What follows belongs to an exercise in optimizing a design on an open flow for small area, a short achievable clock period and few clock cycles; a production flow would make more cautious choices.
RTL that was checked went through simulation tests only; none was proved equivalent to the original.
The series may have gaps, and a smaller design here may also do less where the tests do not look.
For runs 3 and 4, only the layout was checked, not whether the RTL still works.

==> design/flow/design.v <==
module geofence ( clk,reset,X,Y,valid,is_inside);
input clk;
input reset;
input [9:0] X;
input [9:0] Y;
output valid;
output is_inside;
parameter LOAD = 2'd0;
parameter SORT = 2'd1;
parameter CHECK = 2'd2;
reg [9:0] xi [0:6];
reg [9:0] yi [0:6];
reg [1:0] cs,ns;
reg in_reg;
reg [3:0] counter; 
reg [1:0] sorting_counter;
reg [9:0] x0, x1, x2, xb;
reg [9:0] y0, y1, y2, yb;
reg signed [20:0] temp1;
reg signed [20:0] temp2;
reg signed [20:0] cross_result;
wire counter_6 = (counter == 4'd6); 
assign valid = (counter_6 && cs == CHECK) ? 1'b1 : 1'b0;
assign is_inside = in_reg & (~cross_result[20]);  
always @(posedge clk or posedge reset) begin
    if(reset) begin
        cs <= LOAD;
    end
    else begin
        cs <= ns;
    end
end
always @(*) begin
    case (cs)
        LOAD : ns = (counter_6) ? SORT : LOAD;
        SORT : ns = (sorting_counter == 2'd3) ? CHECK : SORT;
        CHECK : ns = (counter_6) ? LOAD : CHECK; 
        default: ns = LOAD;
    endcase
end
always @(posedge clk) begin
    if (!reset) begin
        case (cs)
            LOAD : begin
                xi[counter] <= X;
                yi[counter] <= Y;
            end
            SORT : begin
                if (cross_result[20]) begin
                    xi[counter] <= xi[counter + 4'd1];
                    xi[counter + 4'd1] <= xi[counter];
                    yi[counter] <= yi[counter + 4'd1];
                    yi[counter + 4'd1] <= yi[counter];
                end
            end
        endcase
    end
end
always @(posedge clk or posedge reset) begin
    if (reset) begin
        in_reg <= 1'b1;
    end
    else if (cs == CHECK) begin
        in_reg <= (cross_result[20]) ? 1'b0 : in_reg;
    end
    else begin
        in_reg <= 1'b1;
    end
end
always @(posedge clk or posedge reset) begin
    if (reset) begin
        counter <= 4'd0;
        sorting_counter <= 2'd0;
    end
    else begin
        case (cs)
            LOAD : counter <= (counter_6) ? 4'd2 : counter + 4'd1;
            SORT : begin 
                case (sorting_counter)  
                    2'd0 : begin 
                        counter <= (counter == 4'd5) ? 4'd2 : counter + 4'd1;
                        sorting_counter <= (counter == 4'd5) ? 2'd1 : sorting_counter;   
                    end
                    2'd1 : begin
                        counter <= (counter == 4'd4) ? 4'd2 : counter + 4'd1;
                        sorting_counter <= (counter == 4'd4) ? 2'd2 : sorting_counter;   
                    end
                    2'd2 : begin
                        counter <= (counter == 4'd3) ? 4'd2 : counter + 4'd1;
                        sorting_counter <= (counter == 4'd3) ? 2'd3 : sorting_counter;   
                    end
                    2'd3 : begin
                        counter <= 4'd1;
                        sorting_counter <= 2'd0;   
                    end
                endcase
            end
            CHECK : counter <= (counter_6) ? 4'd0 : counter + 4'd1;
            default : begin 
                counter <= counter;
                sorting_counter <= sorting_counter;
            end
        endcase
    end
end
always @(*) begin
    case (cs)
        SORT : begin
            x0 = xi[1];
            x1 = xi[counter]; 
            x2 = xi[counter + 4'd1];
            xb = x0;                         
            y0 = yi[1];
            y1 = yi[counter];
            y2 = yi[counter + 4'd1];
            yb = y0;
        end
        CHECK : begin
            x0 = xi[0];
            x1 = xi[counter];
            x2 = (counter_6) ? xi[1] : xi[counter + 4'd1];
            xb = x1;                         
            y0 = yi[0];
            y1 = yi[counter];
            y2 = (counter_6) ? yi[1] : yi[counter + 4'd1];
            yb = y1;
        end
        default : begin
            x0 = 10'd0;
            x1 = 10'd0;
            x2 = 10'd0;
            xb = 10'd0;
            y0 = 10'd0;
            y1 = 10'd0;
            y2 = 10'd0;
            yb = 10'd0;
        end 
    endcase
end
always @(*) begin
    temp1 = ({1'b0,x1} - {1'b0,x0}) * ({1'b0,y2} - {1'b0,yb});
    temp2 = ({1'b0,y1} - {1'b0,y0}) * ({1'b0,x2} - {1'b0,xb});
    cross_result = temp1 - temp2;
end
endmodule
==> design/flow/run.sh <==
#!/bin/bash
# synth_recipe.tcl (not shown) runs the flow's synth.tcl, then flattens the netlist and writes it again
# the make line also repeats each setting of config.mk as NAME=value (left out here)
make -C /OpenROAD-flow-scripts/flow DESIGN_CONFIG=/design/flow/config.mk WORK_HOME=/design/flow/orfs CLKGATE_MAP_FILE= SYNTH_SCRIPT=/design/flow/synth_recipe.tcl finish
==> design/flow/config.mk <==
export PLATFORM = sky130hd
export DESIGN_NAME = geofence
export DESIGN_NICKNAME = geofence
export VERILOG_FILES = /design/flow/design.v
export SDC_FILE = /design/flow/constraint.sdc
export NUM_CORES = 4
export LEC_CHECK = 0
export CAP_MARGIN = 20
export CORE_MARGIN = 2
export CORE_UTILIZATION = 40
export SLEW_MARGIN = 20
==> design/flow/constraint.sdc <==
create_clock -name core_clock -period 13.0 [get_ports {clk}]
set_input_delay 2.6000 -clock core_clock [delete_from_list [all_inputs] [get_ports {clk}]]
set_output_delay 2.6000 -clock core_clock [all_outputs]
set_load 0.01 [all_outputs]
Figure 1. Gate families picked out (run 1).
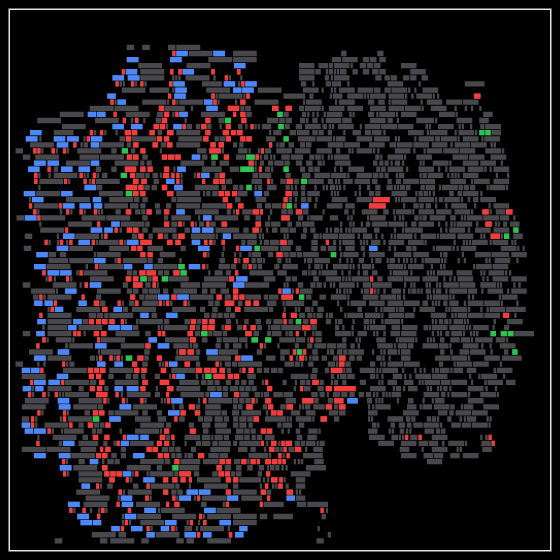
green -> non-inverting ao/oa cells  # cells 38
blue -> mux cells  # cells 166
red -> aoi and oai cells  # cells 457
most common cell after layout, fill and taps aside: inv_1
Non-Filler Instances: 3383
multi-input combinational area share: 59.7%

Figure 2. Wiring heat map (run 1).
The bar under the picture is 50 um long. 24 x 24 tiles, from black (low) to pale yellow (high), scaled to the fullest tile. Values are wire area over tile area, all layers added.
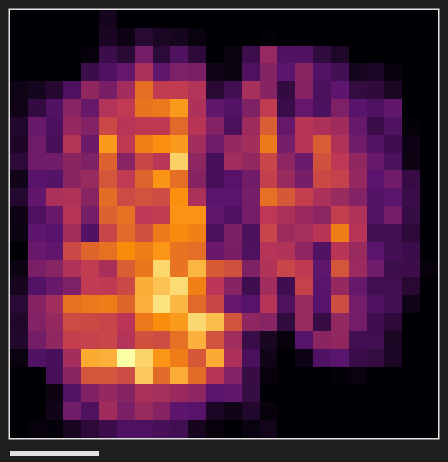
fullest tile = 0.69
mean over tiles = 0.20
tiles over half the peak = 22%
emptiest ninth of the die = lower right
densest ninth of the die = center
vias post-DR: 18900
GRT Resource Usage Total: 24.8%
final WL: 71000 um
wire per inst: 21.0 um

Figure 3. Ports around the boundary (run 1).
The bar under the picture is 50 um long. Pins as bars across the die edge, other pins in gray.
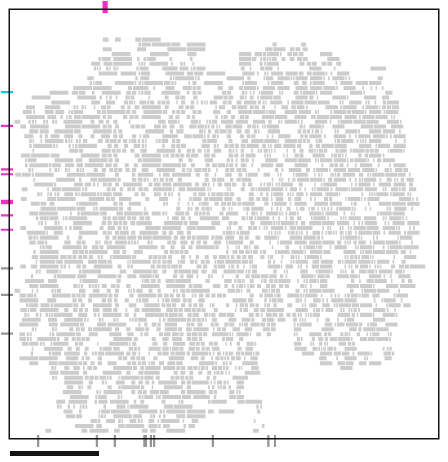
magenta -> `X`  # pins 10, direction input, edge 7 left, 3 top
cyan -> `clk`  # pins 1, direction input, edge left
all pins by edge = 11 left, 10 bottom, 3 top
die height: 241 um
IO Port Bufs: 23
die width: 241 um

==> results.cfg, run 1 <==
[run_status]
status = timing/DRC/antenna clean

[hold_path]
hold-path-endpoint = in_reg$_DFFE_PP1P_
hold_depth = 2
hold_path_class = flop to flop

[logic_synthesis]
ys_seq_area_share_pct = 22.4
synth_cells = 2390
synth-edff-count = 160
ys_ff_latch = 169
synth_xor_area_share_pct = 2.26
synth_top_family_by_area = adder cells

[sta]
slew_headroom_pct = 32.1
worst_slack_ns = 0.253
fin_crit_ns = 12.75

[cells_and_area]
largest_class = multi-input gates
clock_cell_area_share_pct = 2.13
syn2layout_area_growth_pct = 21.5
buffer_area_share_pct = 11.8

[routing]
drt_pre_antenna_iters = 6
wl_met2_um = 33600
via_per_inst = 5.58
highest_layer = met5

[placed_design]
place_congestion = 0.947
dp.cells = 3296
pre_cts_slack_ns = -0.336

[floorplanning]
dieArea_um2 = 58100
rows = 86

[cts]
cts_made_buffers = 17
htree_levels = 4
clock_sinks = 169
post_cts_buffers = 23
cts.clk_slew.worst_paths_ns = 0.08

[critical_path]
cp.depth = 47
crit_type = flop to output port
cp-start-kind = flop
ff2ff_setup_slack_ns = 1.83

[job]
maxCapViolations = 0

[global_routing]
met1_usage_pct = 33.0
use_met2_pct = 40.5
Testbench counts for the RTL of run 1, summed over its fixed seeds: cycles 55,200.
## Run 2: files that changed since run 1, shown whole
==> design/flow/design.v <==
module geofence ( clk,reset,X,Y,valid,is_inside);
input clk;
input reset;
input [9:0] X;
input [9:0] Y;
output valid;
output is_inside;
reg [3:0] cnt;
reg [9:0] ox, oy;
reg v_sx, v_sy, a_sx, a_sy, b_sx, b_sy;
reg [9:0] v_mx, v_my, a_mx, a_my, b_mx, b_my;
reg [11:0] v_3x, v_3y;
reg ins_r;
wire lt1, eq1, lt2, eq2;
xcmp u_x1(.am(a_mx), .vm(v_my), .v3m(v_3y), .an(a_my), .vn(v_mx), .v3n(v_3x), .lt(lt1), .eq(eq1));
xcmp u_x2(.am(b_mx), .vm(v_my), .v3m(v_3y), .an(b_my), .vn(v_mx), .v3n(v_3x), .lt(lt2), .eq(eq2));
function [1:0] cross_sign;
    input p_sx, p_sy;
    input [9:0] p_mx, p_my;
    input q_sx, q_sy;
    input [9:0] q_mx, q_my;
    input lt, eq;
    reg sp, sq, zp, zq;
    begin
        sp = p_sx ^ q_sy;
        sq = p_sy ^ q_sx;
        zp = (p_mx == 10'd0) || (q_my == 10'd0);
        zq = (p_my == 10'd0) || (q_mx == 10'd0);
        case ({sp, sq})
            2'b00: cross_sign = {lt, eq};
            2'b11: cross_sign = {!lt && !eq, eq};
            2'b01: cross_sign = {1'b0, zp && zq};
            2'b10: cross_sign = {!(zp && zq), zp && zq};
        endcase
    end
endfunction
wire [1:0] c1 = cross_sign(a_sx, a_sy, a_mx, a_my, v_sx, v_sy, v_mx, v_my, lt1, eq1);
wire [1:0] c2 = cross_sign(b_sx, b_sy, b_mx, b_my, v_sx, v_sy, v_mx, v_my, lt2, eq2);
wire s1n = c1[1], s1z = c1[0];
wire s2n = c2[1], s2z = c2[0];
wire s1p = !s1n && !s1z;
wire s2p = !s2n && !s2z;
wire same = (a_sx == v_sx && a_mx != 10'd0 && v_mx != 10'd0) ||
            (a_sy == v_sy && a_my != 10'd0 && v_my != 10'd0);
wire hit = (s1n && !s2n) || (s1z && s2p) || (s1z && s2z && !same);
wire load = (cnt == 4'd2);
assign valid = (cnt == 4'd8);
assign is_inside = ins_r;
wire [10:0] dx = {1'b0, X} - {1'b0, ox};
wire [10:0] dy = {1'b0, Y} - {1'b0, oy};
wire [9:0] mx = dx[10] ? -dx[9:0] : dx[9:0];
wire [9:0] my = dy[10] ? -dy[9:0] : dy[9:0];
always @(posedge clk or posedge reset) begin
    if (reset)
        cnt <= 4'd0;
    else
        cnt <= (cnt == 4'd8) ? 4'd0 : cnt + 4'd1;
end
always @(posedge clk) begin
    if (cnt == 4'd0) begin
        ox <= X;
        oy <= Y;
    end
    v_sx <= dx[10];
    v_sy <= dy[10];
    v_mx <= mx;
    v_my <= my;
    v_3x <= {2'b0, mx} + {1'b0, mx, 1'b0};
    v_3y <= {2'b0, my} + {1'b0, my, 1'b0};
    if (load || (s1n && s2n)) begin
        a_sx <= v_sx; a_sy <= v_sy; a_mx <= v_mx; a_my <= v_my;
    end
    if (load || (s1p && s2p)) begin
        b_sx <= v_sx; b_sy <= v_sy; b_mx <= v_mx; b_my <= v_my;
    end
    ins_r <= !load && (ins_r || hit);
end
endmodule
module xcmp(am, vm, v3m, an, vn, v3n, lt, eq);
input [9:0] am, vm, an, vn;
input [11:0] v3m, v3n;
output lt, eq;
wire s1;
wire s2;
wire s3;
wire p4;
wire p5;
wire p6;
wire p7;
wire p8;
wire p9;
wire p10;
wire p11;
wire p12;
wire p13;
wire p14;
wire p15;
wire s16;
wire s17;
wire s18;
wire p19;
wire p20;
wire p21;
wire p22;
wire p23;
wire p24;
wire p25;
wire p26;
wire p27;
wire p28;
wire p29;
wire p30;
wire s31;
wire s32;
wire s33;
wire p34;
wire p35;
wire p36;
wire p37;
wire p38;
wire p39;
wire p40;
wire p41;
wire p42;
wire p43;
wire p44;
wire p45;
wire s46;
wire s47;
wire s48;
wire p49;
wire p50;
wire p51;
wire p52;
wire p53;
wire p54;
wire p55;
wire p56;
wire p57;
wire p58;
wire p59;
wire p60;
wire s61;
wire s62;
wire s63;
wire p64;
wire p65;
wire p66;
wire p67;
wire p68;
wire p69;
wire p70;
wire p71;
wire p72;
wire p73;
wire p74;
wire p75;
wire s76;
wire s77;
wire s78;
wire p79;
wire p80;
wire p81;
wire p82;
wire p83;
wire p84;
wire p85;
wire p86;
wire p87;
wire p88;
wire p89;
wire p90;
wire s91;
wire s92;
wire s93;
wire p94;
wire p95;
wire p96;
wire p97;
wire p98;
wire p99;
wire p100;
wire p101;
wire p102;
wire p103;
wire p104;
wire p105;
wire s106;
wire s107;
wire s108;
wire p109;
wire p110;
wire p111;
wire p112;
wire p113;
wire p114;
wire p115;
wire p116;
wire p117;
wire p118;
wire p119;
wire p120;
wire s121;
wire s122;
wire s123;
wire p124;
wire p125;
wire p126;
wire p127;
wire p128;
wire p129;
wire p130;
wire p131;
wire p132;
wire p133;
wire p134;
wire p135;
wire s136;
wire s137;
wire s138;
wire p139;
wire p140;
wire p141;
wire p142;
wire p143;
wire p144;
wire p145;
wire p146;
wire p147;
wire p148;
wire p149;
wire p150;
wire s151;
wire c152;
wire s153;
wire c154;
wire s155;
wire c156;
wire s157;
wire c158;
wire s159;
wire c160;
wire s161;
wire c162;
wire s163;
wire c164;
wire s165;
wire c166;
wire s167;
wire c168;
wire s169;
wire c170;
wire s171;
wire c172;
wire s173;
wire c174;
wire s175;
wire c176;
wire s177;
wire c178;
wire s179;
wire c180;
wire s181;
wire c182;
wire s183;
wire c184;
wire s185;
wire c186;
wire s187;
wire c188;
wire s189;
wire c190;
wire s191;
wire c192;
wire s193;
wire c194;
wire s195;
wire c196;
wire s197;
wire c198;
wire s199;
wire c200;
wire s201;
wire c202;
wire s203;
wire c204;
wire s205;
wire c206;
wire s207;
wire c208;
wire s209;
wire c210;
wire s211;
wire c212;
wire s213;
wire c214;
wire s215;
wire c216;
wire s217;
wire c218;
wire s219;
wire c220;
wire s221;
wire c222;
wire s223;
wire c224;
wire s225;
wire c226;
wire s227;
wire c228;
wire s229;
wire c230;
wire s231;
wire c232;
wire s233;
wire c234;
wire s235;
wire c236;
wire s237;
wire c238;
wire s239;
wire c240;
wire s241;
wire c242;
wire s243;
wire c244;
wire s245;
wire c246;
wire s247;
wire c248;
wire s249;
wire c250;
wire s251;
wire c252;
wire s253;
wire c254;
wire s255;
wire c256;
wire s257;
wire c258;
wire s259;
wire c260;
wire s261;
wire c262;
wire s263;
wire c264;
wire s265;
wire c266;
wire s267;
wire c268;
wire s269;
wire c270;
wire s271;
wire c272;
wire s273;
wire c274;
wire s275;
wire c276;
wire s277;
wire c278;
wire s279;
wire c280;
wire s281;
wire c282;
wire s283;
wire c284;
wire s285;
wire c286;
wire s287;
wire c288;
wire s289;
wire c290;
wire s291;
wire c292;
wire s293;
wire c294;
wire s295;
wire c296;
wire s297;
wire c298;
wire s299;
wire c300;
wire s301;
wire c302;
wire s303;
wire c304;
wire s305;
wire c306;
wire s307;
wire c308;
wire s309;
wire c310;
wire s311;
wire c312;
wire s313;
wire c314;
wire s315;
wire c316;
wire s317;
wire c318;
wire s319;
wire c320;
wire s321;
wire c322;
wire s323;
wire c324;
wire s325;
wire c326;
wire s327;
wire c328;
wire s329;
wire c330;
wire s331;
wire c332;
wire s333;
wire c334;
wire s335;
wire c336;
wire s337;
wire c338;
wire s339;
wire c340;
wire s341;
wire c342;
wire s343;
wire c344;
wire s345;
wire c346;
wire s347;
wire c348;
wire s349;
wire c350;
wire s351;
wire c352;
wire s353;
wire c354;
assign s1 = am[0] & ~am[1];
assign s2 = ~am[0] & am[1];
assign s3 = am[0] & am[1];
assign p4 = (s1 & vm[0]) | (s3 & v3m[0]);
assign p5 = (s1 & vm[1]) | (s2 & vm[0]) | (s3 & v3m[1]);
assign p6 = (s1 & vm[2]) | (s2 & vm[1]) | (s3 & v3m[2]);
assign p7 = (s1 & vm[3]) | (s2 & vm[2]) | (s3 & v3m[3]);
assign p8 = (s1 & vm[4]) | (s2 & vm[3]) | (s3 & v3m[4]);
assign p9 = (s1 & vm[5]) | (s2 & vm[4]) | (s3 & v3m[5]);
assign p10 = (s1 & vm[6]) | (s2 & vm[5]) | (s3 & v3m[6]);
assign p11 = (s1 & vm[7]) | (s2 & vm[6]) | (s3 & v3m[7]);
assign p12 = (s1 & vm[8]) | (s2 & vm[7]) | (s3 & v3m[8]);
assign p13 = (s1 & vm[9]) | (s2 & vm[8]) | (s3 & v3m[9]);
assign p14 = (s2 & vm[9]) | (s3 & v3m[10]);
assign p15 = (s3 & v3m[11]);
assign s16 = am[2] & ~am[3];
assign s17 = ~am[2] & am[3];
assign s18 = am[2] & am[3];
assign p19 = (s16 & vm[0]) | (s18 & v3m[0]);
assign p20 = (s16 & vm[1]) | (s17 & vm[0]) | (s18 & v3m[1]);
assign p21 = (s16 & vm[2]) | (s17 & vm[1]) | (s18 & v3m[2]);
assign p22 = (s16 & vm[3]) | (s17 & vm[2]) | (s18 & v3m[3]);
assign p23 = (s16 & vm[4]) | (s17 & vm[3]) | (s18 & v3m[4]);
assign p24 = (s16 & vm[5]) | (s17 & vm[4]) | (s18 & v3m[5]);
assign p25 = (s16 & vm[6]) | (s17 & vm[5]) | (s18 & v3m[6]);
assign p26 = (s16 & vm[7]) | (s17 & vm[6]) | (s18 & v3m[7]);
assign p27 = (s16 & vm[8]) | (s17 & vm[7]) | (s18 & v3m[8]);
assign p28 = (s16 & vm[9]) | (s17 & vm[8]) | (s18 & v3m[9]);
assign p29 = (s17 & vm[9]) | (s18 & v3m[10]);
assign p30 = (s18 & v3m[11]);
assign s31 = am[4] & ~am[5];
assign s32 = ~am[4] & am[5];
assign s33 = am[4] & am[5];
assign p34 = (s31 & vm[0]) | (s33 & v3m[0]);
assign p35 = (s31 & vm[1]) | (s32 & vm[0]) | (s33 & v3m[1]);
assign p36 = (s31 & vm[2]) | (s32 & vm[1]) | (s33 & v3m[2]);
assign p37 = (s31 & vm[3]) | (s32 & vm[2]) | (s33 & v3m[3]);
assign p38 = (s31 & vm[4]) | (s32 & vm[3]) | (s33 & v3m[4]);
assign p39 = (s31 & vm[5]) | (s32 & vm[4]) | (s33 & v3m[5]);
assign p40 = (s31 & vm[6]) | (s32 & vm[5]) | (s33 & v3m[6]);
assign p41 = (s31 & vm[7]) | (s32 & vm[6]) | (s33 & v3m[7]);
assign p42 = (s31 & vm[8]) | (s32 & vm[7]) | (s33 & v3m[8]);
assign p43 = (s31 & vm[9]) | (s32 & vm[8]) | (s33 & v3m[9]);
assign p44 = (s32 & vm[9]) | (s33 & v3m[10]);
assign p45 = (s33 & v3m[11]);
assign s46 = am[6] & ~am[7];
assign s47 = ~am[6] & am[7];
assign s48 = am[6] & am[7];
assign p49 = (s46 & vm[0]) | (s48 & v3m[0]);
assign p50 = (s46 & vm[1]) | (s47 & vm[0]) | (s48 & v3m[1]);
assign p51 = (s46 & vm[2]) | (s47 & vm[1]) | (s48 & v3m[2]);
assign p52 = (s46 & vm[3]) | (s47 & vm[2]) | (s48 & v3m[3]);
assign p53 = (s46 & vm[4]) | (s47 & vm[3]) | (s48 & v3m[4]);
assign p54 = (s46 & vm[5]) | (s47 & vm[4]) | (s48 & v3m[5]);
assign p55 = (s46 & vm[6]) | (s47 & vm[5]) | (s48 & v3m[6]);
assign p56 = (s46 & vm[7]) | (s47 & vm[6]) | (s48 & v3m[7]);
assign p57 = (s46 & vm[8]) | (s47 & vm[7]) | (s48 & v3m[8]);
assign p58 = (s46 & vm[9]) | (s47 & vm[8]) | (s48 & v3m[9]);
assign p59 = (s47 & vm[9]) | (s48 & v3m[10]);
assign p60 = (s48 & v3m[11]);
assign s61 = am[8] & ~am[9];
assign s62 = ~am[8] & am[9];
assign s63 = am[8] & am[9];
assign p64 = (s61 & vm[0]) | (s63 & v3m[0]);
assign p65 = (s61 & vm[1]) | (s62 & vm[0]) | (s63 & v3m[1]);
assign p66 = (s61 & vm[2]) | (s62 & vm[1]) | (s63 & v3m[2]);
assign p67 = (s61 & vm[3]) | (s62 & vm[2]) | (s63 & v3m[3]);
assign p68 = (s61 & vm[4]) | (s62 & vm[3]) | (s63 & v3m[4]);
assign p69 = (s61 & vm[5]) | (s62 & vm[4]) | (s63 & v3m[5]);
assign p70 = (s61 & vm[6]) | (s62 & vm[5]) | (s63 & v3m[6]);
assign p71 = (s61 & vm[7]) | (s62 & vm[6]) | (s63 & v3m[7]);
assign p72 = (s61 & vm[8]) | (s62 & vm[7]) | (s63 & v3m[8]);
assign p73 = (s61 & vm[9]) | (s62 & vm[8]) | (s63 & v3m[9]);
assign p74 = (s62 & vm[9]) | (s63 & v3m[10]);
assign p75 = (s63 & v3m[11]);
assign s76 = an[0] & ~an[1];
assign s77 = ~an[0] & an[1];
assign s78 = an[0] & an[1];
assign p79 = ~((s76 & vn[0]) | (s78 & v3n[0]));
assign p80 = ~((s76 & vn[1]) | (s77 & vn[0]) | (s78 & v3n[1]));
assign p81 = ~((s76 & vn[2]) | (s77 & vn[1]) | (s78 & v3n[2]));
assign p82 = ~((s76 & vn[3]) | (s77 & vn[2]) | (s78 & v3n[3]));
assign p83 = ~((s76 & vn[4]) | (s77 & vn[3]) | (s78 & v3n[4]));
assign p84 = ~((s76 & vn[5]) | (s77 & vn[4]) | (s78 & v3n[5]));
assign p85 = ~((s76 & vn[6]) | (s77 & vn[5]) | (s78 & v3n[6]));
assign p86 = ~((s76 & vn[7]) | (s77 & vn[6]) | (s78 & v3n[7]));
assign p87 = ~((s76 & vn[8]) | (s77 & vn[7]) | (s78 & v3n[8]));
assign p88 = ~((s76 & vn[9]) | (s77 & vn[8]) | (s78 & v3n[9]));
assign p89 = ~((s77 & vn[9]) | (s78 & v3n[10]));
assign p90 = ~((s78 & v3n[11]));
assign s91 = an[2] & ~an[3];
assign s92 = ~an[2] & an[3];
assign s93 = an[2] & an[3];
assign p94 = ~((s91 & vn[0]) | (s93 & v3n[0]));
assign p95 = ~((s91 & vn[1]) | (s92 & vn[0]) | (s93 & v3n[1]));
assign p96 = ~((s91 & vn[2]) | (s92 & vn[1]) | (s93 & v3n[2]));
assign p97 = ~((s91 & vn[3]) | (s92 & vn[2]) | (s93 & v3n[3]));
assign p98 = ~((s91 & vn[4]) | (s92 & vn[3]) | (s93 & v3n[4]));
assign p99 = ~((s91 & vn[5]) | (s92 & vn[4]) | (s93 & v3n[5]));
assign p100 = ~((s91 & vn[6]) | (s92 & vn[5]) | (s93 & v3n[6]));
assign p101 = ~((s91 & vn[7]) | (s92 & vn[6]) | (s93 & v3n[7]));
assign p102 = ~((s91 & vn[8]) | (s92 & vn[7]) | (s93 & v3n[8]));
assign p103 = ~((s91 & vn[9]) | (s92 & vn[8]) | (s93 & v3n[9]));
assign p104 = ~((s92 & vn[9]) | (s93 & v3n[10]));
assign p105 = ~((s93 & v3n[11]));
assign s106 = an[4] & ~an[5];
assign s107 = ~an[4] & an[5];
assign s108 = an[4] & an[5];
assign p109 = ~((s106 & vn[0]) | (s108 & v3n[0]));
assign p110 = ~((s106 & vn[1]) | (s107 & vn[0]) | (s108 & v3n[1]));
assign p111 = ~((s106 & vn[2]) | (s107 & vn[1]) | (s108 & v3n[2]));
assign p112 = ~((s106 & vn[3]) | (s107 & vn[2]) | (s108 & v3n[3]));
assign p113 = ~((s106 & vn[4]) | (s107 & vn[3]) | (s108 & v3n[4]));
assign p114 = ~((s106 & vn[5]) | (s107 & vn[4]) | (s108 & v3n[5]));
assign p115 = ~((s106 & vn[6]) | (s107 & vn[5]) | (s108 & v3n[6]));
assign p116 = ~((s106 & vn[7]) | (s107 & vn[6]) | (s108 & v3n[7]));
assign p117 = ~((s106 & vn[8]) | (s107 & vn[7]) | (s108 & v3n[8]));
assign p118 = ~((s106 & vn[9]) | (s107 & vn[8]) | (s108 & v3n[9]));
assign p119 = ~((s107 & vn[9]) | (s108 & v3n[10]));
assign p120 = ~((s108 & v3n[11]));
assign s121 = an[6] & ~an[7];
assign s122 = ~an[6] & an[7];
assign s123 = an[6] & an[7];
assign p124 = ~((s121 & vn[0]) | (s123 & v3n[0]));
assign p125 = ~((s121 & vn[1]) | (s122 & vn[0]) | (s123 & v3n[1]));
assign p126 = ~((s121 & vn[2]) | (s122 & vn[1]) | (s123 & v3n[2]));
assign p127 = ~((s121 & vn[3]) | (s122 & vn[2]) | (s123 & v3n[3]));
assign p128 = ~((s121 & vn[4]) | (s122 & vn[3]) | (s123 & v3n[4]));
assign p129 = ~((s121 & vn[5]) | (s122 & vn[4]) | (s123 & v3n[5]));
assign p130 = ~((s121 & vn[6]) | (s122 & vn[5]) | (s123 & v3n[6]));
assign p131 = ~((s121 & vn[7]) | (s122 & vn[6]) | (s123 & v3n[7]));
assign p132 = ~((s121 & vn[8]) | (s122 & vn[7]) | (s123 & v3n[8]));
assign p133 = ~((s121 & vn[9]) | (s122 & vn[8]) | (s123 & v3n[9]));
assign p134 = ~((s122 & vn[9]) | (s123 & v3n[10]));
assign p135 = ~((s123 & v3n[11]));
assign s136 = an[8] & ~an[9];
assign s137 = ~an[8] & an[9];
assign s138 = an[8] & an[9];
assign p139 = ~((s136 & vn[0]) | (s138 & v3n[0]));
assign p140 = ~((s136 & vn[1]) | (s137 & vn[0]) | (s138 & v3n[1]));
assign p141 = ~((s136 & vn[2]) | (s137 & vn[1]) | (s138 & v3n[2]));
assign p142 = ~((s136 & vn[3]) | (s137 & vn[2]) | (s138 & v3n[3]));
assign p143 = ~((s136 & vn[4]) | (s137 & vn[3]) | (s138 & v3n[4]));
assign p144 = ~((s136 & vn[5]) | (s137 & vn[4]) | (s138 & v3n[5]));
assign p145 = ~((s136 & vn[6]) | (s137 & vn[5]) | (s138 & v3n[6]));
assign p146 = ~((s136 & vn[7]) | (s137 & vn[6]) | (s138 & v3n[7]));
assign p147 = ~((s136 & vn[8]) | (s137 & vn[7]) | (s138 & v3n[8]));
assign p148 = ~((s136 & vn[9]) | (s137 & vn[8]) | (s138 & v3n[9]));
assign p149 = ~((s137 & vn[9]) | (s138 & v3n[10]));
assign p150 = ~((s138 & v3n[11]));
assign s151 = ~(p12 ^ p25);
assign c152 = p12 | p25;
fa3 us153(.a(p13), .b(p26), .c(p39), .s(s153), .co(c154));
fa3 us155(.a(p14), .b(p27), .c(p40), .s(s155), .co(c156));
fa3 us157(.a(p15), .b(p28), .c(p41), .s(s157), .co(c158));
assign s159 = ~p29;
assign c160 = p29;
assign s161 = ~p30;
assign c162 = p30;
assign s163 = ~p8;
assign c164 = p8;
ha2 us165(.a(p9), .b(p22), .s(s165), .co(c166));
assign s167 = ~(p10 ^ p23);
assign c168 = p10 | p23;
fa3 us169(.a(p36), .b(p49), .c(p85), .s(s169), .co(c170));
fa3 us171(.a(p11), .b(p24), .c(p37), .s(s171), .co(c172));
fa3 us173(.a(p50), .b(p86), .c(p99), .s(s173), .co(c174));
fa3 us175(.a(p38), .b(p51), .c(p64), .s(s175), .co(c176));
fa3 us177(.a(p87), .b(p100), .c(p113), .s(s177), .co(c178));
ha2 us179(.a(p126), .b(p139), .s(s179), .co(c180));
fa3 us181(.a(p52), .b(p65), .c(p88), .s(s181), .co(c182));
fa3 us183(.a(p101), .b(p114), .c(p127), .s(s183), .co(c184));
fa3 us185(.a(p140), .b(s153), .c(c152), .s(s185), .co(c186));
fa3 us187(.a(p53), .b(p66), .c(p89), .s(s187), .co(c188));
fa3 us189(.a(p102), .b(p115), .c(p128), .s(s189), .co(c190));
fa3 us191(.a(p141), .b(s155), .c(c154), .s(s191), .co(c192));
fa3 us193(.a(p54), .b(p67), .c(p90), .s(s193), .co(c194));
fa3 us195(.a(p103), .b(p116), .c(p129), .s(s195), .co(c196));
fa3 us197(.a(p142), .b(s157), .c(c156), .s(s197), .co(c198));
fa3 us199(.a(p42), .b(p55), .c(p68), .s(s199), .co(c200));
fa3 us201(.a(p104), .b(p117), .c(p130), .s(s201), .co(c202));
fa3 us203(.a(p143), .b(s159), .c(c158), .s(s203), .co(c204));
fa3 us205(.a(p43), .b(p56), .c(p69), .s(s205), .co(c206));
fa3 us207(.a(p105), .b(p118), .c(p131), .s(s207), .co(c208));
fa3 us209(.a(p144), .b(s161), .c(c160), .s(s209), .co(c210));
fa3 us211(.a(p44), .b(p57), .c(p70), .s(s211), .co(c212));
fa3 us213(.a(p119), .b(p132), .c(p145), .s(s213), .co(c214));
assign s215 = ~(p45 ^ p58);
assign c216 = p45 | p58;
ha2 us217(.a(p71), .b(p120), .s(s217), .co(c218));
assign s219 = ~p6;
assign c220 = p6;
ha2 us221(.a(p7), .b(p20), .s(s221), .co(c222));
fa3 us223(.a(p21), .b(p34), .c(p83), .s(s223), .co(c224));
ha2 us225(.a(p96), .b(p109), .s(s225), .co(c226));
fa3 us227(.a(p35), .b(p84), .c(p97), .s(s227), .co(c228));
fa3 us229(.a(p110), .b(s165), .c(c164), .s(s229), .co(c230));
fa3 us231(.a(p98), .b(p111), .c(p124), .s(s231), .co(c232));
fa3 us233(.a(s167), .b(s169), .c(c166), .s(s233), .co(c234));
fa3 us235(.a(p112), .b(p125), .c(s171), .s(s235), .co(c236));
fa3 us237(.a(s173), .b(c168), .c(c170), .s(s237), .co(c238));
fa3 us239(.a(s151), .b(s175), .c(s177), .s(s239), .co(c240));
fa3 us241(.a(s179), .b(c172), .c(c174), .s(s241), .co(c242));
fa3 us243(.a(s181), .b(s183), .c(s185), .s(s243), .co(c244));
fa3 us245(.a(c176), .b(c178), .c(c180), .s(s245), .co(c246));
fa3 us247(.a(s187), .b(s189), .c(s191), .s(s247), .co(c248));
fa3 us249(.a(c182), .b(c184), .c(c186), .s(s249), .co(c250));
fa3 us251(.a(s193), .b(s195), .c(s197), .s(s251), .co(c252));
fa3 us253(.a(c188), .b(c190), .c(c192), .s(s253), .co(c254));
fa3 us255(.a(s199), .b(s201), .c(s203), .s(s255), .co(c256));
fa3 us257(.a(c194), .b(c196), .c(c198), .s(s257), .co(c258));
fa3 us259(.a(s205), .b(s207), .c(s209), .s(s259), .co(c260));
fa3 us261(.a(c200), .b(c202), .c(c204), .s(s261), .co(c262));
fa3 us263(.a(c162), .b(s211), .c(s213), .s(s263), .co(c264));
fa3 us265(.a(c206), .b(c208), .c(c210), .s(s265), .co(c266));
fa3 us267(.a(p133), .b(p146), .c(s215), .s(s267), .co(c268));
fa3 us269(.a(s217), .b(c212), .c(c214), .s(s269), .co(c270));
fa3 us271(.a(p59), .b(p72), .c(p134), .s(s271), .co(c272));
fa3 us273(.a(p147), .b(c216), .c(c218), .s(s273), .co(c274));
assign s275 = ~(p60 ^ p73);
assign c276 = p60 | p73;
ha2 us277(.a(p135), .b(p148), .s(s277), .co(c278));
ha2 us279(.a(p19), .b(p81), .s(s279), .co(c280));
fa3 us281(.a(p82), .b(p95), .c(s221), .s(s281), .co(c282));
fa3 us283(.a(s163), .b(s223), .c(s225), .s(s283), .co(c284));
fa3 us285(.a(s227), .b(s229), .c(c224), .s(s285), .co(c286));
fa3 us287(.a(s231), .b(s233), .c(c228), .s(s287), .co(c288));
fa3 us289(.a(s235), .b(s237), .c(c232), .s(s289), .co(c290));
fa3 us291(.a(s239), .b(s241), .c(c236), .s(s291), .co(c292));
fa3 us293(.a(s243), .b(s245), .c(c240), .s(s293), .co(c294));
fa3 us295(.a(s247), .b(s249), .c(c244), .s(s295), .co(c296));
fa3 us297(.a(s251), .b(s253), .c(c248), .s(s297), .co(c298));
fa3 us299(.a(s255), .b(s257), .c(c252), .s(s299), .co(c300));
fa3 us301(.a(s259), .b(s261), .c(c256), .s(s301), .co(c302));
fa3 us303(.a(s263), .b(s265), .c(c260), .s(s303), .co(c304));
fa3 us305(.a(s267), .b(s269), .c(c264), .s(s305), .co(c306));
fa3 us307(.a(s271), .b(s273), .c(c268), .s(s307), .co(c308));
fa3 us309(.a(s275), .b(s277), .c(c272), .s(s309), .co(c310));
fa3 us311(.a(p74), .b(p149), .c(c276), .s(s311), .co(c312));
assign s313 = ~p75;
assign c314 = p75;
assign s315 = ~p4;
assign c316 = p4;
ha2 us317(.a(p5), .b(p80), .s(s317), .co(c318));
fa3 us319(.a(p94), .b(s219), .c(s279), .s(s319), .co(c320));
fa3 us321(.a(c220), .b(s281), .c(c280), .s(s321), .co(c322));
fa3 us323(.a(c222), .b(s283), .c(c282), .s(s323), .co(c324));
fa3 us325(.a(c226), .b(s285), .c(c284), .s(s325), .co(c326));
fa3 us327(.a(c230), .b(s287), .c(c286), .s(s327), .co(c328));
fa3 us329(.a(c234), .b(s289), .c(c288), .s(s329), .co(c330));
fa3 us331(.a(c238), .b(s291), .c(c290), .s(s331), .co(c332));
fa3 us333(.a(c242), .b(s293), .c(c292), .s(s333), .co(c334));
fa3 us335(.a(c246), .b(s295), .c(c294), .s(s335), .co(c336));
fa3 us337(.a(c250), .b(s297), .c(c296), .s(s337), .co(c338));
fa3 us339(.a(c254), .b(s299), .c(c298), .s(s339), .co(c340));
fa3 us341(.a(c258), .b(s301), .c(c300), .s(s341), .co(c342));
fa3 us343(.a(c262), .b(s303), .c(c302), .s(s343), .co(c344));
fa3 us345(.a(c266), .b(s305), .c(c304), .s(s345), .co(c346));
fa3 us347(.a(c270), .b(s307), .c(c306), .s(s347), .co(c348));
fa3 us349(.a(c274), .b(s309), .c(c308), .s(s349), .co(c350));
fa3 us351(.a(c278), .b(s311), .c(c310), .s(s351), .co(c352));
fa3 us353(.a(p150), .b(s313), .c(c312), .s(s353), .co(c354));
wire [20:0] r1 = {c314, s353, s351, s349, s347, s345, s343, s341, s339, s337, s335, s333, s331, s329, s327, s325, s323, s321, s319, s317, p79};
wire [20:0] r2 = {c354, c352, c350, c348, c346, c344, c342, c340, c338, c336, c334, c332, c330, c328, c326, c324, c322, c320, c318, c316, s315};
csign u_sign(.r1(r1), .r2(r2), .neg(lt));
czero u_zero(.r1(r1), .r2(r2), .zero(eq));
endmodule
module csign(r1, r2, neg);
input [20:0] r1, r2;
output neg;
wire [19:0] g0 = r1[19:0] & r2[19:0];
wire [19:0] p0 = r1[19:0] | r2[19:0];
wire [19:0] g1, p1, g2, p2, g3, p3, g4, p4, g5, p5;
genvar i;
generate for (i = 0; i < 20; i = i + 1) begin : pf
    if (i % 2 == 1) begin
        assign g1[i] = g0[i] | (p0[i] & g0[i - 1]);
        assign p1[i] = p0[i] & p0[i - 1];
    end else begin
        assign g1[i] = g0[i]; assign p1[i] = p0[i];
    end
    if (i % 4 >= 2) begin
        assign g2[i] = g1[i] | (p1[i] & g1[i - i % 4 + 1]);
        assign p2[i] = p1[i] & p1[i - i % 4 + 1];
    end else begin
        assign g2[i] = g1[i]; assign p2[i] = p1[i];
    end
    if (i % 8 >= 4) begin
        assign g3[i] = g2[i] | (p2[i] & g2[i - i % 8 + 3]);
        assign p3[i] = p2[i] & p2[i - i % 8 + 3];
    end else begin
        assign g3[i] = g2[i]; assign p3[i] = p2[i];
    end
    if (i % 16 >= 8) begin
        assign g4[i] = g3[i] | (p3[i] & g3[i - i % 16 + 7]);
        assign p4[i] = p3[i] & p3[i - i % 16 + 7];
    end else begin
        assign g4[i] = g3[i]; assign p4[i] = p3[i];
    end
    if (i % 32 >= 16) begin
        assign g5[i] = g4[i] | (p4[i] & g4[i - i % 32 + 15]);
        assign p5[i] = p4[i] & p4[i - i % 32 + 15];
    end else begin
        assign g5[i] = g4[i]; assign p5[i] = p4[i];
    end
end endgenerate
assign neg = r1[20] ^ r2[20] ^ g5[19];
endmodule
module czero(r1, r2, zero);
input [20:0] r1, r2;
output zero;
wire [20:0] zx = r1 ^ r2;
wire [20:0] zo = {r1[19:0] | r2[19:0], 1'b0};
assign zero = (zx == zo);
endmodule
module fa3(a, b, c, s, co);
input a, b, c;
output s, co;
assign s = a ^ b ^ c;
assign co = (a & b) | (c & (a ^ b));
endmodule
module ha2(a, b, s, co);
input a, b;
output s, co;
assign s = a ^ b;
assign co = a & b;
endmodule
==> design/flow/config.mk <==
export PLATFORM = sky130hd
export DESIGN_NAME = geofence
export DESIGN_NICKNAME = geofence
export VERILOG_FILES = /design/flow/design.v
export SDC_FILE = /design/flow/constraint.sdc
export NUM_CORES = 4
export LEC_CHECK = 0
export CAP_MARGIN = 20
export CORE_MARGIN = 2
export CORE_UTILIZATION = 40
export SLEW_MARGIN = 20
export SYNTH_HIERARCHICAL = 1
export SYNTH_MINIMUM_KEEP_SIZE = 0
Figure 4. Gate families picked out (run 2).
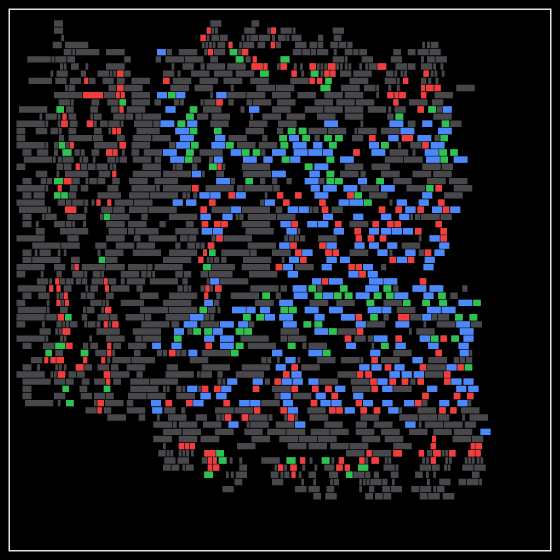
Non-Filler Instances: 2021
multi-input combinational area share: 70.6%

Figure 5. Ports around the boundary (run 2).
The bar under the picture is 50 um long. Pins as bars across the die edge, other pins in gray.
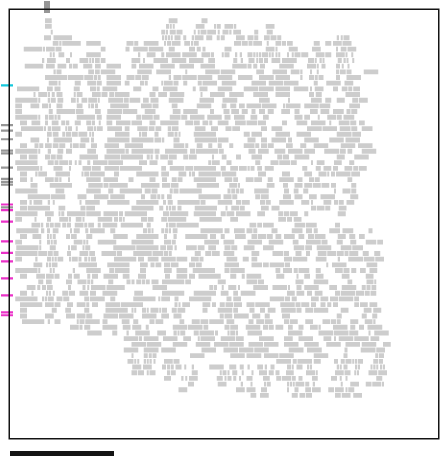
magenta -> `X`  # pins 10, direction input, edge left
cyan -> `clk`  # pins 1, direction input, edge left
all pins by edge = 21 left, 3 top
die width: 205 um
die height: 205 um

==> run 2 against run 1 <==
Compared with the run above:
- critical endpoint is now a_mx[9]$_DFFE_PP_
- highest routed layer is now met4
- clock skew fell by 0.0030 ns
- synthesized cell count decreased by 36%
- register-to-register slack improved by 3.9 ns
- synthesized area down 28%
==> results.cfg, run 2 <==
[sta]
worst_slack_ns = 5.74
fin_crit_ns = 7.26

[cts]
htree_levels = 4
cts_made_buffers = 17
clock_sinks = 113
cts.clk_slew.worst_paths_ns = 0.05
post_cts_buffers = 0

[placed_design]
pre_cts_slack_ns = 5.76
dp.cells = 1989

[logic_synthesis]
synth_cells = 1518
ys_ff_latch = 113
ys_seq_area_share_pct = 18.1
synth_xor_area_share_pct = 5.53
synth_top_family_by_area = adder cells
synth-edff-count = 64

[global_routing]
met1_usage_pct = 29.4
use_met2_pct = 34.4
track_usage_pct = 21.9

[routing]
wl_met2_um = 20200
vias = 12100
via_per_inst = 5.98
drt_pre_antenna_iters = 7

[floorplanning]
dieArea_um2 = 42000

[run_status]
status = timing/DRC/antenna clean

[cells_and_area]
syn2layout_area_growth_pct = 6.43
clock_cell_area_share_pct = 3.13
largest_class = multi-input gates
buffer_area_share_pct = 2.38

[hold_path]
hold_depth = 1
hold-path-endpoint = cnt[0]$_DFF_PP0_
hold_path_class = flop to flop

[job]
maxCapViolations = 0

[critical_path]
crit_type = flop to flop
Testbench counts for the RTL of run 2, summed over its fixed seeds: cycles 21,600.
Figure 6. Sequential cells grouped by signal name (run 2).
The bar under the picture is 50 um long.
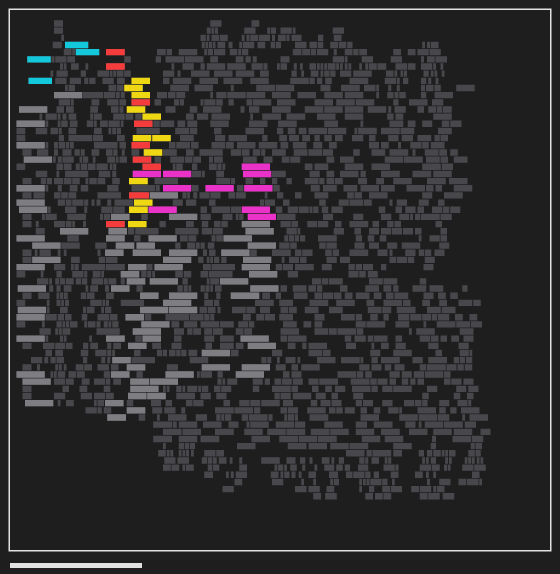
cyan -> `cnt`  # placed flops 4, where upper left
magenta -> `a_mx`  # placed flops 10
red -> `v_my`  # placed flops 9, where upper left
yellow -> `v_3y`  # placed flops 12, where upper left
sequential cell area share: 17.0%
final core utilization: 43.2%
register area: 2920 um2

Figure 7. Full-chip view from the flow's report step (run 2).
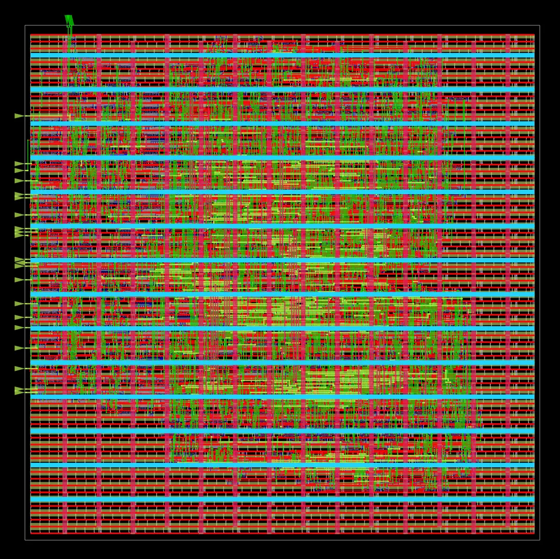
Final Cell Area: 17200 um2
I/O pin cnt: 24
final WL: 44800 um
num rows: 73

==> run 3: a larger rewrite; changed files in full <==
removed: design/flow/run.sh
==> design/flow/design.v <==
module geofence ( clk,reset,X,Y,valid,is_inside);
input clk;
input reset;
input [9:0] X;
input [9:0] Y;
output valid;
output is_inside;
reg [3:0] cnt;
reg [9:0] ox, oy;
reg v_sx, v_sy, a_sx, a_sy, b_sx, b_sy;
reg [9:0] v_mx, v_my, a_mx, a_my, b_mx, b_my;
reg [11:0] v_3x, v_3y;
reg ins_r;
wire le1, eq1, le2, eq2;
xcmp u_x1(.am(a_mx), .vm(v_my), .v3m(v_3y), .an(a_my), .vn(v_mx), .v3n(v_3x), .le(le1), .eq(eq1));
xcmp u_x2(.am(b_mx), .vm(v_my), .v3m(v_3y), .an(b_my), .vn(v_mx), .v3n(v_3x), .le(le2), .eq(eq2));
function [1:0] cross_sign;
    input p_sx, p_sy;
    input [9:0] p_mx, p_my;
    input q_sx, q_sy;
    input [9:0] q_mx, q_my;
    input le, eq;
    reg sp, sq, zp, zq;
    begin
        sp = p_sx ^ q_sy;
        sq = p_sy ^ q_sx;
        zp = (p_mx == 10'd0) || (q_my == 10'd0);
        zq = (p_my == 10'd0) || (q_mx == 10'd0);
        case ({sp, sq})
            2'b00: cross_sign = {le && !eq, eq};
            2'b11: cross_sign = {!le, eq};
            2'b01: cross_sign = {1'b0, zp && zq};
            2'b10: cross_sign = {!(zp && zq), zp && zq};
        endcase
    end
endfunction
wire [1:0] c1 = cross_sign(a_sx, a_sy, a_mx, a_my, v_sx, v_sy, v_mx, v_my, le1, eq1);
wire [1:0] c2 = cross_sign(b_sx, b_sy, b_mx, b_my, v_sx, v_sy, v_mx, v_my, le2, eq2);
wire s1n = c1[1], s1z = c1[0];
wire s2n = c2[1], s2z = c2[0];
wire s1p = !s1n && !s1z;
wire s2p = !s2n && !s2z;
wire same = (a_sx == v_sx && a_mx != 10'd0 && v_mx != 10'd0) ||
            (a_sy == v_sy && a_my != 10'd0 && v_my != 10'd0);
wire hit = (s1n && !s2n) || (s1z && s2p) || (s1z && s2z && !same);
wire load = (cnt == 4'd2);
assign valid = (cnt == 4'd8);
assign is_inside = ins_r;
wire [10:0] dx = {1'b0, X} - {1'b0, ox};
wire [10:0] dy = {1'b0, Y} - {1'b0, oy};
wire [9:0] dxc = dx[9:0] ^ {10{dx[10]}};
wire [9:0] dyc = dy[9:0] ^ {10{dy[10]}};
wire [9:0] mx = dxc + {9'd0, dx[10]};
wire [9:0] my = dyc + {9'd0, dy[10]};
wire [11:0] m3x = {2'b0, mx} + {1'b0, mx, 1'b0};
wire [11:0] m3y = {2'b0, my} + {1'b0, my, 1'b0};
always @(posedge clk or posedge reset) begin
    if (reset)
        cnt <= 4'd0;
    else
        cnt <= (cnt == 4'd8) ? 4'd0 : cnt + 4'd1;
end
always @(posedge clk) begin
    if (cnt == 4'd0) begin
        ox <= X;
        oy <= Y;
    end
    v_sx <= dx[10];
    v_sy <= dy[10];
    v_mx <= mx;
    v_my <= my;
    v_3x <= m3x;
    v_3y <= m3y;
    if (load || (s1n && s2n)) begin
        a_sx <= v_sx; a_sy <= v_sy; a_mx <= v_mx; a_my <= v_my;
    end
    if (load || (s1p && s2p)) begin
        b_sx <= v_sx; b_sy <= v_sy; b_mx <= v_mx; b_my <= v_my;
    end
    ins_r <= !load && (ins_r || hit);
end
endmodule
module xcmp(am, vm, v3m, an, vn, v3n, le, eq);
input [9:0] am, vm, an, vn;
input [11:0] v3m, v3n;
output le, eq;
wire s1;
wire s2;
wire s3;
wire p4;
wire p5;
wire p6;
wire p7;
wire p8;
wire p9;
wire p10;
wire p11;
wire p12;
wire p13;
wire p14;
wire p15;
wire s16;
wire s17;
wire s18;
wire p19;
wire p20;
wire p21;
wire p22;
wire p23;
wire p24;
wire p25;
wire p26;
wire p27;
wire p28;
wire p29;
wire p30;
wire s31;
wire s32;
wire s33;
wire p34;
wire p35;
wire p36;
wire p37;
wire p38;
wire p39;
wire p40;
wire p41;
wire p42;
wire p43;
wire p44;
wire p45;
wire s46;
wire s47;
wire s48;
wire p49;
wire p50;
wire p51;
wire p52;
wire p53;
wire p54;
wire p55;
wire p56;
wire p57;
wire p58;
wire p59;
wire p60;
wire s61;
wire s62;
wire s63;
wire p64;
wire p65;
wire p66;
wire p67;
wire p68;
wire p69;
wire p70;
wire p71;
wire p72;
wire p73;
wire p74;
wire p75;
wire s76;
wire s77;
wire s78;
wire p79;
wire p80;
wire p81;
wire p82;
wire p83;
wire p84;
wire p85;
wire p86;
wire p87;
wire p88;
wire p89;
wire p90;
wire s91;
wire s92;
wire s93;
wire p94;
wire p95;
wire p96;
wire p97;
wire p98;
wire p99;
wire p100;
wire p101;
wire p102;
wire p103;
wire p104;
wire p105;
wire s106;
wire s107;
wire s108;
wire p109;
wire p110;
wire p111;
wire p112;
wire p113;
wire p114;
wire p115;
wire p116;
wire p117;
wire p118;
wire p119;
wire p120;
wire s121;
wire s122;
wire s123;
wire p124;
wire p125;
wire p126;
wire p127;
wire p128;
wire p129;
wire p130;
wire p131;
wire p132;
wire p133;
wire p134;
wire p135;
wire s136;
wire s137;
wire s138;
wire p139;
wire p140;
wire p141;
wire p142;
wire p143;
wire p144;
wire p145;
wire p146;
wire p147;
wire p148;
wire p149;
wire p150;
wire s151;
wire c152;
wire s153;
wire c154;
wire s155;
wire c156;
wire s157;
wire c158;
wire s159;
wire c160;
wire s161;
wire c162;
wire s163;
wire c164;
wire s165;
wire c166;
wire s167;
wire c168;
wire s169;
wire c170;
wire s171;
wire c172;
wire s173;
wire c174;
wire s175;
wire c176;
wire s177;
wire c178;
wire s179;
wire c180;
wire s181;
wire c182;
wire s183;
wire c184;
wire s185;
wire c186;
wire s187;
wire c188;
wire s189;
wire c190;
wire s191;
wire c192;
wire s193;
wire c194;
wire s195;
wire c196;
wire s197;
wire c198;
wire s199;
wire c200;
wire s201;
wire c202;
wire s203;
wire c204;
wire s205;
wire c206;
wire s207;
wire c208;
wire s209;
wire c210;
wire s211;
wire c212;
wire s213;
wire c214;
wire s215;
wire c216;
wire s217;
wire c218;
wire s219;
wire c220;
wire s221;
wire c222;
wire s223;
wire c224;
wire s225;
wire c226;
wire s227;
wire c228;
wire s229;
wire c230;
wire s231;
wire c232;
wire s233;
wire c234;
wire s235;
wire c236;
wire s237;
wire c238;
wire s239;
wire c240;
wire s241;
wire c242;
wire s243;
wire c244;
wire s245;
wire c246;
wire s247;
wire c248;
wire s249;
wire c250;
wire s251;
wire c252;
wire s253;
wire c254;
wire s255;
wire c256;
wire s257;
wire c258;
wire s259;
wire c260;
wire s261;
wire c262;
wire s263;
wire c264;
wire s265;
wire c266;
wire s267;
wire c268;
wire s269;
wire c270;
wire s271;
wire c272;
wire s273;
wire c274;
wire s275;
wire c276;
wire s277;
wire c278;
wire s279;
wire c280;
wire s281;
wire c282;
wire s283;
wire c284;
wire s285;
wire c286;
wire s287;
wire c288;
wire s289;
wire c290;
wire s291;
wire c292;
wire s293;
wire c294;
wire s295;
wire c296;
wire s297;
wire c298;
wire s299;
wire c300;
wire s301;
wire c302;
wire s303;
wire c304;
wire s305;
wire c306;
wire s307;
wire c308;
wire s309;
wire c310;
wire s311;
wire c312;
wire s313;
wire c314;
wire s315;
wire c316;
wire s317;
wire c318;
wire s319;
wire c320;
wire s321;
wire c322;
wire s323;
wire c324;
wire s325;
wire c326;
wire s327;
wire c328;
wire s329;
wire c330;
wire s331;
wire c332;
wire s333;
wire c334;
wire s335;
wire c336;
wire s337;
wire c338;
wire s339;
wire c340;
wire s341;
wire c342;
wire s343;
wire c344;
wire s345;
wire c346;
wire s347;
wire c348;
wire s349;
wire c350;
dec4 uds1(.a0(am[0]), .a1(am[1]), .s1(s1), .s2(s2), .s3(s3));
an2 up4(.a(am[0]), .b(vm[0]), .y(p4));
pp3 up5(.a1(s1), .a2(vm[1]), .b1(s2), .b2(vm[0]), .c1(s3), .c2(v3m[1]), .y(p5));
pp3 up6(.a1(s1), .a2(vm[2]), .b1(s2), .b2(vm[1]), .c1(s3), .c2(v3m[2]), .y(p6));
pp3 up7(.a1(s1), .a2(vm[3]), .b1(s2), .b2(vm[2]), .c1(s3), .c2(v3m[3]), .y(p7));
pp3 up8(.a1(s1), .a2(vm[4]), .b1(s2), .b2(vm[3]), .c1(s3), .c2(v3m[4]), .y(p8));
pp3 up9(.a1(s1), .a2(vm[5]), .b1(s2), .b2(vm[4]), .c1(s3), .c2(v3m[5]), .y(p9));
pp3 up10(.a1(s1), .a2(vm[6]), .b1(s2), .b2(vm[5]), .c1(s3), .c2(v3m[6]), .y(p10));
pp3 up11(.a1(s1), .a2(vm[7]), .b1(s2), .b2(vm[6]), .c1(s3), .c2(v3m[7]), .y(p11));
pp3 up12(.a1(s1), .a2(vm[8]), .b1(s2), .b2(vm[7]), .c1(s3), .c2(v3m[8]), .y(p12));
pp3 up13(.a1(s1), .a2(vm[9]), .b1(s2), .b2(vm[8]), .c1(s3), .c2(v3m[9]), .y(p13));
pp2 up14(.a1(s2), .a2(vm[9]), .b1(s3), .b2(v3m[10]), .y(p14));
an2 up15(.a(s3), .b(v3m[11]), .y(p15));
dec4 uds16(.a0(am[2]), .a1(am[3]), .s1(s16), .s2(s17), .s3(s18));
an2 up19(.a(am[2]), .b(vm[0]), .y(p19));
pp3 up20(.a1(s16), .a2(vm[1]), .b1(s17), .b2(vm[0]), .c1(s18), .c2(v3m[1]), .y(p20));
pp3 up21(.a1(s16), .a2(vm[2]), .b1(s17), .b2(vm[1]), .c1(s18), .c2(v3m[2]), .y(p21));
pp3 up22(.a1(s16), .a2(vm[3]), .b1(s17), .b2(vm[2]), .c1(s18), .c2(v3m[3]), .y(p22));
pp3 up23(.a1(s16), .a2(vm[4]), .b1(s17), .b2(vm[3]), .c1(s18), .c2(v3m[4]), .y(p23));
pp3 up24(.a1(s16), .a2(vm[5]), .b1(s17), .b2(vm[4]), .c1(s18), .c2(v3m[5]), .y(p24));
pp3 up25(.a1(s16), .a2(vm[6]), .b1(s17), .b2(vm[5]), .c1(s18), .c2(v3m[6]), .y(p25));
pp3 up26(.a1(s16), .a2(vm[7]), .b1(s17), .b2(vm[6]), .c1(s18), .c2(v3m[7]), .y(p26));
pp3 up27(.a1(s16), .a2(vm[8]), .b1(s17), .b2(vm[7]), .c1(s18), .c2(v3m[8]), .y(p27));
pp3 up28(.a1(s16), .a2(vm[9]), .b1(s17), .b2(vm[8]), .c1(s18), .c2(v3m[9]), .y(p28));
pp2 up29(.a1(s17), .a2(vm[9]), .b1(s18), .b2(v3m[10]), .y(p29));
an2 up30(.a(s18), .b(v3m[11]), .y(p30));
dec4 uds31(.a0(am[4]), .a1(am[5]), .s1(s31), .s2(s32), .s3(s33));
an2 up34(.a(am[4]), .b(vm[0]), .y(p34));
pp3 up35(.a1(s31), .a2(vm[1]), .b1(s32), .b2(vm[0]), .c1(s33), .c2(v3m[1]), .y(p35));
pp3 up36(.a1(s31), .a2(vm[2]), .b1(s32), .b2(vm[1]), .c1(s33), .c2(v3m[2]), .y(p36));
pp3 up37(.a1(s31), .a2(vm[3]), .b1(s32), .b2(vm[2]), .c1(s33), .c2(v3m[3]), .y(p37));
pp3 up38(.a1(s31), .a2(vm[4]), .b1(s32), .b2(vm[3]), .c1(s33), .c2(v3m[4]), .y(p38));
pp3 up39(.a1(s31), .a2(vm[5]), .b1(s32), .b2(vm[4]), .c1(s33), .c2(v3m[5]), .y(p39));
pp3 up40(.a1(s31), .a2(vm[6]), .b1(s32), .b2(vm[5]), .c1(s33), .c2(v3m[6]), .y(p40));
pp3 up41(.a1(s31), .a2(vm[7]), .b1(s32), .b2(vm[6]), .c1(s33), .c2(v3m[7]), .y(p41));
pp3 up42(.a1(s31), .a2(vm[8]), .b1(s32), .b2(vm[7]), .c1(s33), .c2(v3m[8]), .y(p42));
pp3 up43(.a1(s31), .a2(vm[9]), .b1(s32), .b2(vm[8]), .c1(s33), .c2(v3m[9]), .y(p43));
pp2 up44(.a1(s32), .a2(vm[9]), .b1(s33), .b2(v3m[10]), .y(p44));
an2 up45(.a(s33), .b(v3m[11]), .y(p45));
dec4 uds46(.a0(am[6]), .a1(am[7]), .s1(s46), .s2(s47), .s3(s48));
an2 up49(.a(am[6]), .b(vm[0]), .y(p49));
pp3 up50(.a1(s46), .a2(vm[1]), .b1(s47), .b2(vm[0]), .c1(s48), .c2(v3m[1]), .y(p50));
pp3 up51(.a1(s46), .a2(vm[2]), .b1(s47), .b2(vm[1]), .c1(s48), .c2(v3m[2]), .y(p51));
pp3 up52(.a1(s46), .a2(vm[3]), .b1(s47), .b2(vm[2]), .c1(s48), .c2(v3m[3]), .y(p52));
pp3 up53(.a1(s46), .a2(vm[4]), .b1(s47), .b2(vm[3]), .c1(s48), .c2(v3m[4]), .y(p53));
pp3 up54(.a1(s46), .a2(vm[5]), .b1(s47), .b2(vm[4]), .c1(s48), .c2(v3m[5]), .y(p54));
pp3 up55(.a1(s46), .a2(vm[6]), .b1(s47), .b2(vm[5]), .c1(s48), .c2(v3m[6]), .y(p55));
pp3 up56(.a1(s46), .a2(vm[7]), .b1(s47), .b2(vm[6]), .c1(s48), .c2(v3m[7]), .y(p56));
pp3 up57(.a1(s46), .a2(vm[8]), .b1(s47), .b2(vm[7]), .c1(s48), .c2(v3m[8]), .y(p57));
pp3 up58(.a1(s46), .a2(vm[9]), .b1(s47), .b2(vm[8]), .c1(s48), .c2(v3m[9]), .y(p58));
pp2 up59(.a1(s47), .a2(vm[9]), .b1(s48), .b2(v3m[10]), .y(p59));
an2 up60(.a(s48), .b(v3m[11]), .y(p60));
dec4 uds61(.a0(am[8]), .a1(am[9]), .s1(s61), .s2(s62), .s3(s63));
an2 up64(.a(am[8]), .b(vm[0]), .y(p64));
pp3 up65(.a1(s61), .a2(vm[1]), .b1(s62), .b2(vm[0]), .c1(s63), .c2(v3m[1]), .y(p65));
pp3 up66(.a1(s61), .a2(vm[2]), .b1(s62), .b2(vm[1]), .c1(s63), .c2(v3m[2]), .y(p66));
pp3 up67(.a1(s61), .a2(vm[3]), .b1(s62), .b2(vm[2]), .c1(s63), .c2(v3m[3]), .y(p67));
pp3 up68(.a1(s61), .a2(vm[4]), .b1(s62), .b2(vm[3]), .c1(s63), .c2(v3m[4]), .y(p68));
pp3 up69(.a1(s61), .a2(vm[5]), .b1(s62), .b2(vm[4]), .c1(s63), .c2(v3m[5]), .y(p69));
pp3 up70(.a1(s61), .a2(vm[6]), .b1(s62), .b2(vm[5]), .c1(s63), .c2(v3m[6]), .y(p70));
pp3 up71(.a1(s61), .a2(vm[7]), .b1(s62), .b2(vm[6]), .c1(s63), .c2(v3m[7]), .y(p71));
pp3 up72(.a1(s61), .a2(vm[8]), .b1(s62), .b2(vm[7]), .c1(s63), .c2(v3m[8]), .y(p72));
pp3 up73(.a1(s61), .a2(vm[9]), .b1(s62), .b2(vm[8]), .c1(s63), .c2(v3m[9]), .y(p73));
pp2 up74(.a1(s62), .a2(vm[9]), .b1(s63), .b2(v3m[10]), .y(p74));
an2 up75(.a(s63), .b(v3m[11]), .y(p75));
dec4 uds76(.a0(an[0]), .a1(an[1]), .s1(s76), .s2(s77), .s3(s78));
nd2 up79(.a(an[0]), .b(vn[0]), .y(p79));
pp3n up80(.a1(s76), .a2(vn[1]), .b1(s77), .b2(vn[0]), .c1(s78), .c2(v3n[1]), .y(p80));
pp3n up81(.a1(s76), .a2(vn[2]), .b1(s77), .b2(vn[1]), .c1(s78), .c2(v3n[2]), .y(p81));
pp3n up82(.a1(s76), .a2(vn[3]), .b1(s77), .b2(vn[2]), .c1(s78), .c2(v3n[3]), .y(p82));
pp3n up83(.a1(s76), .a2(vn[4]), .b1(s77), .b2(vn[3]), .c1(s78), .c2(v3n[4]), .y(p83));
pp3n up84(.a1(s76), .a2(vn[5]), .b1(s77), .b2(vn[4]), .c1(s78), .c2(v3n[5]), .y(p84));
pp3n up85(.a1(s76), .a2(vn[6]), .b1(s77), .b2(vn[5]), .c1(s78), .c2(v3n[6]), .y(p85));
pp3n up86(.a1(s76), .a2(vn[7]), .b1(s77), .b2(vn[6]), .c1(s78), .c2(v3n[7]), .y(p86));
pp3n up87(.a1(s76), .a2(vn[8]), .b1(s77), .b2(vn[7]), .c1(s78), .c2(v3n[8]), .y(p87));
pp3n up88(.a1(s76), .a2(vn[9]), .b1(s77), .b2(vn[8]), .c1(s78), .c2(v3n[9]), .y(p88));
pp2n up89(.a1(s77), .a2(vn[9]), .b1(s78), .b2(v3n[10]), .y(p89));
nd2 up90(.a(s78), .b(v3n[11]), .y(p90));
dec4 uds91(.a0(an[2]), .a1(an[3]), .s1(s91), .s2(s92), .s3(s93));
nd2 up94(.a(an[2]), .b(vn[0]), .y(p94));
pp3n up95(.a1(s91), .a2(vn[1]), .b1(s92), .b2(vn[0]), .c1(s93), .c2(v3n[1]), .y(p95));
pp3n up96(.a1(s91), .a2(vn[2]), .b1(s92), .b2(vn[1]), .c1(s93), .c2(v3n[2]), .y(p96));
pp3n up97(.a1(s91), .a2(vn[3]), .b1(s92), .b2(vn[2]), .c1(s93), .c2(v3n[3]), .y(p97));
pp3n up98(.a1(s91), .a2(vn[4]), .b1(s92), .b2(vn[3]), .c1(s93), .c2(v3n[4]), .y(p98));
pp3n up99(.a1(s91), .a2(vn[5]), .b1(s92), .b2(vn[4]), .c1(s93), .c2(v3n[5]), .y(p99));
pp3n up100(.a1(s91), .a2(vn[6]), .b1(s92), .b2(vn[5]), .c1(s93), .c2(v3n[6]), .y(p100));
pp3n up101(.a1(s91), .a2(vn[7]), .b1(s92), .b2(vn[6]), .c1(s93), .c2(v3n[7]), .y(p101));
pp3n up102(.a1(s91), .a2(vn[8]), .b1(s92), .b2(vn[7]), .c1(s93), .c2(v3n[8]), .y(p102));
pp3n up103(.a1(s91), .a2(vn[9]), .b1(s92), .b2(vn[8]), .c1(s93), .c2(v3n[9]), .y(p103));
pp2n up104(.a1(s92), .a2(vn[9]), .b1(s93), .b2(v3n[10]), .y(p104));
nd2 up105(.a(s93), .b(v3n[11]), .y(p105));
dec4 uds106(.a0(an[4]), .a1(an[5]), .s1(s106), .s2(s107), .s3(s108));
nd2 up109(.a(an[4]), .b(vn[0]), .y(p109));
pp3n up110(.a1(s106), .a2(vn[1]), .b1(s107), .b2(vn[0]), .c1(s108), .c2(v3n[1]), .y(p110));
pp3n up111(.a1(s106), .a2(vn[2]), .b1(s107), .b2(vn[1]), .c1(s108), .c2(v3n[2]), .y(p111));
pp3n up112(.a1(s106), .a2(vn[3]), .b1(s107), .b2(vn[2]), .c1(s108), .c2(v3n[3]), .y(p112));
pp3n up113(.a1(s106), .a2(vn[4]), .b1(s107), .b2(vn[3]), .c1(s108), .c2(v3n[4]), .y(p113));
pp3n up114(.a1(s106), .a2(vn[5]), .b1(s107), .b2(vn[4]), .c1(s108), .c2(v3n[5]), .y(p114));
pp3n up115(.a1(s106), .a2(vn[6]), .b1(s107), .b2(vn[5]), .c1(s108), .c2(v3n[6]), .y(p115));
pp3n up116(.a1(s106), .a2(vn[7]), .b1(s107), .b2(vn[6]), .c1(s108), .c2(v3n[7]), .y(p116));
pp3n up117(.a1(s106), .a2(vn[8]), .b1(s107), .b2(vn[7]), .c1(s108), .c2(v3n[8]), .y(p117));
pp3n up118(.a1(s106), .a2(vn[9]), .b1(s107), .b2(vn[8]), .c1(s108), .c2(v3n[9]), .y(p118));
pp2n up119(.a1(s107), .a2(vn[9]), .b1(s108), .b2(v3n[10]), .y(p119));
nd2 up120(.a(s108), .b(v3n[11]), .y(p120));
dec4 uds121(.a0(an[6]), .a1(an[7]), .s1(s121), .s2(s122), .s3(s123));
nd2 up124(.a(an[6]), .b(vn[0]), .y(p124));
pp3n up125(.a1(s121), .a2(vn[1]), .b1(s122), .b2(vn[0]), .c1(s123), .c2(v3n[1]), .y(p125));
pp3n up126(.a1(s121), .a2(vn[2]), .b1(s122), .b2(vn[1]), .c1(s123), .c2(v3n[2]), .y(p126));
pp3n up127(.a1(s121), .a2(vn[3]), .b1(s122), .b2(vn[2]), .c1(s123), .c2(v3n[3]), .y(p127));
pp3n up128(.a1(s121), .a2(vn[4]), .b1(s122), .b2(vn[3]), .c1(s123), .c2(v3n[4]), .y(p128));
pp3n up129(.a1(s121), .a2(vn[5]), .b1(s122), .b2(vn[4]), .c1(s123), .c2(v3n[5]), .y(p129));
pp3n up130(.a1(s121), .a2(vn[6]), .b1(s122), .b2(vn[5]), .c1(s123), .c2(v3n[6]), .y(p130));
pp3n up131(.a1(s121), .a2(vn[7]), .b1(s122), .b2(vn[6]), .c1(s123), .c2(v3n[7]), .y(p131));
pp3n up132(.a1(s121), .a2(vn[8]), .b1(s122), .b2(vn[7]), .c1(s123), .c2(v3n[8]), .y(p132));
pp3n up133(.a1(s121), .a2(vn[9]), .b1(s122), .b2(vn[8]), .c1(s123), .c2(v3n[9]), .y(p133));
pp2n up134(.a1(s122), .a2(vn[9]), .b1(s123), .b2(v3n[10]), .y(p134));
nd2 up135(.a(s123), .b(v3n[11]), .y(p135));
dec4 uds136(.a0(an[8]), .a1(an[9]), .s1(s136), .s2(s137), .s3(s138));
nd2 up139(.a(an[8]), .b(vn[0]), .y(p139));
pp3n up140(.a1(s136), .a2(vn[1]), .b1(s137), .b2(vn[0]), .c1(s138), .c2(v3n[1]), .y(p140));
pp3n up141(.a1(s136), .a2(vn[2]), .b1(s137), .b2(vn[1]), .c1(s138), .c2(v3n[2]), .y(p141));
pp3n up142(.a1(s136), .a2(vn[3]), .b1(s137), .b2(vn[2]), .c1(s138), .c2(v3n[3]), .y(p142));
pp3n up143(.a1(s136), .a2(vn[4]), .b1(s137), .b2(vn[3]), .c1(s138), .c2(v3n[4]), .y(p143));
pp3n up144(.a1(s136), .a2(vn[5]), .b1(s137), .b2(vn[4]), .c1(s138), .c2(v3n[5]), .y(p144));
pp3n up145(.a1(s136), .a2(vn[6]), .b1(s137), .b2(vn[5]), .c1(s138), .c2(v3n[6]), .y(p145));
pp3n up146(.a1(s136), .a2(vn[7]), .b1(s137), .b2(vn[6]), .c1(s138), .c2(v3n[7]), .y(p146));
pp3n up147(.a1(s136), .a2(vn[8]), .b1(s137), .b2(vn[7]), .c1(s138), .c2(v3n[8]), .y(p147));
pp3n up148(.a1(s136), .a2(vn[9]), .b1(s137), .b2(vn[8]), .c1(s138), .c2(v3n[9]), .y(p148));
pp2n up149(.a1(s137), .a2(vn[9]), .b1(s138), .b2(v3n[10]), .y(p149));
nd2 up150(.a(s138), .b(v3n[11]), .y(p150));
xn2 us151(.a(p12), .b(p25), .y(s151));
or2 uc152(.a(p12), .b(p25), .y(c152));
fa3 us153(.a(p13), .b(p26), .c(p39), .s(s153), .co(c154));
fa3 us155(.a(p14), .b(p27), .c(p40), .s(s155), .co(c156));
fa3 us157(.a(p15), .b(p28), .c(p41), .s(s157), .co(c158));
assign s159 = ~p29;
assign c160 = p29;
assign s161 = ~p30;
assign c162 = p30;
assign s163 = ~p8;
assign c164 = p8;
ha2 us165(.a(p9), .b(p22), .s(s165), .co(c166));
xn2 us167(.a(p10), .b(p23), .y(s167));
or2 uc168(.a(p10), .b(p23), .y(c168));
fa3 us169(.a(p36), .b(p49), .c(p85), .s(s169), .co(c170));
fa3 us171(.a(p11), .b(p24), .c(p37), .s(s171), .co(c172));
fa3 us173(.a(p50), .b(p86), .c(p99), .s(s173), .co(c174));
fa3 us175(.a(p38), .b(p51), .c(p64), .s(s175), .co(c176));
fa3 us177(.a(p87), .b(p100), .c(p113), .s(s177), .co(c178));
ha2 us179(.a(p126), .b(p139), .s(s179), .co(c180));
fa3 us181(.a(p52), .b(p65), .c(p88), .s(s181), .co(c182));
fa3 us183(.a(p101), .b(p114), .c(p127), .s(s183), .co(c184));
fa3 us185(.a(p140), .b(s153), .c(c152), .s(s185), .co(c186));
fa3 us187(.a(p53), .b(p66), .c(p89), .s(s187), .co(c188));
fa3 us189(.a(p102), .b(p115), .c(p128), .s(s189), .co(c190));
fa3 us191(.a(p141), .b(s155), .c(c154), .s(s191), .co(c192));
fa3 us193(.a(p54), .b(p67), .c(p90), .s(s193), .co(c194));
fa3 us195(.a(p103), .b(p116), .c(p129), .s(s195), .co(c196));
fa3 us197(.a(p142), .b(s157), .c(c156), .s(s197), .co(c198));
fa3 us199(.a(p42), .b(p55), .c(p68), .s(s199), .co(c200));
fa3 us201(.a(p104), .b(p117), .c(p130), .s(s201), .co(c202));
fa3 us203(.a(p143), .b(s159), .c(c158), .s(s203), .co(c204));
fa3 us205(.a(p43), .b(p56), .c(p69), .s(s205), .co(c206));
fa3 us207(.a(p105), .b(p118), .c(p131), .s(s207), .co(c208));
fa3 us209(.a(p144), .b(s161), .c(c160), .s(s209), .co(c210));
fa3 us211(.a(p44), .b(p57), .c(p70), .s(s211), .co(c212));
fa3 us213(.a(p119), .b(p132), .c(p145), .s(s213), .co(c214));
xn2 us215(.a(p45), .b(p58), .y(s215));
or2 uc216(.a(p45), .b(p58), .y(c216));
ha2 us217(.a(p71), .b(p120), .s(s217), .co(c218));
assign s219 = ~p6;
assign c220 = p6;
ha2 us221(.a(p7), .b(p20), .s(s221), .co(c222));
fa3 us223(.a(p21), .b(p34), .c(p83), .s(s223), .co(c224));
ha2 us225(.a(p96), .b(p109), .s(s225), .co(c226));
fa3 us227(.a(p35), .b(p84), .c(p97), .s(s227), .co(c228));
fa3 us229(.a(p110), .b(s165), .c(c164), .s(s229), .co(c230));
fa3 us231(.a(p98), .b(p111), .c(p124), .s(s231), .co(c232));
fa3 us233(.a(s167), .b(s169), .c(c166), .s(s233), .co(c234));
fa3 us235(.a(p112), .b(p125), .c(s171), .s(s235), .co(c236));
fa3 us237(.a(s173), .b(c168), .c(c170), .s(s237), .co(c238));
fa3 us239(.a(s151), .b(s175), .c(s177), .s(s239), .co(c240));
fa3 us241(.a(s179), .b(c172), .c(c174), .s(s241), .co(c242));
fa3 us243(.a(s181), .b(s183), .c(s185), .s(s243), .co(c244));
fa3 us245(.a(c176), .b(c178), .c(c180), .s(s245), .co(c246));
fa3 us247(.a(s187), .b(s189), .c(s191), .s(s247), .co(c248));
fa3 us249(.a(c182), .b(c184), .c(c186), .s(s249), .co(c250));
fa3 us251(.a(s193), .b(s195), .c(s197), .s(s251), .co(c252));
fa3 us253(.a(c188), .b(c190), .c(c192), .s(s253), .co(c254));
fa3 us255(.a(s199), .b(s201), .c(s203), .s(s255), .co(c256));
fa3 us257(.a(c194), .b(c196), .c(c198), .s(s257), .co(c258));
fa3 us259(.a(s205), .b(s207), .c(s209), .s(s259), .co(c260));
fa3 us261(.a(c200), .b(c202), .c(c204), .s(s261), .co(c262));
fa3 us263(.a(c162), .b(s211), .c(s213), .s(s263), .co(c264));
fa3 us265(.a(c206), .b(c208), .c(c210), .s(s265), .co(c266));
fa3 us267(.a(p133), .b(p146), .c(s215), .s(s267), .co(c268));
fa3 us269(.a(s217), .b(c212), .c(c214), .s(s269), .co(c270));
fa3 us271(.a(p59), .b(p72), .c(p134), .s(s271), .co(c272));
fa3 us273(.a(p147), .b(c216), .c(c218), .s(s273), .co(c274));
xn2 us275(.a(p60), .b(p73), .y(s275));
or2 uc276(.a(p60), .b(p73), .y(c276));
ha2 us277(.a(p135), .b(p148), .s(s277), .co(c278));
ha2 us279(.a(p19), .b(p81), .s(s279), .co(c280));
fa3 us281(.a(p82), .b(p95), .c(s221), .s(s281), .co(c282));
fa3 us283(.a(s163), .b(s223), .c(s225), .s(s283), .co(c284));
fa3 us285(.a(s227), .b(s229), .c(c224), .s(s285), .co(c286));
fa3 us287(.a(s231), .b(s233), .c(c228), .s(s287), .co(c288));
fa3 us289(.a(s235), .b(s237), .c(c232), .s(s289), .co(c290));
fa3 us291(.a(s239), .b(s241), .c(c236), .s(s291), .co(c292));
fa3 us293(.a(s243), .b(s245), .c(c240), .s(s293), .co(c294));
fa3 us295(.a(s247), .b(s249), .c(c244), .s(s295), .co(c296));
fa3 us297(.a(s251), .b(s253), .c(c248), .s(s297), .co(c298));
fa3 us299(.a(s255), .b(s257), .c(c252), .s(s299), .co(c300));
fa3 us301(.a(s259), .b(s261), .c(c256), .s(s301), .co(c302));
fa3 us303(.a(s263), .b(s265), .c(c260), .s(s303), .co(c304));
fa3 us305(.a(s267), .b(s269), .c(c264), .s(s305), .co(c306));
fa3 us307(.a(s271), .b(s273), .c(c268), .s(s307), .co(c308));
fa3 us309(.a(s275), .b(s277), .c(c272), .s(s309), .co(c310));
fa3 us311(.a(p74), .b(p149), .c(c276), .s(s311), .co(c312));
assign s313 = ~p75;
assign c314 = p75;
ha2 us315(.a(p94), .b(s219), .s(s315), .co(c316));
fa3 us317(.a(c220), .b(s281), .c(c280), .s(s317), .co(c318));
fa3 us319(.a(c222), .b(s283), .c(c282), .s(s319), .co(c320));
fa3 us321(.a(c226), .b(s285), .c(c284), .s(s321), .co(c322));
fa3 us323(.a(c230), .b(s287), .c(c286), .s(s323), .co(c324));
fa3 us325(.a(c234), .b(s289), .c(c288), .s(s325), .co(c326));
fa3 us327(.a(c238), .b(s291), .c(c290), .s(s327), .co(c328));
fa3 us329(.a(c242), .b(s293), .c(c292), .s(s329), .co(c330));
fa3 us331(.a(c246), .b(s295), .c(c294), .s(s331), .co(c332));
fa3 us333(.a(c250), .b(s297), .c(c296), .s(s333), .co(c334));
fa3 us335(.a(c254), .b(s299), .c(c298), .s(s335), .co(c336));
fa3 us337(.a(c258), .b(s301), .c(c300), .s(s337), .co(c338));
fa3 us339(.a(c262), .b(s303), .c(c302), .s(s339), .co(c340));
fa3 us341(.a(c266), .b(s305), .c(c304), .s(s341), .co(c342));
fa3 us343(.a(c270), .b(s307), .c(c306), .s(s343), .co(c344));
fa3 us345(.a(c274), .b(s309), .c(c308), .s(s345), .co(c346));
fa3 us347(.a(c278), .b(s311), .c(c310), .s(s347), .co(c348));
fa3 us349(.a(p150), .b(s313), .c(c312), .s(s349), .co(c350));
wire [20:0] r1 = {c314, s349, s347, s345, s343, s341, s339, s337, s335, s333, s331, s329, s327, s325, s323, s321, s319, s317, s279, p5, p4};
wire [20:0] r2 = {c350, c348, c346, c344, c342, c340, c338, c336, c334, c332, c330, c328, c326, c324, c322, c320, c318, c316, s315, p80, p79};
csz u_sz(.r1(r1), .r2(r2), .le(le), .eq(eq));
endmodule
module csz(r1, r2, le, eq);
input [20:0] r1, r2;
output le, eq;
wire [20:0] g0, p0;
wire [19:0] g1, p1, g2, p2, g3, p3, g4, p4, g5, p5;
genvar i;
generate for (i = 0; i < 21; i = i + 1) begin : hb
    ha2 u(.a(r1[i]), .b(r2[i]), .s(p0[i]), .co(g0[i]));
end endgenerate
generate for (i = 0; i < 20; i = i + 1) begin : pf
    if (i % 2 == 1) begin
        assign g1[i] = g0[i] | (p0[i] & g0[i - 1]);
        assign p1[i] = p0[i] & p0[i - 1];
    end else begin
        assign g1[i] = g0[i]; assign p1[i] = p0[i];
    end
    if (i % 4 >= 2) begin
        assign g2[i] = g1[i] | (p1[i] & g1[i - i % 4 + 1]);
        assign p2[i] = p1[i] & p1[i - i % 4 + 1];
    end else begin
        assign g2[i] = g1[i]; assign p2[i] = p1[i];
    end
    if (i % 8 >= 4) begin
        assign g3[i] = g2[i] | (p2[i] & g2[i - i % 8 + 3]);
        assign p3[i] = p2[i] & p2[i - i % 8 + 3];
    end else begin
        assign g3[i] = g2[i]; assign p3[i] = p2[i];
    end
    if (i % 16 >= 8) begin
        assign g4[i] = g3[i] | (p3[i] & g3[i - i % 16 + 7]);
        assign p4[i] = p3[i] & p3[i - i % 16 + 7];
    end else begin
        assign g4[i] = g3[i]; assign p4[i] = p3[i];
    end
    if (i % 32 >= 16) begin
        assign g5[i] = g4[i] | (p4[i] & g4[i - i % 32 + 15]);
        assign p5[i] = p4[i] & p4[i - i % 32 + 15];
    end else begin
        assign g5[i] = g4[i]; assign p5[i] = p4[i];
    end
end endgenerate
assign le = p0[20] ^ g5[19];
assign eq = &p0;
endmodule
module dec4(a0, a1, s1, s2, s3);
input a0, a1;
output s1, s2, s3;
assign s1 = a0 & ~a1;
assign s2 = ~a0 & a1;
assign s3 = a0 & a1;
endmodule
module pp3(a1, a2, b1, b2, c1, c2, y);
input a1, a2, b1, b2, c1, c2;
output y;
assign y = (a1 & a2) | (b1 & b2) | (c1 & c2);
endmodule
module pp3n(a1, a2, b1, b2, c1, c2, y);
input a1, a2, b1, b2, c1, c2;
output y;
assign y = ~((a1 & a2) | (b1 & b2) | (c1 & c2));
endmodule
module pp2(a1, a2, b1, b2, y);
input a1, a2, b1, b2;
output y;
assign y = (a1 & a2) | (b1 & b2);
endmodule
module pp2n(a1, a2, b1, b2, y);
input a1, a2, b1, b2;
output y;
assign y = ~((a1 & a2) | (b1 & b2));
endmodule
module an2(a, b, y);
input a, b;
output y;
assign y = a & b;
endmodule
module nd2(a, b, y);
input a, b;
output y;
assign y = ~(a & b);
endmodule
module xn2(a, b, y);
input a, b;
output y;
assign y = ~(a ^ b);
endmodule
module or2(a, b, y);
input a, b;
output y;
assign y = a | b;
endmodule
module fa3(a, b, c, s, co);
input a, b, c;
output s, co;
assign s = a ^ b ^ c;
assign co = (a & b) | (c & (a ^ b));
endmodule
module ha2(a, b, s, co);
input a, b;
output s, co;
assign s = a ^ b;
assign co = a & b;
endmodule
==> design/flow/flow/run.sh <==
#!/bin/bash
# The standard layout, with ORFS's timing repair aiming for a setup slack of
# $MARGIN ns (a shorter period than the constraint's) instead of the default.
set -euo pipefail
MARGIN=$(cat flow/margin.txt)
bash standard.sh SETUP_SLACK_MARGIN=$MARGIN finish > make_finish.log 2>&1
==> design/flow/flow/margin.txt <==
7
==> design/flow/standard.sh <==
#!/bin/bash
# synth_recipe.tcl (not shown) runs the flow's synth.tcl, then flattens the netlist and writes it again
# the make line also repeats each setting of config.mk as NAME=value (left out here)
make -C /OpenROAD-flow-scripts/flow DESIGN_CONFIG=/design/flow/config.mk WORK_HOME=/design/flow/orfs CLKGATE_MAP_FILE= SYNTH_SCRIPT=/design/flow/synth_recipe.tcl "${@:-finish}"
Figure 8. Routing congestion map (run 3).
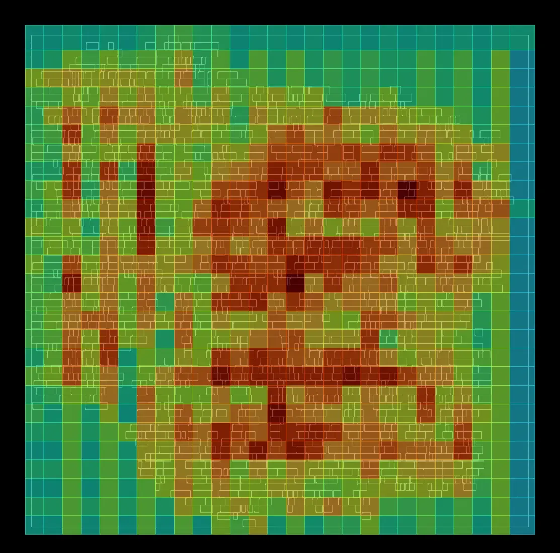
GRT Resource Usage Total: 23.1%
GRT met2 Usage: 35.8%
GR peak layer: met2
met3 Usage GRT: 5.49%

Figure 9. Ports around the boundary (run 3).
The bar under the picture is 50 um long. Pins as bars across the die edge, other pins in gray.
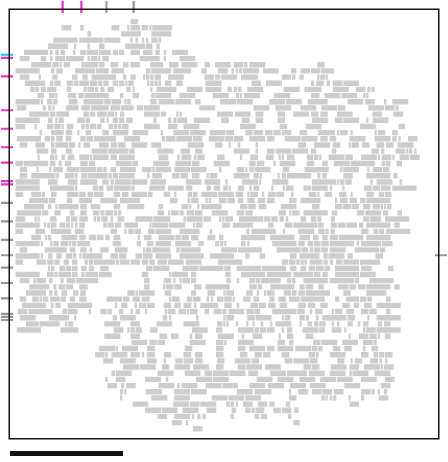
magenta -> `X`  # pins 10, direction input, edge 8 left, 2 top
cyan -> `clk`  # pins 1, direction input, edge left
all pins by edge = 19 left, 4 top, 1 right
die height: 189 um
die width: 189 um

==> run 3 against run 2 <==
Compared with the run above:
- still clean on timing, DRC and antenna
- non-clock buffer count increased by 53
- sequential share of layout area is 0.79 points higher
- first-iteration DRC count rose to 2.5 times the previous value
- synthesized area fell by 16%
- utilization grew 5.9 points
- register-to-register slack better by 1.2 ns
- worst setup slack better by 1.1 ns
- fmax grew 19%
- routed wire length down 7.3%
- critical path type is now input pin to flop
- largest cell class unchanged
==> results.cfg, run 3 <==
[run_status]
status = timing/DRC/antenna clean

[hold_path]
hold-path-endpoint = cnt[0]$_DFF_PP0_
hold_path_class = flop to flop

[routing]
drt-total-wl_um = 41600
via_per_inst = 6.48

[cts]
htree_levels = 4
cts_made_buffers = 17
post_cts_buffers = 28
clock_sinks = 113

[critical_path]
crit_type = input pin to flop

[logic_synthesis]
synth-edff-count = 64
synth_xor_area_share_pct = 5.26
synth_cells = 1243
synth_top_family_by_area = adder cells

[global_routing]
met1_usage_pct = 31.1

[cells_and_area]
multi_input_area_share_pct = 66.2
buffer_area_share_pct = 5.42

[placed_design]
pre_cts_slack_ns = 5.54

[sta]
fin_crit_ns = 6.12
Figure 10. Full-chip view from the flow's report step (run 3).
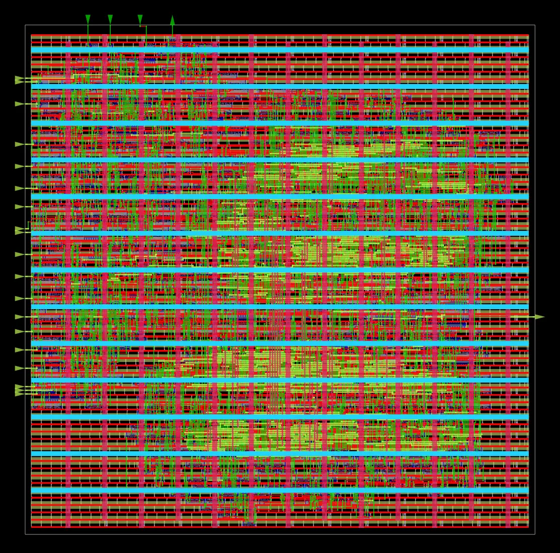
num rows: 67
Die ar.: 35600 um2
final core utilization: 49.1%
Non-Filler Instances: 1825
Final Cell Area: 16500 um2

Figure 11. Gate families picked out (run 3).
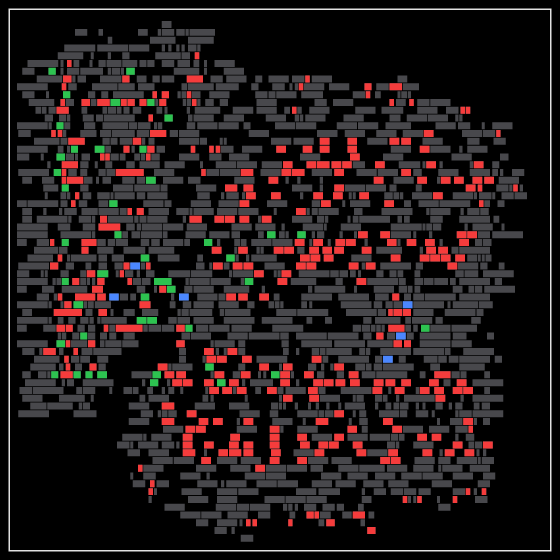
green -> non-inverting ao/oa cells  # cells 44
blue -> mux cells  # cells 6
red -> aoi and oai cells  # cells 309

==> run 4, diff against run 3 <==
--- a/design/flow/design.v
+++ b/design/flow/design.v
@@ -47,12 +47,9 @@
 assign valid = (cnt == 4'd8);
 assign is_inside = ins_r;
-wire [10:0] dx = {1'b0, X} - {1'b0, ox};
-wire [10:0] dy = {1'b0, Y} - {1'b0, oy};
-wire [9:0] dxc = dx[9:0] ^ {10{dx[10]}};
-wire [9:0] dyc = dy[9:0] ^ {10{dy[10]}};
-wire [9:0] mx = dxc + {9'd0, dx[10]};
-wire [9:0] my = dyc + {9'd0, dy[10]};
-wire [11:0] m3x = {2'b0, mx} + {1'b0, mx, 1'b0};
-wire [11:0] m3y = {2'b0, my} + {1'b0, my, 1'b0};
+wire [9:0] mx, my;
+wire [11:0] m3x, m3y;
+wire nx, ny;    
+absx u_ax(.x(X), .o(ox), .m(mx), .m3(m3x), .neg(nx));
+absx u_ay(.x(Y), .o(oy), .m(my), .m3(m3y), .neg(ny));
 always @(posedge clk or posedge reset) begin
     if (reset)
@@ -66,6 +63,6 @@
         oy <= Y;
     end
-    v_sx <= dx[10];
-    v_sy <= dy[10];
+    v_sx <= nx;
+    v_sy <= ny;
     v_mx <= mx;
     v_my <= my;
@@ -781,2 +778,50 @@
 assign co = a & b;
 endmodule
+module absx(x, o, m, m3, neg);
+input [9:0] x, o;
+output neg;
+output [9:0] m;
+output [11:0] m3;
+wire [9:0] g = x & ~o;
+wire [9:0] p = ~(x ^ o);
+wire [9:0] G1, P1, G2, P2, G3, P3, G4, P4;
+genvar i;
+generate for (i = 0; i < 10; i = i + 1) begin : pf
+    if (i % 2 == 1) begin
+        assign G1[i] = g[i] | (p[i] & g[i-1]); assign P1[i] = p[i] & p[i-1];
+    end else begin assign G1[i] = g[i]; assign P1[i] = p[i]; end
+    if (i % 4 >= 2) begin
+        assign G2[i] = G1[i] | (P1[i] & G1[i - i%4 + 1]); assign P2[i] = P1[i] & P1[i - i%4 + 1];
+    end else begin assign G2[i] = G1[i]; assign P2[i] = P1[i]; end
+    if (i % 8 >= 4) begin
+        assign G3[i] = G2[i] | (P2[i] & G2[i - i%8 + 3]); assign P3[i] = P2[i] & P2[i - i%8 + 3];
+    end else begin assign G3[i] = G2[i]; assign P3[i] = P2[i]; end
+    if (i % 16 >= 8) begin
+        assign G4[i] = G3[i] | (P3[i] & G3[i - i%16 + 7]); assign P4[i] = P3[i] & P3[i - i%16 + 7];
+    end else begin assign G4[i] = G3[i]; assign P4[i] = P3[i]; end
+end endgenerate
+wire co = G4[9];            
+assign neg = ~co;
+wire [9:0] c = {G4[8:0] | (P4[8:0] & {9{co}}), co};
+assign m = p ^ c ^ {10{~co}};
+wire [10:0] a3 = {1'b0, m};
+wire [10:0] b3 = {m, 1'b0};
+wire [10:0] h = a3 ^ b3;
+wire [10:0] k = a3 & b3;
+wire [10:0] K1, Q1, K2, Q2, K3, Q3, K4, Q4;
+generate for (i = 0; i < 11; i = i + 1) begin : pf3
+    if (i % 2 == 1) begin
+        assign K1[i] = k[i] | (h[i] & k[i-1]); assign Q1[i] = h[i] & h[i-1];
+    end else begin assign K1[i] = k[i]; assign Q1[i] = h[i]; end
+    if (i % 4 >= 2) begin
+        assign K2[i] = K1[i] | (Q1[i] & K1[i - i%4 + 1]); assign Q2[i] = Q1[i] & Q1[i - i%4 + 1];
+    end else begin assign K2[i] = K1[i]; assign Q2[i] = Q1[i]; end
+    if (i % 8 >= 4) begin
+        assign K3[i] = K2[i] | (Q2[i] & K2[i - i%8 + 3]); assign Q3[i] = Q2[i] & Q2[i - i%8 + 3];
+    end else begin assign K3[i] = K2[i]; assign Q3[i] = Q2[i]; end
+    if (i % 16 >= 8) begin
+        assign K4[i] = K3[i] | (Q3[i] & K3[i - i%16 + 7]); assign Q4[i] = Q3[i] & Q3[i - i%16 + 7];
+    end else begin assign K4[i] = K3[i]; assign Q4[i] = Q3[i]; end
+end endgenerate
+assign m3 = {K4[10], h ^ {K4[9:0], 1'b0}};
+endmodule
==> design/flow/flow/margin.txt (replaced) <==
7.5
Figure 12. Routing congestion map (run 4).
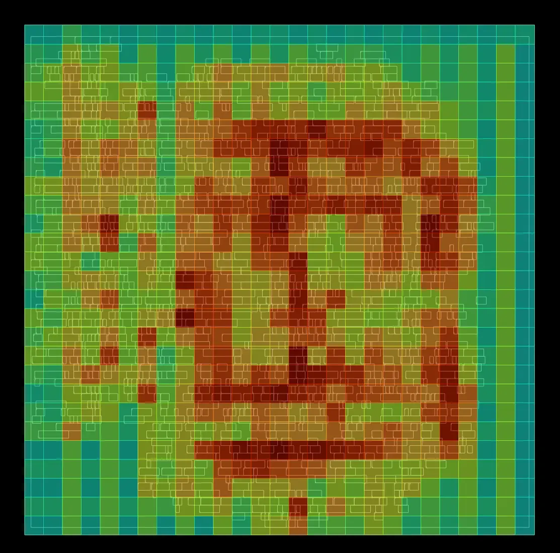
final core utilization: 49.9%
met3 Usage GRT: 7.79%
GRT Resource Usage Total: 24.2%
GRT met2 Usage: 38.2%
wire per inst: 23.3 um

Figure 13. Full-chip view from the flow's report step (run 4).
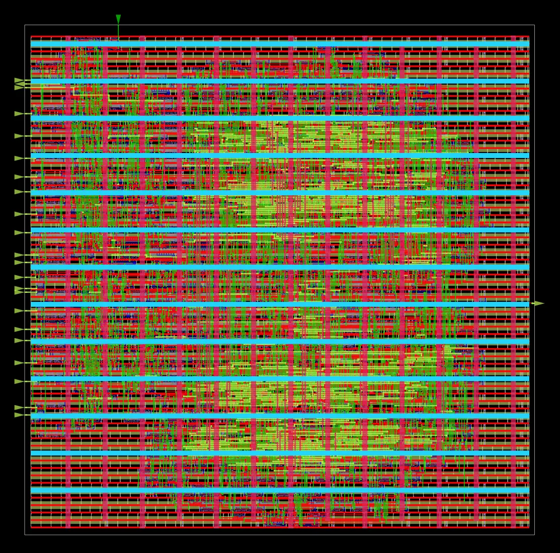
Die ar.: 34800 um2
die height: 186 um
num rows: 66

==> run 4 against run 3 <==
Compared with the run above:
- clock skew rose by 0.0034 ns
- global-route usage grew 1.1 points
- non-clock buffer count rose by 20
- highest routed layer unchanged
==> results.cfg, run 4 <==
[hold_path]
hold_path_class = flop to flop
hold-path-endpoint = cnt[0]$_DFF_PP0_

[floorplanning]
nWellTaps = 442
ioPinCount = 24
start_util_pct = 40.7
dieWidth_um = 186

[critical_path]
cpLargestDelayFamily = adder cells
crit_path_max_fanout = 6
critPathBufInv = 1
crit_type = flop to flop

[sta]
fin_crit_ns = 5.86
worst_slack_ns = 7.14
clock.fmax_mhz = 171

[cells_and_area]
drive_gt1_share_pct = 24.6
fillerInstances = 2971
syn2layout_area_growth_pct = 22.5
n_clock_buffer = 23
multi_input_area_share_pct = 65.6
design_area_um2 = 16300
buffer_area_share_pct = 5.71
fin_cells = 1827

[cts]
clock_sinks = 113
post_cts_buffers = 57
cts_made_buffers = 17
htree_levels = 4

[routing]
drc = 0
via_per_inst = 6.43

[placed_design]
pre_cts_slack_ns = 6.50

[run_status]
status = timing/DRC/antenna clean

[global_routing]
met1_usage_pct = 31.2
top_usage_layer = met2

[logic_synthesis]
synth_cells = 1229
Figure 14. Ports around the boundary (run 4).
The bar under the picture is 50 um long. Pins as bars across the die edge, other pins in gray.
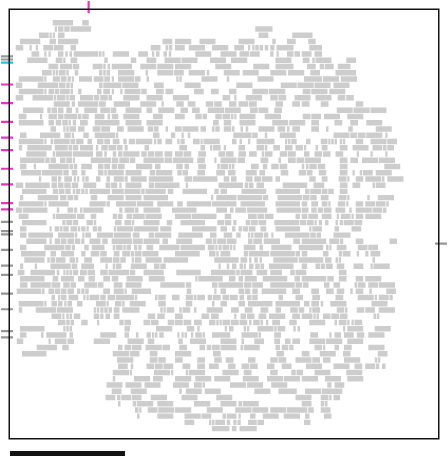
magenta -> `X`  # pins 10, direction input, edge 9 left, 1 top
cyan -> `clk`  # pins 1, direction input, edge left
all pins by edge = 22 left, 1 top, 1 right

Figure 15. Wiring heat map (run 4).
The bar under the picture is 50 um long. 37 x 37 tiles, from black (low) to pale yellow (high), scaled to the fullest tile. Values are wire area over tile area, all layers added.
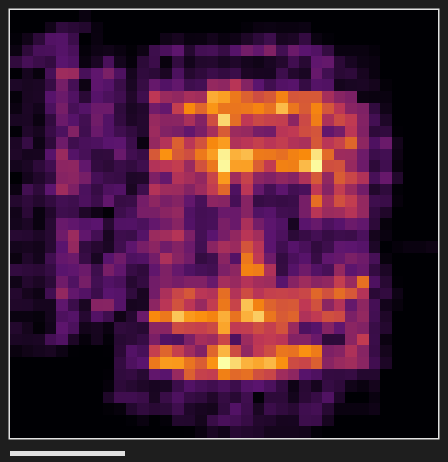
fullest tile = 0.97
nearly empty tiles = 24%
mean over tiles = 0.21
tiles over half the peak = 14%
vias post-DR: 11700
final WL: 42600 um

==> run 5, diff against run 4 <==
--- a/design/flow/design.v
+++ b/design/flow/design.v
@@ -12,7 +12,7 @@
 reg [11:0] v_3x, v_3y;
 reg ins_r;
-wire le1, eq1, le2, eq2;
-xcmp u_x1(.am(a_mx), .vm(v_my), .v3m(v_3y), .an(a_my), .vn(v_mx), .v3n(v_3x), .le(le1), .eq(eq1));
-xcmp u_x2(.am(b_mx), .vm(v_my), .v3m(v_3y), .an(b_my), .vn(v_mx), .v3n(v_3x), .le(le2), .eq(eq2));
+wire lt1, eq1, lt2, eq2;
+xcmp u_x1(.am(a_mx), .vm(v_my), .v3m(v_3y), .an(a_my), .vn(v_mx), .v3n(v_3x), .lt(lt1), .eq(eq1));
+xcmp u_x2(.am(b_mx), .vm(v_my), .v3m(v_3y), .an(b_my), .vn(v_mx), .v3n(v_3x), .lt(lt2), .eq(eq2));
 function [1:0] cross_sign;
     input p_sx, p_sy;
@@ -20,5 +20,5 @@
     input q_sx, q_sy;
     input [9:0] q_mx, q_my;
-    input le, eq;
+    input lt, eq;
     reg sp, sq, zp, zq;
     begin
@@ -28,6 +28,6 @@
         zq = (p_my == 10'd0) || (q_mx == 10'd0);
         case ({sp, sq})
-            2'b00: cross_sign = {le && !eq, eq};
-            2'b11: cross_sign = {!le, eq};
+            2'b00: cross_sign = {lt, eq};
+            2'b11: cross_sign = {!lt && !eq, eq};
             2'b01: cross_sign = {1'b0, zp && zq};
             2'b10: cross_sign = {!(zp && zq), zp && zq};
@@ -35,6 +35,6 @@
     end
 endfunction
-wire [1:0] c1 = cross_sign(a_sx, a_sy, a_mx, a_my, v_sx, v_sy, v_mx, v_my, le1, eq1);
-wire [1:0] c2 = cross_sign(b_sx, b_sy, b_mx, b_my, v_sx, v_sy, v_mx, v_my, le2, eq2);
+wire [1:0] c1 = cross_sign(a_sx, a_sy, a_mx, a_my, v_sx, v_sy, v_mx, v_my, lt1, eq1);
+wire [1:0] c2 = cross_sign(b_sx, b_sy, b_mx, b_my, v_sx, v_sy, v_mx, v_my, lt2, eq2);
 wire s1n = c1[1], s1z = c1[0];
 wire s2n = c2[1], s2z = c2[0];
@@ -47,9 +47,12 @@
 assign valid = (cnt == 4'd8);
 assign is_inside = ins_r;
-wire [9:0] mx, my;
-wire [11:0] m3x, m3y;
-wire nx, ny;    
-absx u_ax(.x(X), .o(ox), .m(mx), .m3(m3x), .neg(nx));
-absx u_ay(.x(Y), .o(oy), .m(my), .m3(m3y), .neg(ny));
+wire [10:0] dx = {1'b0, X} - {1'b0, ox};
+wire [10:0] dy = {1'b0, Y} - {1'b0, oy};
+wire [9:0] dxc = dx[9:0] ^ {10{dx[10]}};
+wire [9:0] dyc = dy[9:0] ^ {10{dy[10]}};
+wire [9:0] mx = dxc + {9'd0, dx[10]};
+wire [9:0] my = dyc + {9'd0, dy[10]};
+wire [11:0] m3x = {2'b0, dxc} + {1'b0, dxc, 1'b0} + {10'd0, dx[10], dx[10]};
+wire [11:0] m3y = {2'b0, dyc} + {1'b0, dyc, 1'b0} + {10'd0, dy[10], dy[10]};
 always @(posedge clk or posedge reset) begin
     if (reset)
@@ -63,6 +66,6 @@
         oy <= Y;
     end
-    v_sx <= nx;
-    v_sy <= ny;
+    v_sx <= dx[10];
+    v_sy <= dy[10];
     v_mx <= mx;
     v_my <= my;
@@ -78,8 +81,8 @@
 end
 endmodule
-module xcmp(am, vm, v3m, an, vn, v3n, le, eq);
+module xcmp(am, vm, v3m, an, vn, v3n, lt, eq);
 input [9:0] am, vm, an, vn;
 input [11:0] v3m, v3n;
-output le, eq;
+output lt, eq;
 wire s1;
 wire s2;
@@ -432,4 +435,8 @@
 wire s349;
 wire c350;
+wire s351;
+wire c352;
+wire s353;
+wire c354;
 dec4 uds1(.a0(am[0]), .a1(am[1]), .s1(s1), .s2(s2), .s3(s3));
 an2 up4(.a(am[0]), .b(vm[0]), .y(p4));
@@ -653,35 +660,37 @@
 assign s313 = ~p75;
 assign c314 = p75;
-ha2 us315(.a(p94), .b(s219), .s(s315), .co(c316));
-fa3 us317(.a(c220), .b(s281), .c(c280), .s(s317), .co(c318));
-fa3 us319(.a(c222), .b(s283), .c(c282), .s(s319), .co(c320));
-fa3 us321(.a(c226), .b(s285), .c(c284), .s(s321), .co(c322));
-fa3 us323(.a(c230), .b(s287), .c(c286), .s(s323), .co(c324));
-fa3 us325(.a(c234), .b(s289), .c(c288), .s(s325), .co(c326));
-fa3 us327(.a(c238), .b(s291), .c(c290), .s(s327), .co(c328));
-fa3 us329(.a(c242), .b(s293), .c(c292), .s(s329), .co(c330));
-fa3 us331(.a(c246), .b(s295), .c(c294), .s(s331), .co(c332));
-fa3 us333(.a(c250), .b(s297), .c(c296), .s(s333), .co(c334));
-fa3 us335(.a(c254), .b(s299), .c(c298), .s(s335), .co(c336));
-fa3 us337(.a(c258), .b(s301), .c(c300), .s(s337), .co(c338));
-fa3 us339(.a(c262), .b(s303), .c(c302), .s(s339), .co(c340));
-fa3 us341(.a(c266), .b(s305), .c(c304), .s(s341), .co(c342));
-fa3 us343(.a(c270), .b(s307), .c(c306), .s(s343), .co(c344));
-fa3 us345(.a(c274), .b(s309), .c(c308), .s(s345), .co(c346));
-fa3 us347(.a(c278), .b(s311), .c(c310), .s(s347), .co(c348));
-fa3 us349(.a(p150), .b(s313), .c(c312), .s(s349), .co(c350));
-wire [20:0] r1 = {c314, s349, s347, s345, s343, s341, s339, s337, s335, s333, s331, s329, s327, s325, s323, s321, s319, s317, s279, p5, p4};
-wire [20:0] r2 = {c350, c348, c346, c344, c342, c340, c338, c336, c334, c332, c330, c328, c326, c324, c322, c320, c318, c316, s315, p80, p79};
-csz u_sz(.r1(r1), .r2(r2), .le(le), .eq(eq));
+assign s315 = ~p4;
+assign c316 = p4;
+ha2 us317(.a(p5), .b(p80), .s(s317), .co(c318));
+fa3 us319(.a(p94), .b(s219), .c(s279), .s(s319), .co(c320));
+fa3 us321(.a(c220), .b(s281), .c(c280), .s(s321), .co(c322));
+fa3 us323(.a(c222), .b(s283), .c(c282), .s(s323), .co(c324));
+fa3 us325(.a(c226), .b(s285), .c(c284), .s(s325), .co(c326));
+fa3 us327(.a(c230), .b(s287), .c(c286), .s(s327), .co(c328));
+fa3 us329(.a(c234), .b(s289), .c(c288), .s(s329), .co(c330));
+fa3 us331(.a(c238), .b(s291), .c(c290), .s(s331), .co(c332));
+fa3 us333(.a(c242), .b(s293), .c(c292), .s(s333), .co(c334));
+fa3 us335(.a(c246), .b(s295), .c(c294), .s(s335), .co(c336));
+fa3 us337(.a(c250), .b(s297), .c(c296), .s(s337), .co(c338));
+fa3 us339(.a(c254), .b(s299), .c(c298), .s(s339), .co(c340));
+fa3 us341(.a(c258), .b(s301), .c(c300), .s(s341), .co(c342));
+fa3 us343(.a(c262), .b(s303), .c(c302), .s(s343), .co(c344));
+fa3 us345(.a(c266), .b(s305), .c(c304), .s(s345), .co(c346));
+fa3 us347(.a(c270), .b(s307), .c(c306), .s(s347), .co(c348));
+fa3 us349(.a(c274), .b(s309), .c(c308), .s(s349), .co(c350));
+fa3 us351(.a(c278), .b(s311), .c(c310), .s(s351), .co(c352));
+fa3 us353(.a(p150), .b(s313), .c(c312), .s(s353), .co(c354));
+wire [20:0] r1 = {c314, s353, s351, s349, s347, s345, s343, s341, s339, s337, s335, s333, s331, s329, s327, s325, s323, s321, s319, s317, p79};
+wire [20:0] r2 = {c354, c352, c350, c348, c346, c344, c342, c340, c338, c336, c334, c332, c330, c328, c326, c324, c322, c320, c318, c316, s315};
+csign u_sign(.r1(r1), .r2(r2), .neg(lt));
+czero u_zero(.r1(r1), .r2(r2), .zero(eq));
 endmodule
-module csz(r1, r2, le, eq);
+module csign(r1, r2, neg);
 input [20:0] r1, r2;
-output le, eq;
-wire [20:0] g0, p0;
+output neg;
+wire [19:0] g0 = r1[19:0] & r2[19:0];
+wire [19:0] p0 = r1[19:0] | r2[19:0];
 wire [19:0] g1, p1, g2, p2, g3, p3, g4, p4, g5, p5;
 genvar i;
-generate for (i = 0; i < 21; i = i + 1) begin : hb
-    ha2 u(.a(r1[i]), .b(r2[i]), .s(p0[i]), .co(g0[i]));
-end endgenerate
 generate for (i = 0; i < 20; i = i + 1) begin : pf
     if (i % 2 == 1) begin
@@ -716,6 +725,12 @@
     end
 end endgenerate
-assign le = p0[20] ^ g5[19];
-assign eq = &p0;
+assign neg = r1[20] ^ r2[20] ^ g5[19];
+endmodule
+module czero(r1, r2, zero);
+input [20:0] r1, r2;
+output zero;
+wire [20:0] zx = r1 ^ r2;
+wire [20:0] zo = {r1[19:0] | r2[19:0], 1'b0};
+assign zero = (zx == zo);
 endmodule
 module dec4(a0, a1, s1, s2, s3);
@@ -778,50 +793,2 @@
 assign co = a & b;
 endmodule
-module absx(x, o, m, m3, neg);
-input [9:0] x, o;
-output neg;
-output [9:0] m;
-output [11:0] m3;
-wire [9:0] g = x & ~o;
-wire [9:0] p = ~(x ^ o);
-wire [9:0] G1, P1, G2, P2, G3, P3, G4, P4;
-genvar i;
-generate for (i = 0; i < 10; i = i + 1) begin : pf
-    if (i % 2 == 1) begin
-        assign G1[i] = g[i] | (p[i] & g[i-1]); assign P1[i] = p[i] & p[i-1];
-    end else begin assign G1[i] = g[i]; assign P1[i] = p[i]; end
-    if (i % 4 >= 2) begin
-        assign G2[i] = G1[i] | (P1[i] & G1[i - i%4 + 1]); assign P2[i] = P1[i] & P1[i - i%4 + 1];
-    end else begin assign G2[i] = G1[i]; assign P2[i] = P1[i]; end
-    if (i % 8 >= 4) begin
-        assign G3[i] = G2[i] | (P2[i] & G2[i - i%8 + 3]); assign P3[i] = P2[i] & P2[i - i%8 + 3];
-    end else begin assign G3[i] = G2[i]; assign P3[i] = P2[i]; end
-    if (i % 16 >= 8) begin
-        assign G4[i] = G3[i] | (P3[i] & G3[i - i%16 + 7]); assign P4[i] = P3[i] & P3[i - i%16 + 7];
-    end else begin assign G4[i] = G3[i]; assign P4[i] = P3[i]; end
-end endgenerate
-wire co = G4[9];            
-assign neg = ~co;
-wire [9:0] c = {G4[8:0] | (P4[8:0] & {9{co}}), co};
-assign m = p ^ c ^ {10{~co}};
-wire [10:0] a3 = {1'b0, m};
-wire [10:0] b3 = {m, 1'b0};
-wire [10:0] h = a3 ^ b3;
-wire [10:0] k = a3 & b3;
-wire [10:0] K1, Q1, K2, Q2, K3, Q3, K4, Q4;
-generate for (i = 0; i < 11; i = i + 1) begin : pf3
-    if (i % 2 == 1) begin
-        assign K1[i] = k[i] | (h[i] & k[i-1]); assign Q1[i] = h[i] & h[i-1];
-    end else begin assign K1[i] = k[i]; assign Q1[i] = h[i]; end
-    if (i % 4 >= 2) begin
-        assign K2[i] = K1[i] | (Q1[i] & K1[i - i%4 + 1]); assign Q2[i] = Q1[i] & Q1[i - i%4 + 1];
-    end else begin assign K2[i] = K1[i]; assign Q2[i] = Q1[i]; end
-    if (i % 8 >= 4) begin
-        assign K3[i] = K2[i] | (Q2[i] & K2[i - i%8 + 3]); assign Q3[i] = Q2[i] & Q2[i - i%8 + 3];
-    end else begin assign K3[i] = K2[i]; assign Q3[i] = Q2[i]; end
-    if (i % 16 >= 8) begin
-        assign K4[i] = K3[i] | (Q3[i] & K3[i - i%16 + 7]); assign Q4[i] = Q3[i] & Q3[i - i%16 + 7];
-    end else begin assign K4[i] = K3[i]; assign Q4[i] = Q3[i]; end
-end endgenerate
-assign m3 = {K4[10], h ^ {K4[9:0], 1'b0}};
-endmodule
==> design/flow/run.sh (new file) <==
#!/bin/bash
# synth_recipe.tcl (not shown) runs the flow's synth.tcl, then flattens the netlist and writes it again
# the make line also repeats each setting of config.mk as NAME=value (left out here)
make -C /OpenROAD-flow-scripts/flow DESIGN_CONFIG=/design/flow/config.mk WORK_HOME=/design/flow/orfs CLKGATE_MAP_FILE= SYNTH_SCRIPT=/design/flow/synth_recipe.tcl finish
removed: design/flow/flow/run.sh
removed: design/flow/flow/margin.txt
removed: design/flow/standard.sh
Figure 16. Gate families picked out (run 5).
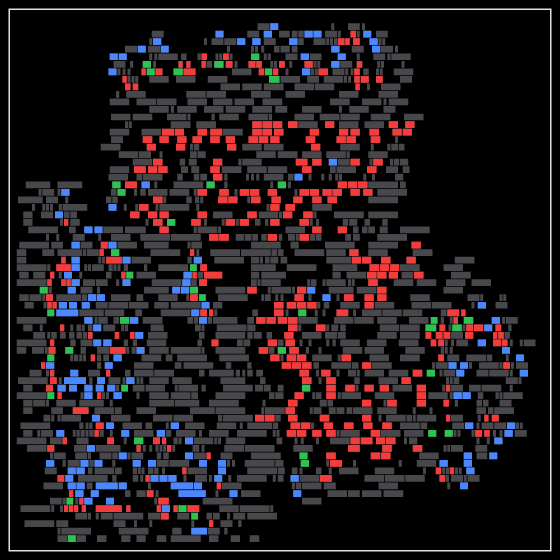
blue -> xor and xnor cells  # cells 139, where all over the die
red -> aoi and oai cells  # cells 316
green -> non-inverting ao/oa cells  # cells 41, where all over the die
Non-Filler Instances: 1927
multi-input combinational area share: 67.3%

Figure 17. Ports around the boundary (run 5).
The bar under the picture is 50 um long. Pins as bars across the die edge, other pins in gray.
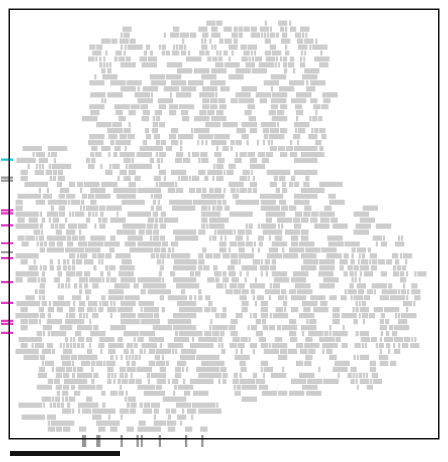
magenta -> `X`  # pins 10, direction input, edge left
cyan -> `clk`  # pins 1, direction input, edge left
all pins by edge = 14 left, 10 bottom
die height: 195 um
die width: 195 um

==> run 5 against run 4 <==
Compared with the run above:
- still clean on timing, DRC and antenna
- global-route usage increased by 0.064 points
- sequential share of layout area increased by 0.25 points
- routed wire length increased by 8.3%
- die area increased by 9.4%
- first-iteration DRC count increased by 14%
- non-clock buffer count decreased by 86
- register-to-register slack got worse by 1.1 ns
- worst hold slack got worse by 0.0070 ns
- highest routed layer is now met5
==> results.cfg, run 5 <==
[critical_path]
crit_chain = a222oi_1 -> inv_1 -> fa_1 -> fa_1 -> fa_1 -> fa_1 -> fa_1 -> inv_1 -> ha_1 -> xnor2_1 -> nor4_1 -> nand4_1 -> nor3_2 -> nor3_1 -> a22oi_1 -> a31o_2
critPathBufInv = 2
cp-start-kind = flop
crit_type = flop to flop
worstPathRequired_ns = 13.04
cpLargestDelayFamily = adder cells
crit_path_max_fanout = 23

[hold_path]
hold-path-endpoint = cnt[0]$_DFF_PP0_
hold_path_class = flop to flop

[placed_design]
post-dp-hpwl_um = 33600
pre_cts_slack_ns = 5.93
portBuffers = 23

[cells_and_area]
biggestRegsByFlops = v_3x: 12 flops, v_3y: 12 flops
insertedDiodeCount = 0
fillerInstances = 3423
syn2layout_area_growth_pct = 9.97
buffer_area_share_pct = 2.00
drive_gt1_share_pct = 8.12
n_clock_buffer = 25
seq_share_pct = 18.2

[global_routing]
antenna_found_initial = 2
grt_pass1_wl_um = 71600
top_usage_layer = met2

[cts]
clock_sinks = 113
post_cts_buffers = 0
cts_hold_buf = 0
htree_levels = 4
cts_made_buffers = 17
clk_latency_ns = 0.42

[sta]
clock.fmax_mhz = 143
worst_slack_ns = 6.02
finalHoldViolCount = 0
fin_crit_ns = 6.98
fin_skew_ns = 0.0187

[logic_synthesis]
synth_fa_ha_area_share_pct = 32.6
synth_most_common_cell = inv_1
synth_cells = 1404
synth-compound-area-share_pct = 21.5

[routing]
drt-total-wl_um = 46200
vias = 12500
via_per_inst = 6.48

[floorplanning]
rows = 69
nWellTaps = 461
ioPinCount = 24
dieArea_um2 = 38000
start_util_pct = 40.8

[run_status]
status = timing/DRC/antenna clean
Testbench counts for the RTL of run 5, summed over its fixed seeds: cycles 21,600.
Figure 18. Full-chip view from the flow's report step (run 5).
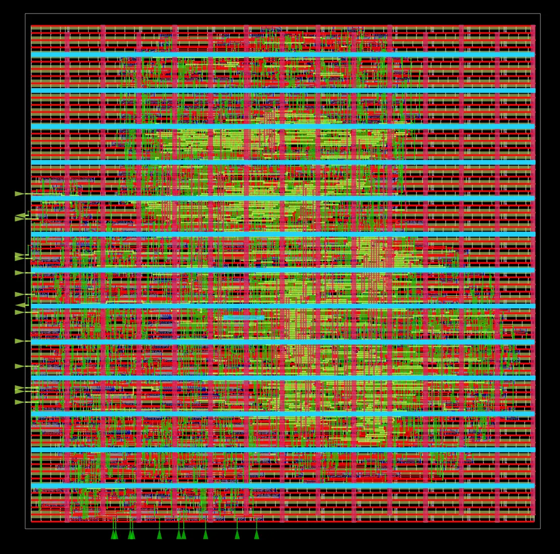
final core utilization: 44.9%
Final Cell Area: 16100 um2

Figure 19. Routing congestion map (run 5).
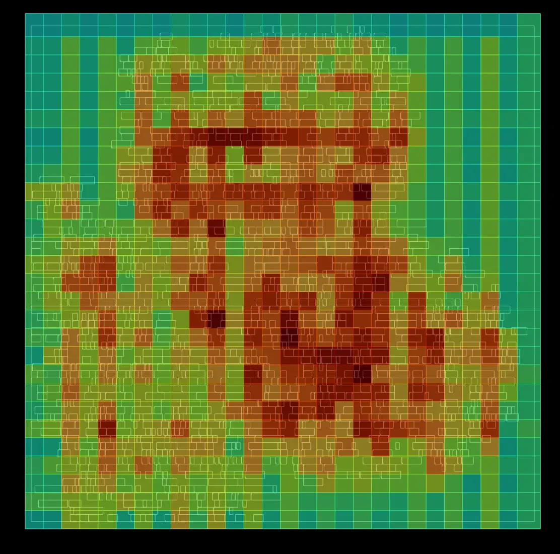
met3 Usage GRT: 8.29%
met1 GRT Util: 31.8%
GRT met2 Usage: 36.4%
wire per inst: 24.0 um
GRT Resource Usage Total: 24.3%

==> run 6: too many edits to list; what changed since run 5 <==
design/flow/design.v: 794 -> 886 lines; modules unchanged: 11
  geofence: edited, 82 -> 79 lines
  xcmp: edited, 605 -> 660 lines
  csz: new, 40 lines
  absx: new, 48 lines
  removed: csign, czero
==> module csz as of run 6 <==
module csz(g0, p0, le, eq);
input [20:0] g0, p0;
output le, eq;
wire [19:0] g1, p1, g2, p2, g3, p3, g4, p4, g5, p5;
genvar i;
generate for (i = 0; i < 20; i = i + 1) begin : pf
    if (i % 2 == 1) begin
        assign g1[i] = g0[i] | (p0[i] & g0[i - 1]);
        assign p1[i] = p0[i] & p0[i - 1];
    end else begin
        assign g1[i] = g0[i]; assign p1[i] = p0[i];
    end
    if (i % 4 >= 2) begin
        assign g2[i] = g1[i] | (p1[i] & g1[i - i % 4 + 1]);
        assign p2[i] = p1[i] & p1[i - i % 4 + 1];
    end else begin
        assign g2[i] = g1[i]; assign p2[i] = p1[i];
    end
    if (i % 8 >= 4) begin
        assign g3[i] = g2[i] | (p2[i] & g2[i - i % 8 + 3]);
        assign p3[i] = p2[i] & p2[i - i % 8 + 3];
    end else begin
        assign g3[i] = g2[i]; assign p3[i] = p2[i];
    end
    if (i % 16 >= 8) begin
        assign g4[i] = g3[i] | (p3[i] & g3[i - i % 16 + 7]);
        assign p4[i] = p3[i] & p3[i - i % 16 + 7];
    end else begin
        assign g4[i] = g3[i]; assign p4[i] = p3[i];
    end
    if (i % 32 >= 16) begin
        assign g5[i] = g4[i] | (p4[i] & g4[i - i % 32 + 15]);
        assign p5[i] = p4[i] & p4[i - i % 32 + 15];
    end else begin
        assign g5[i] = g4[i]; assign p5[i] = p4[i];
    end
end endgenerate
assign le = p0[20] ^ g5[19];
assign eq = &p0;
endmodule
==> design/flow/flow/run.sh (new file) <==
#!/bin/bash
# The standard layout, with ORFS's timing repair aiming for a setup slack of
# $MARGIN ns (a shorter period than the constraint's) instead of the default.
set -euo pipefail
MARGIN=$(cat flow/margin.txt)
bash standard.sh SETUP_SLACK_MARGIN=$MARGIN PLACE_DENSITY=0.5 finish > make_finish.log 2>&1
==> design/flow/flow/margin.txt (new file) <==
7.5
==> design/flow/standard.sh (new file) <==
#!/bin/bash
# synth_recipe.tcl (not shown) runs the flow's synth.tcl, then flattens the netlist and writes it again
# the make line also repeats each setting of config.mk as NAME=value (left out here)
make -C /OpenROAD-flow-scripts/flow DESIGN_CONFIG=/design/flow/config.mk WORK_HOME=/design/flow/orfs CLKGATE_MAP_FILE= SYNTH_SCRIPT=/design/flow/synth_recipe.tcl "${@:-finish}"
removed: design/flow/run.sh
Figure 20. Ports around the boundary (run 6).
The bar under the picture is 50 um long. Pins as bars across the die edge, other pins in gray.
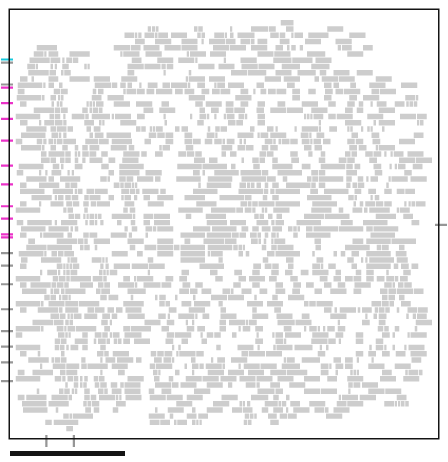
die width: 186 um
die height: 186 um

Figure 21. Gate families picked out (run 6).
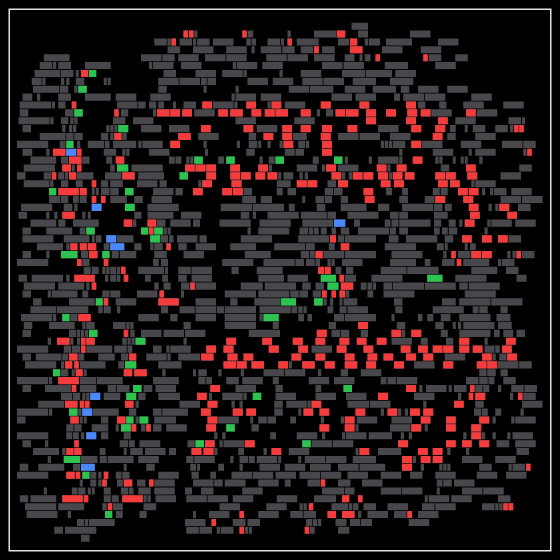
Non-Filler Instances: 1819
multi-input combinational area share: 65.7%
most common cell after layout, fill and taps aside: a222oi_1

==> run 6 against run 5 <==
Compared with the run above:
- sequential share of layout area down 0.22 points
- utilization is 4.8 points higher
- routed wire length shrank 4.0%
- fmax up 23%
- still clean
- count of clock-buffer cells in the layout decreased by 3
==> results.cfg, run 6 <==
[sta]
worst_slack_ns = 7.32
fin_skew_ns = 0.0135
fin_crit_ns = 5.68
clock.fmax_mhz = 176
finalHoldViolCount = 0

[cells_and_area]
seq_share_pct = 18.0
biggestRegsByFlops = v_3x: 11 flops, v_3y: 11 flops
drive_gt1_share_pct = 23.4
buffer_area_share_pct = 5.31
insertedDiodeCount = 0
n_clock_buffer = 22
fillerInstances = 3083
syn2layout_area_growth_pct = 22.2

[routing]
vias = 11600
via_per_inst = 6.36
wire_per_inst_um = 24.4

[global_routing]
met1_usage_pct = 34.2
antenna_found_initial = 0
top_usage_layer = met2
grt_pass1_wl_um = 68400
grtUsageMet3_pct = 6.30

[floorplanning]
nWellTaps = 442
dieArea_um2 = 34800
start_util_pct = 40.7
rows = 66

[cts]
cts_made_buffers = 17
clock_sinks = 113
post_cts_buffers = 41
cts_hold_buf = 0
htree_levels = 4

[logic_synthesis]
synth_cells = 1229

[critical_path]
cp.arrival_ns = 5.79
cpLargestDelayFamily = adder cells
crit_chain = a222oi_1 -> fa_1 -> fa_1 -> fa_2 -> fa_2 -> fa_1 -> ha_4 -> a21oi_1 -> o21bai_1 -> a211oi_2 -> a21oi_2 -> nor4_4 -> nor2b_1 -> a31oi_1 -> o21ai_2 -> buf_4 -> nand2b_4 -> nand2_4
crit_path_max_fanout = 10
worstPathRequired_ns = 13.11
crit_type = flop to flop
critPathBufInv = 1

[placed_design]
portBuffers = 23
pre_cts_slack_ns = 6.39
post-dp-hpwl_um = 30800

[hold_path]
hold_depth = 1
hold-path-endpoint = cnt[0]$_DFF_PP0_

[run_status]
status = timing/DRC/antenna clean
Testbench counts for the RTL of run 6, summed over its fixed seeds: cycles 21,600.
Figure 22. Clock distribution (run 6).
The bar under the picture is 50 um long.
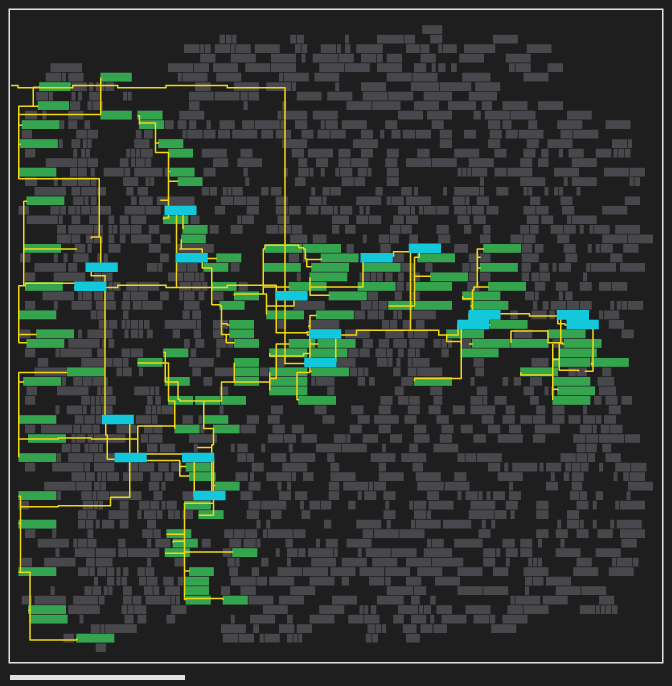
green -> flip-flops  # count 113
yellow -> clock wires  # length 1670 um
cyan -> clock-net drivers  # count 17
routed clock nets = 18
Clock Latency Late Sink: 0.42 ns

Figure 23. Full-chip view from the flow's report step (run 6).
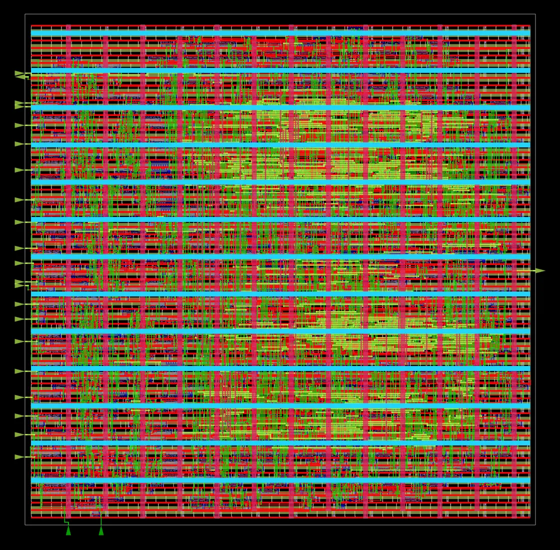
final WL: 44300 um
final core utilization: 49.8%
Final Cell Area: 16300 um2


## Gallery

Wiring heat map.
picture 1
The bar under the picture is 50 um long. 39 x 39 tiles, from black (low) to pale yellow (high), scaled to the fullest tile. Values are wire area over tile area, all layers added.
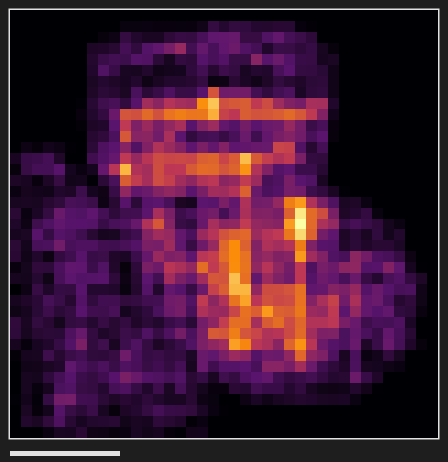
picture 2
The bar under the picture is 50 um long. 37 x 37 tiles, from black (low) to pale yellow (high), scaled to the fullest tile. Values are wire area over tile area, all layers added.
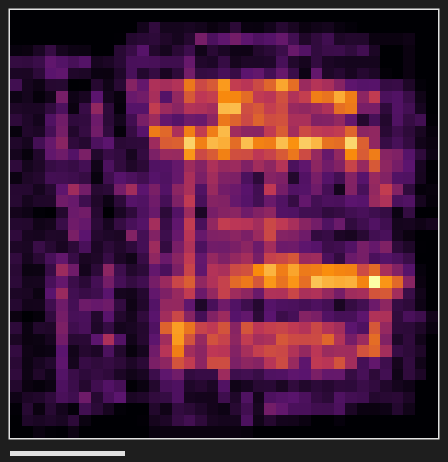
picture 3
The bar under the picture is 50 um long. 38 x 38 tiles, from black (low) to pale yellow (high), scaled to the fullest tile. Values are wire area over tile area, all layers added.
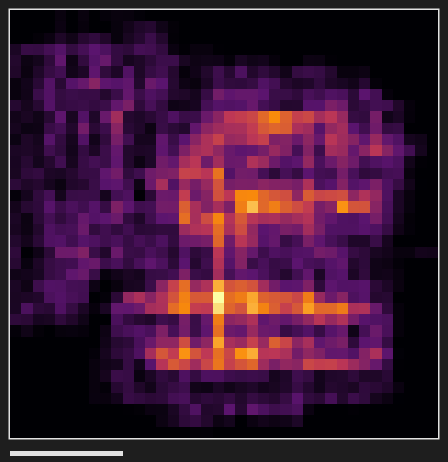
picture 4
The bar under the picture is 50 um long. 21 x 21 tiles, from black (low) to pale yellow (high), scaled to the fullest tile. Values are wire area over tile area, all layers added.
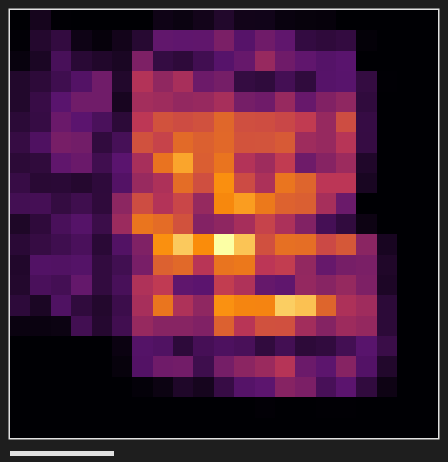
Picture 1 is run 5.
Picture 2 is run 6.
Picture 3 is run 3.
Picture 4 is run 2.


## Gallery

Routing congestion map.
image #1
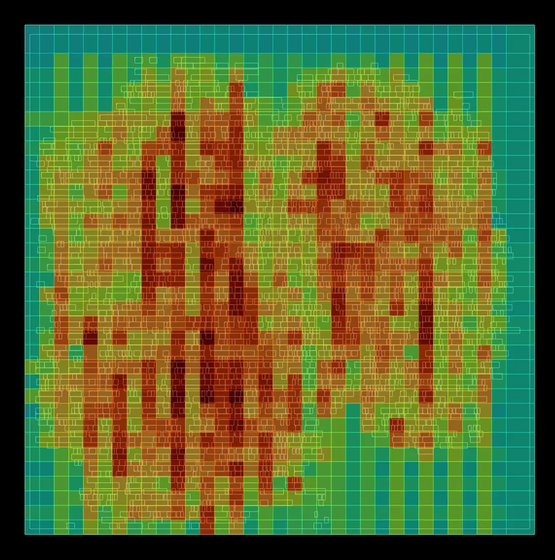
image #2
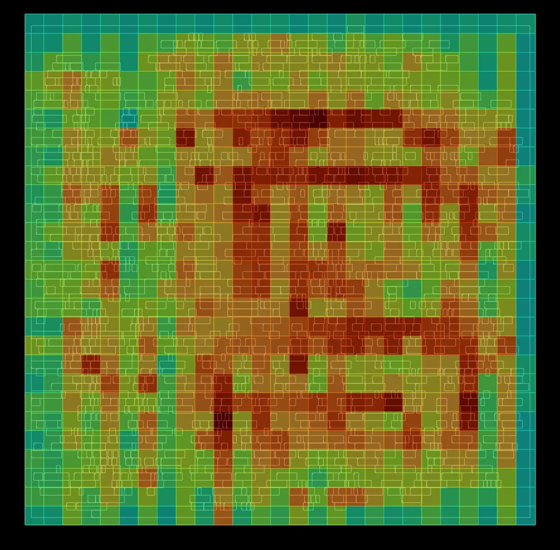
image #3
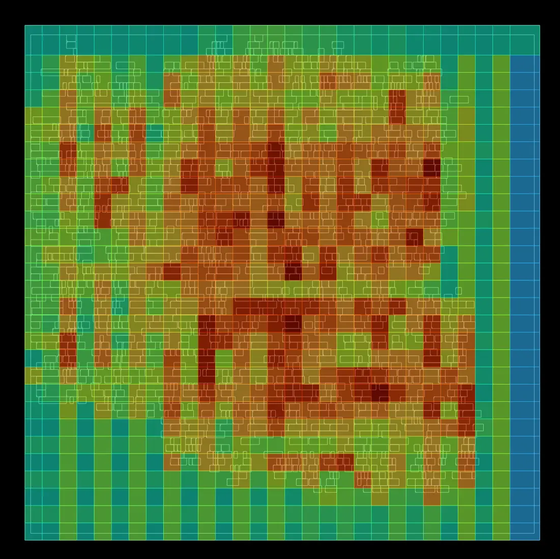
run 2 -> image #3
run 1 -> image #1
run 6 -> image #2

separate check: timing with driven ports:
The flow's constraints put no driver on any port. The routed layouts listed below were extracted and timed again, unchanged, in two steps. Step 1 (the two cells are an assumption about what drives the block):
set clk [get_ports {clk}]
set_driving_cell -lib_cell sky130_fd_sc_hd__clkbuf_16 $clk
set_driving_cell -lib_cell sky130_fd_sc_hd__buf_2 [delete_from_list [all_inputs] $clk]
Step 2 also shifts input and output timing later by t, the mid clock arrival at the registers, as if the neighbouring blocks saw the same clock. Three values: ideal ports, drivers, drivers and shift; two values: the first two.
run | t (ns) | setup slack, ns | hold slack, ns | clock arrival spread, ns
run 1 | 0.508 | 0.253 / 0.203 / 0.711 | 0.523 / 0.523 / 0.523 | 0.013 / 0.014
run 2 | 0.442 | 5.743 / 5.743 / 5.743 | 0.479 / 0.479 / 0.479 | 0.011 / 0.011
run 3 | 0.471 | 6.878 / 6.882 / 6.411 | 0.481 / 0.481 / 0.481 | 0.011 / 0.011
run 4 | 0.447 | 7.142 / 7.142 / 7.142 | 0.492 / 0.492 / 0.492 | 0.015 / 0.015
run 5 | 0.452 | 6.017 / 6.017 / 5.906 | 0.485 / 0.485 / 0.485 | 0.020 / 0.019
run 6 | 0.467 | 7.317 / 7.317 / 7.177 | 0.482 / 0.482 / 0.482 | 0.015 / 0.016
After both steps setup and hold are still met in every run listed. The setup slack of run 3, which loses most, moves by +0.004 ns with the drivers and by -0.467 ns with both steps.
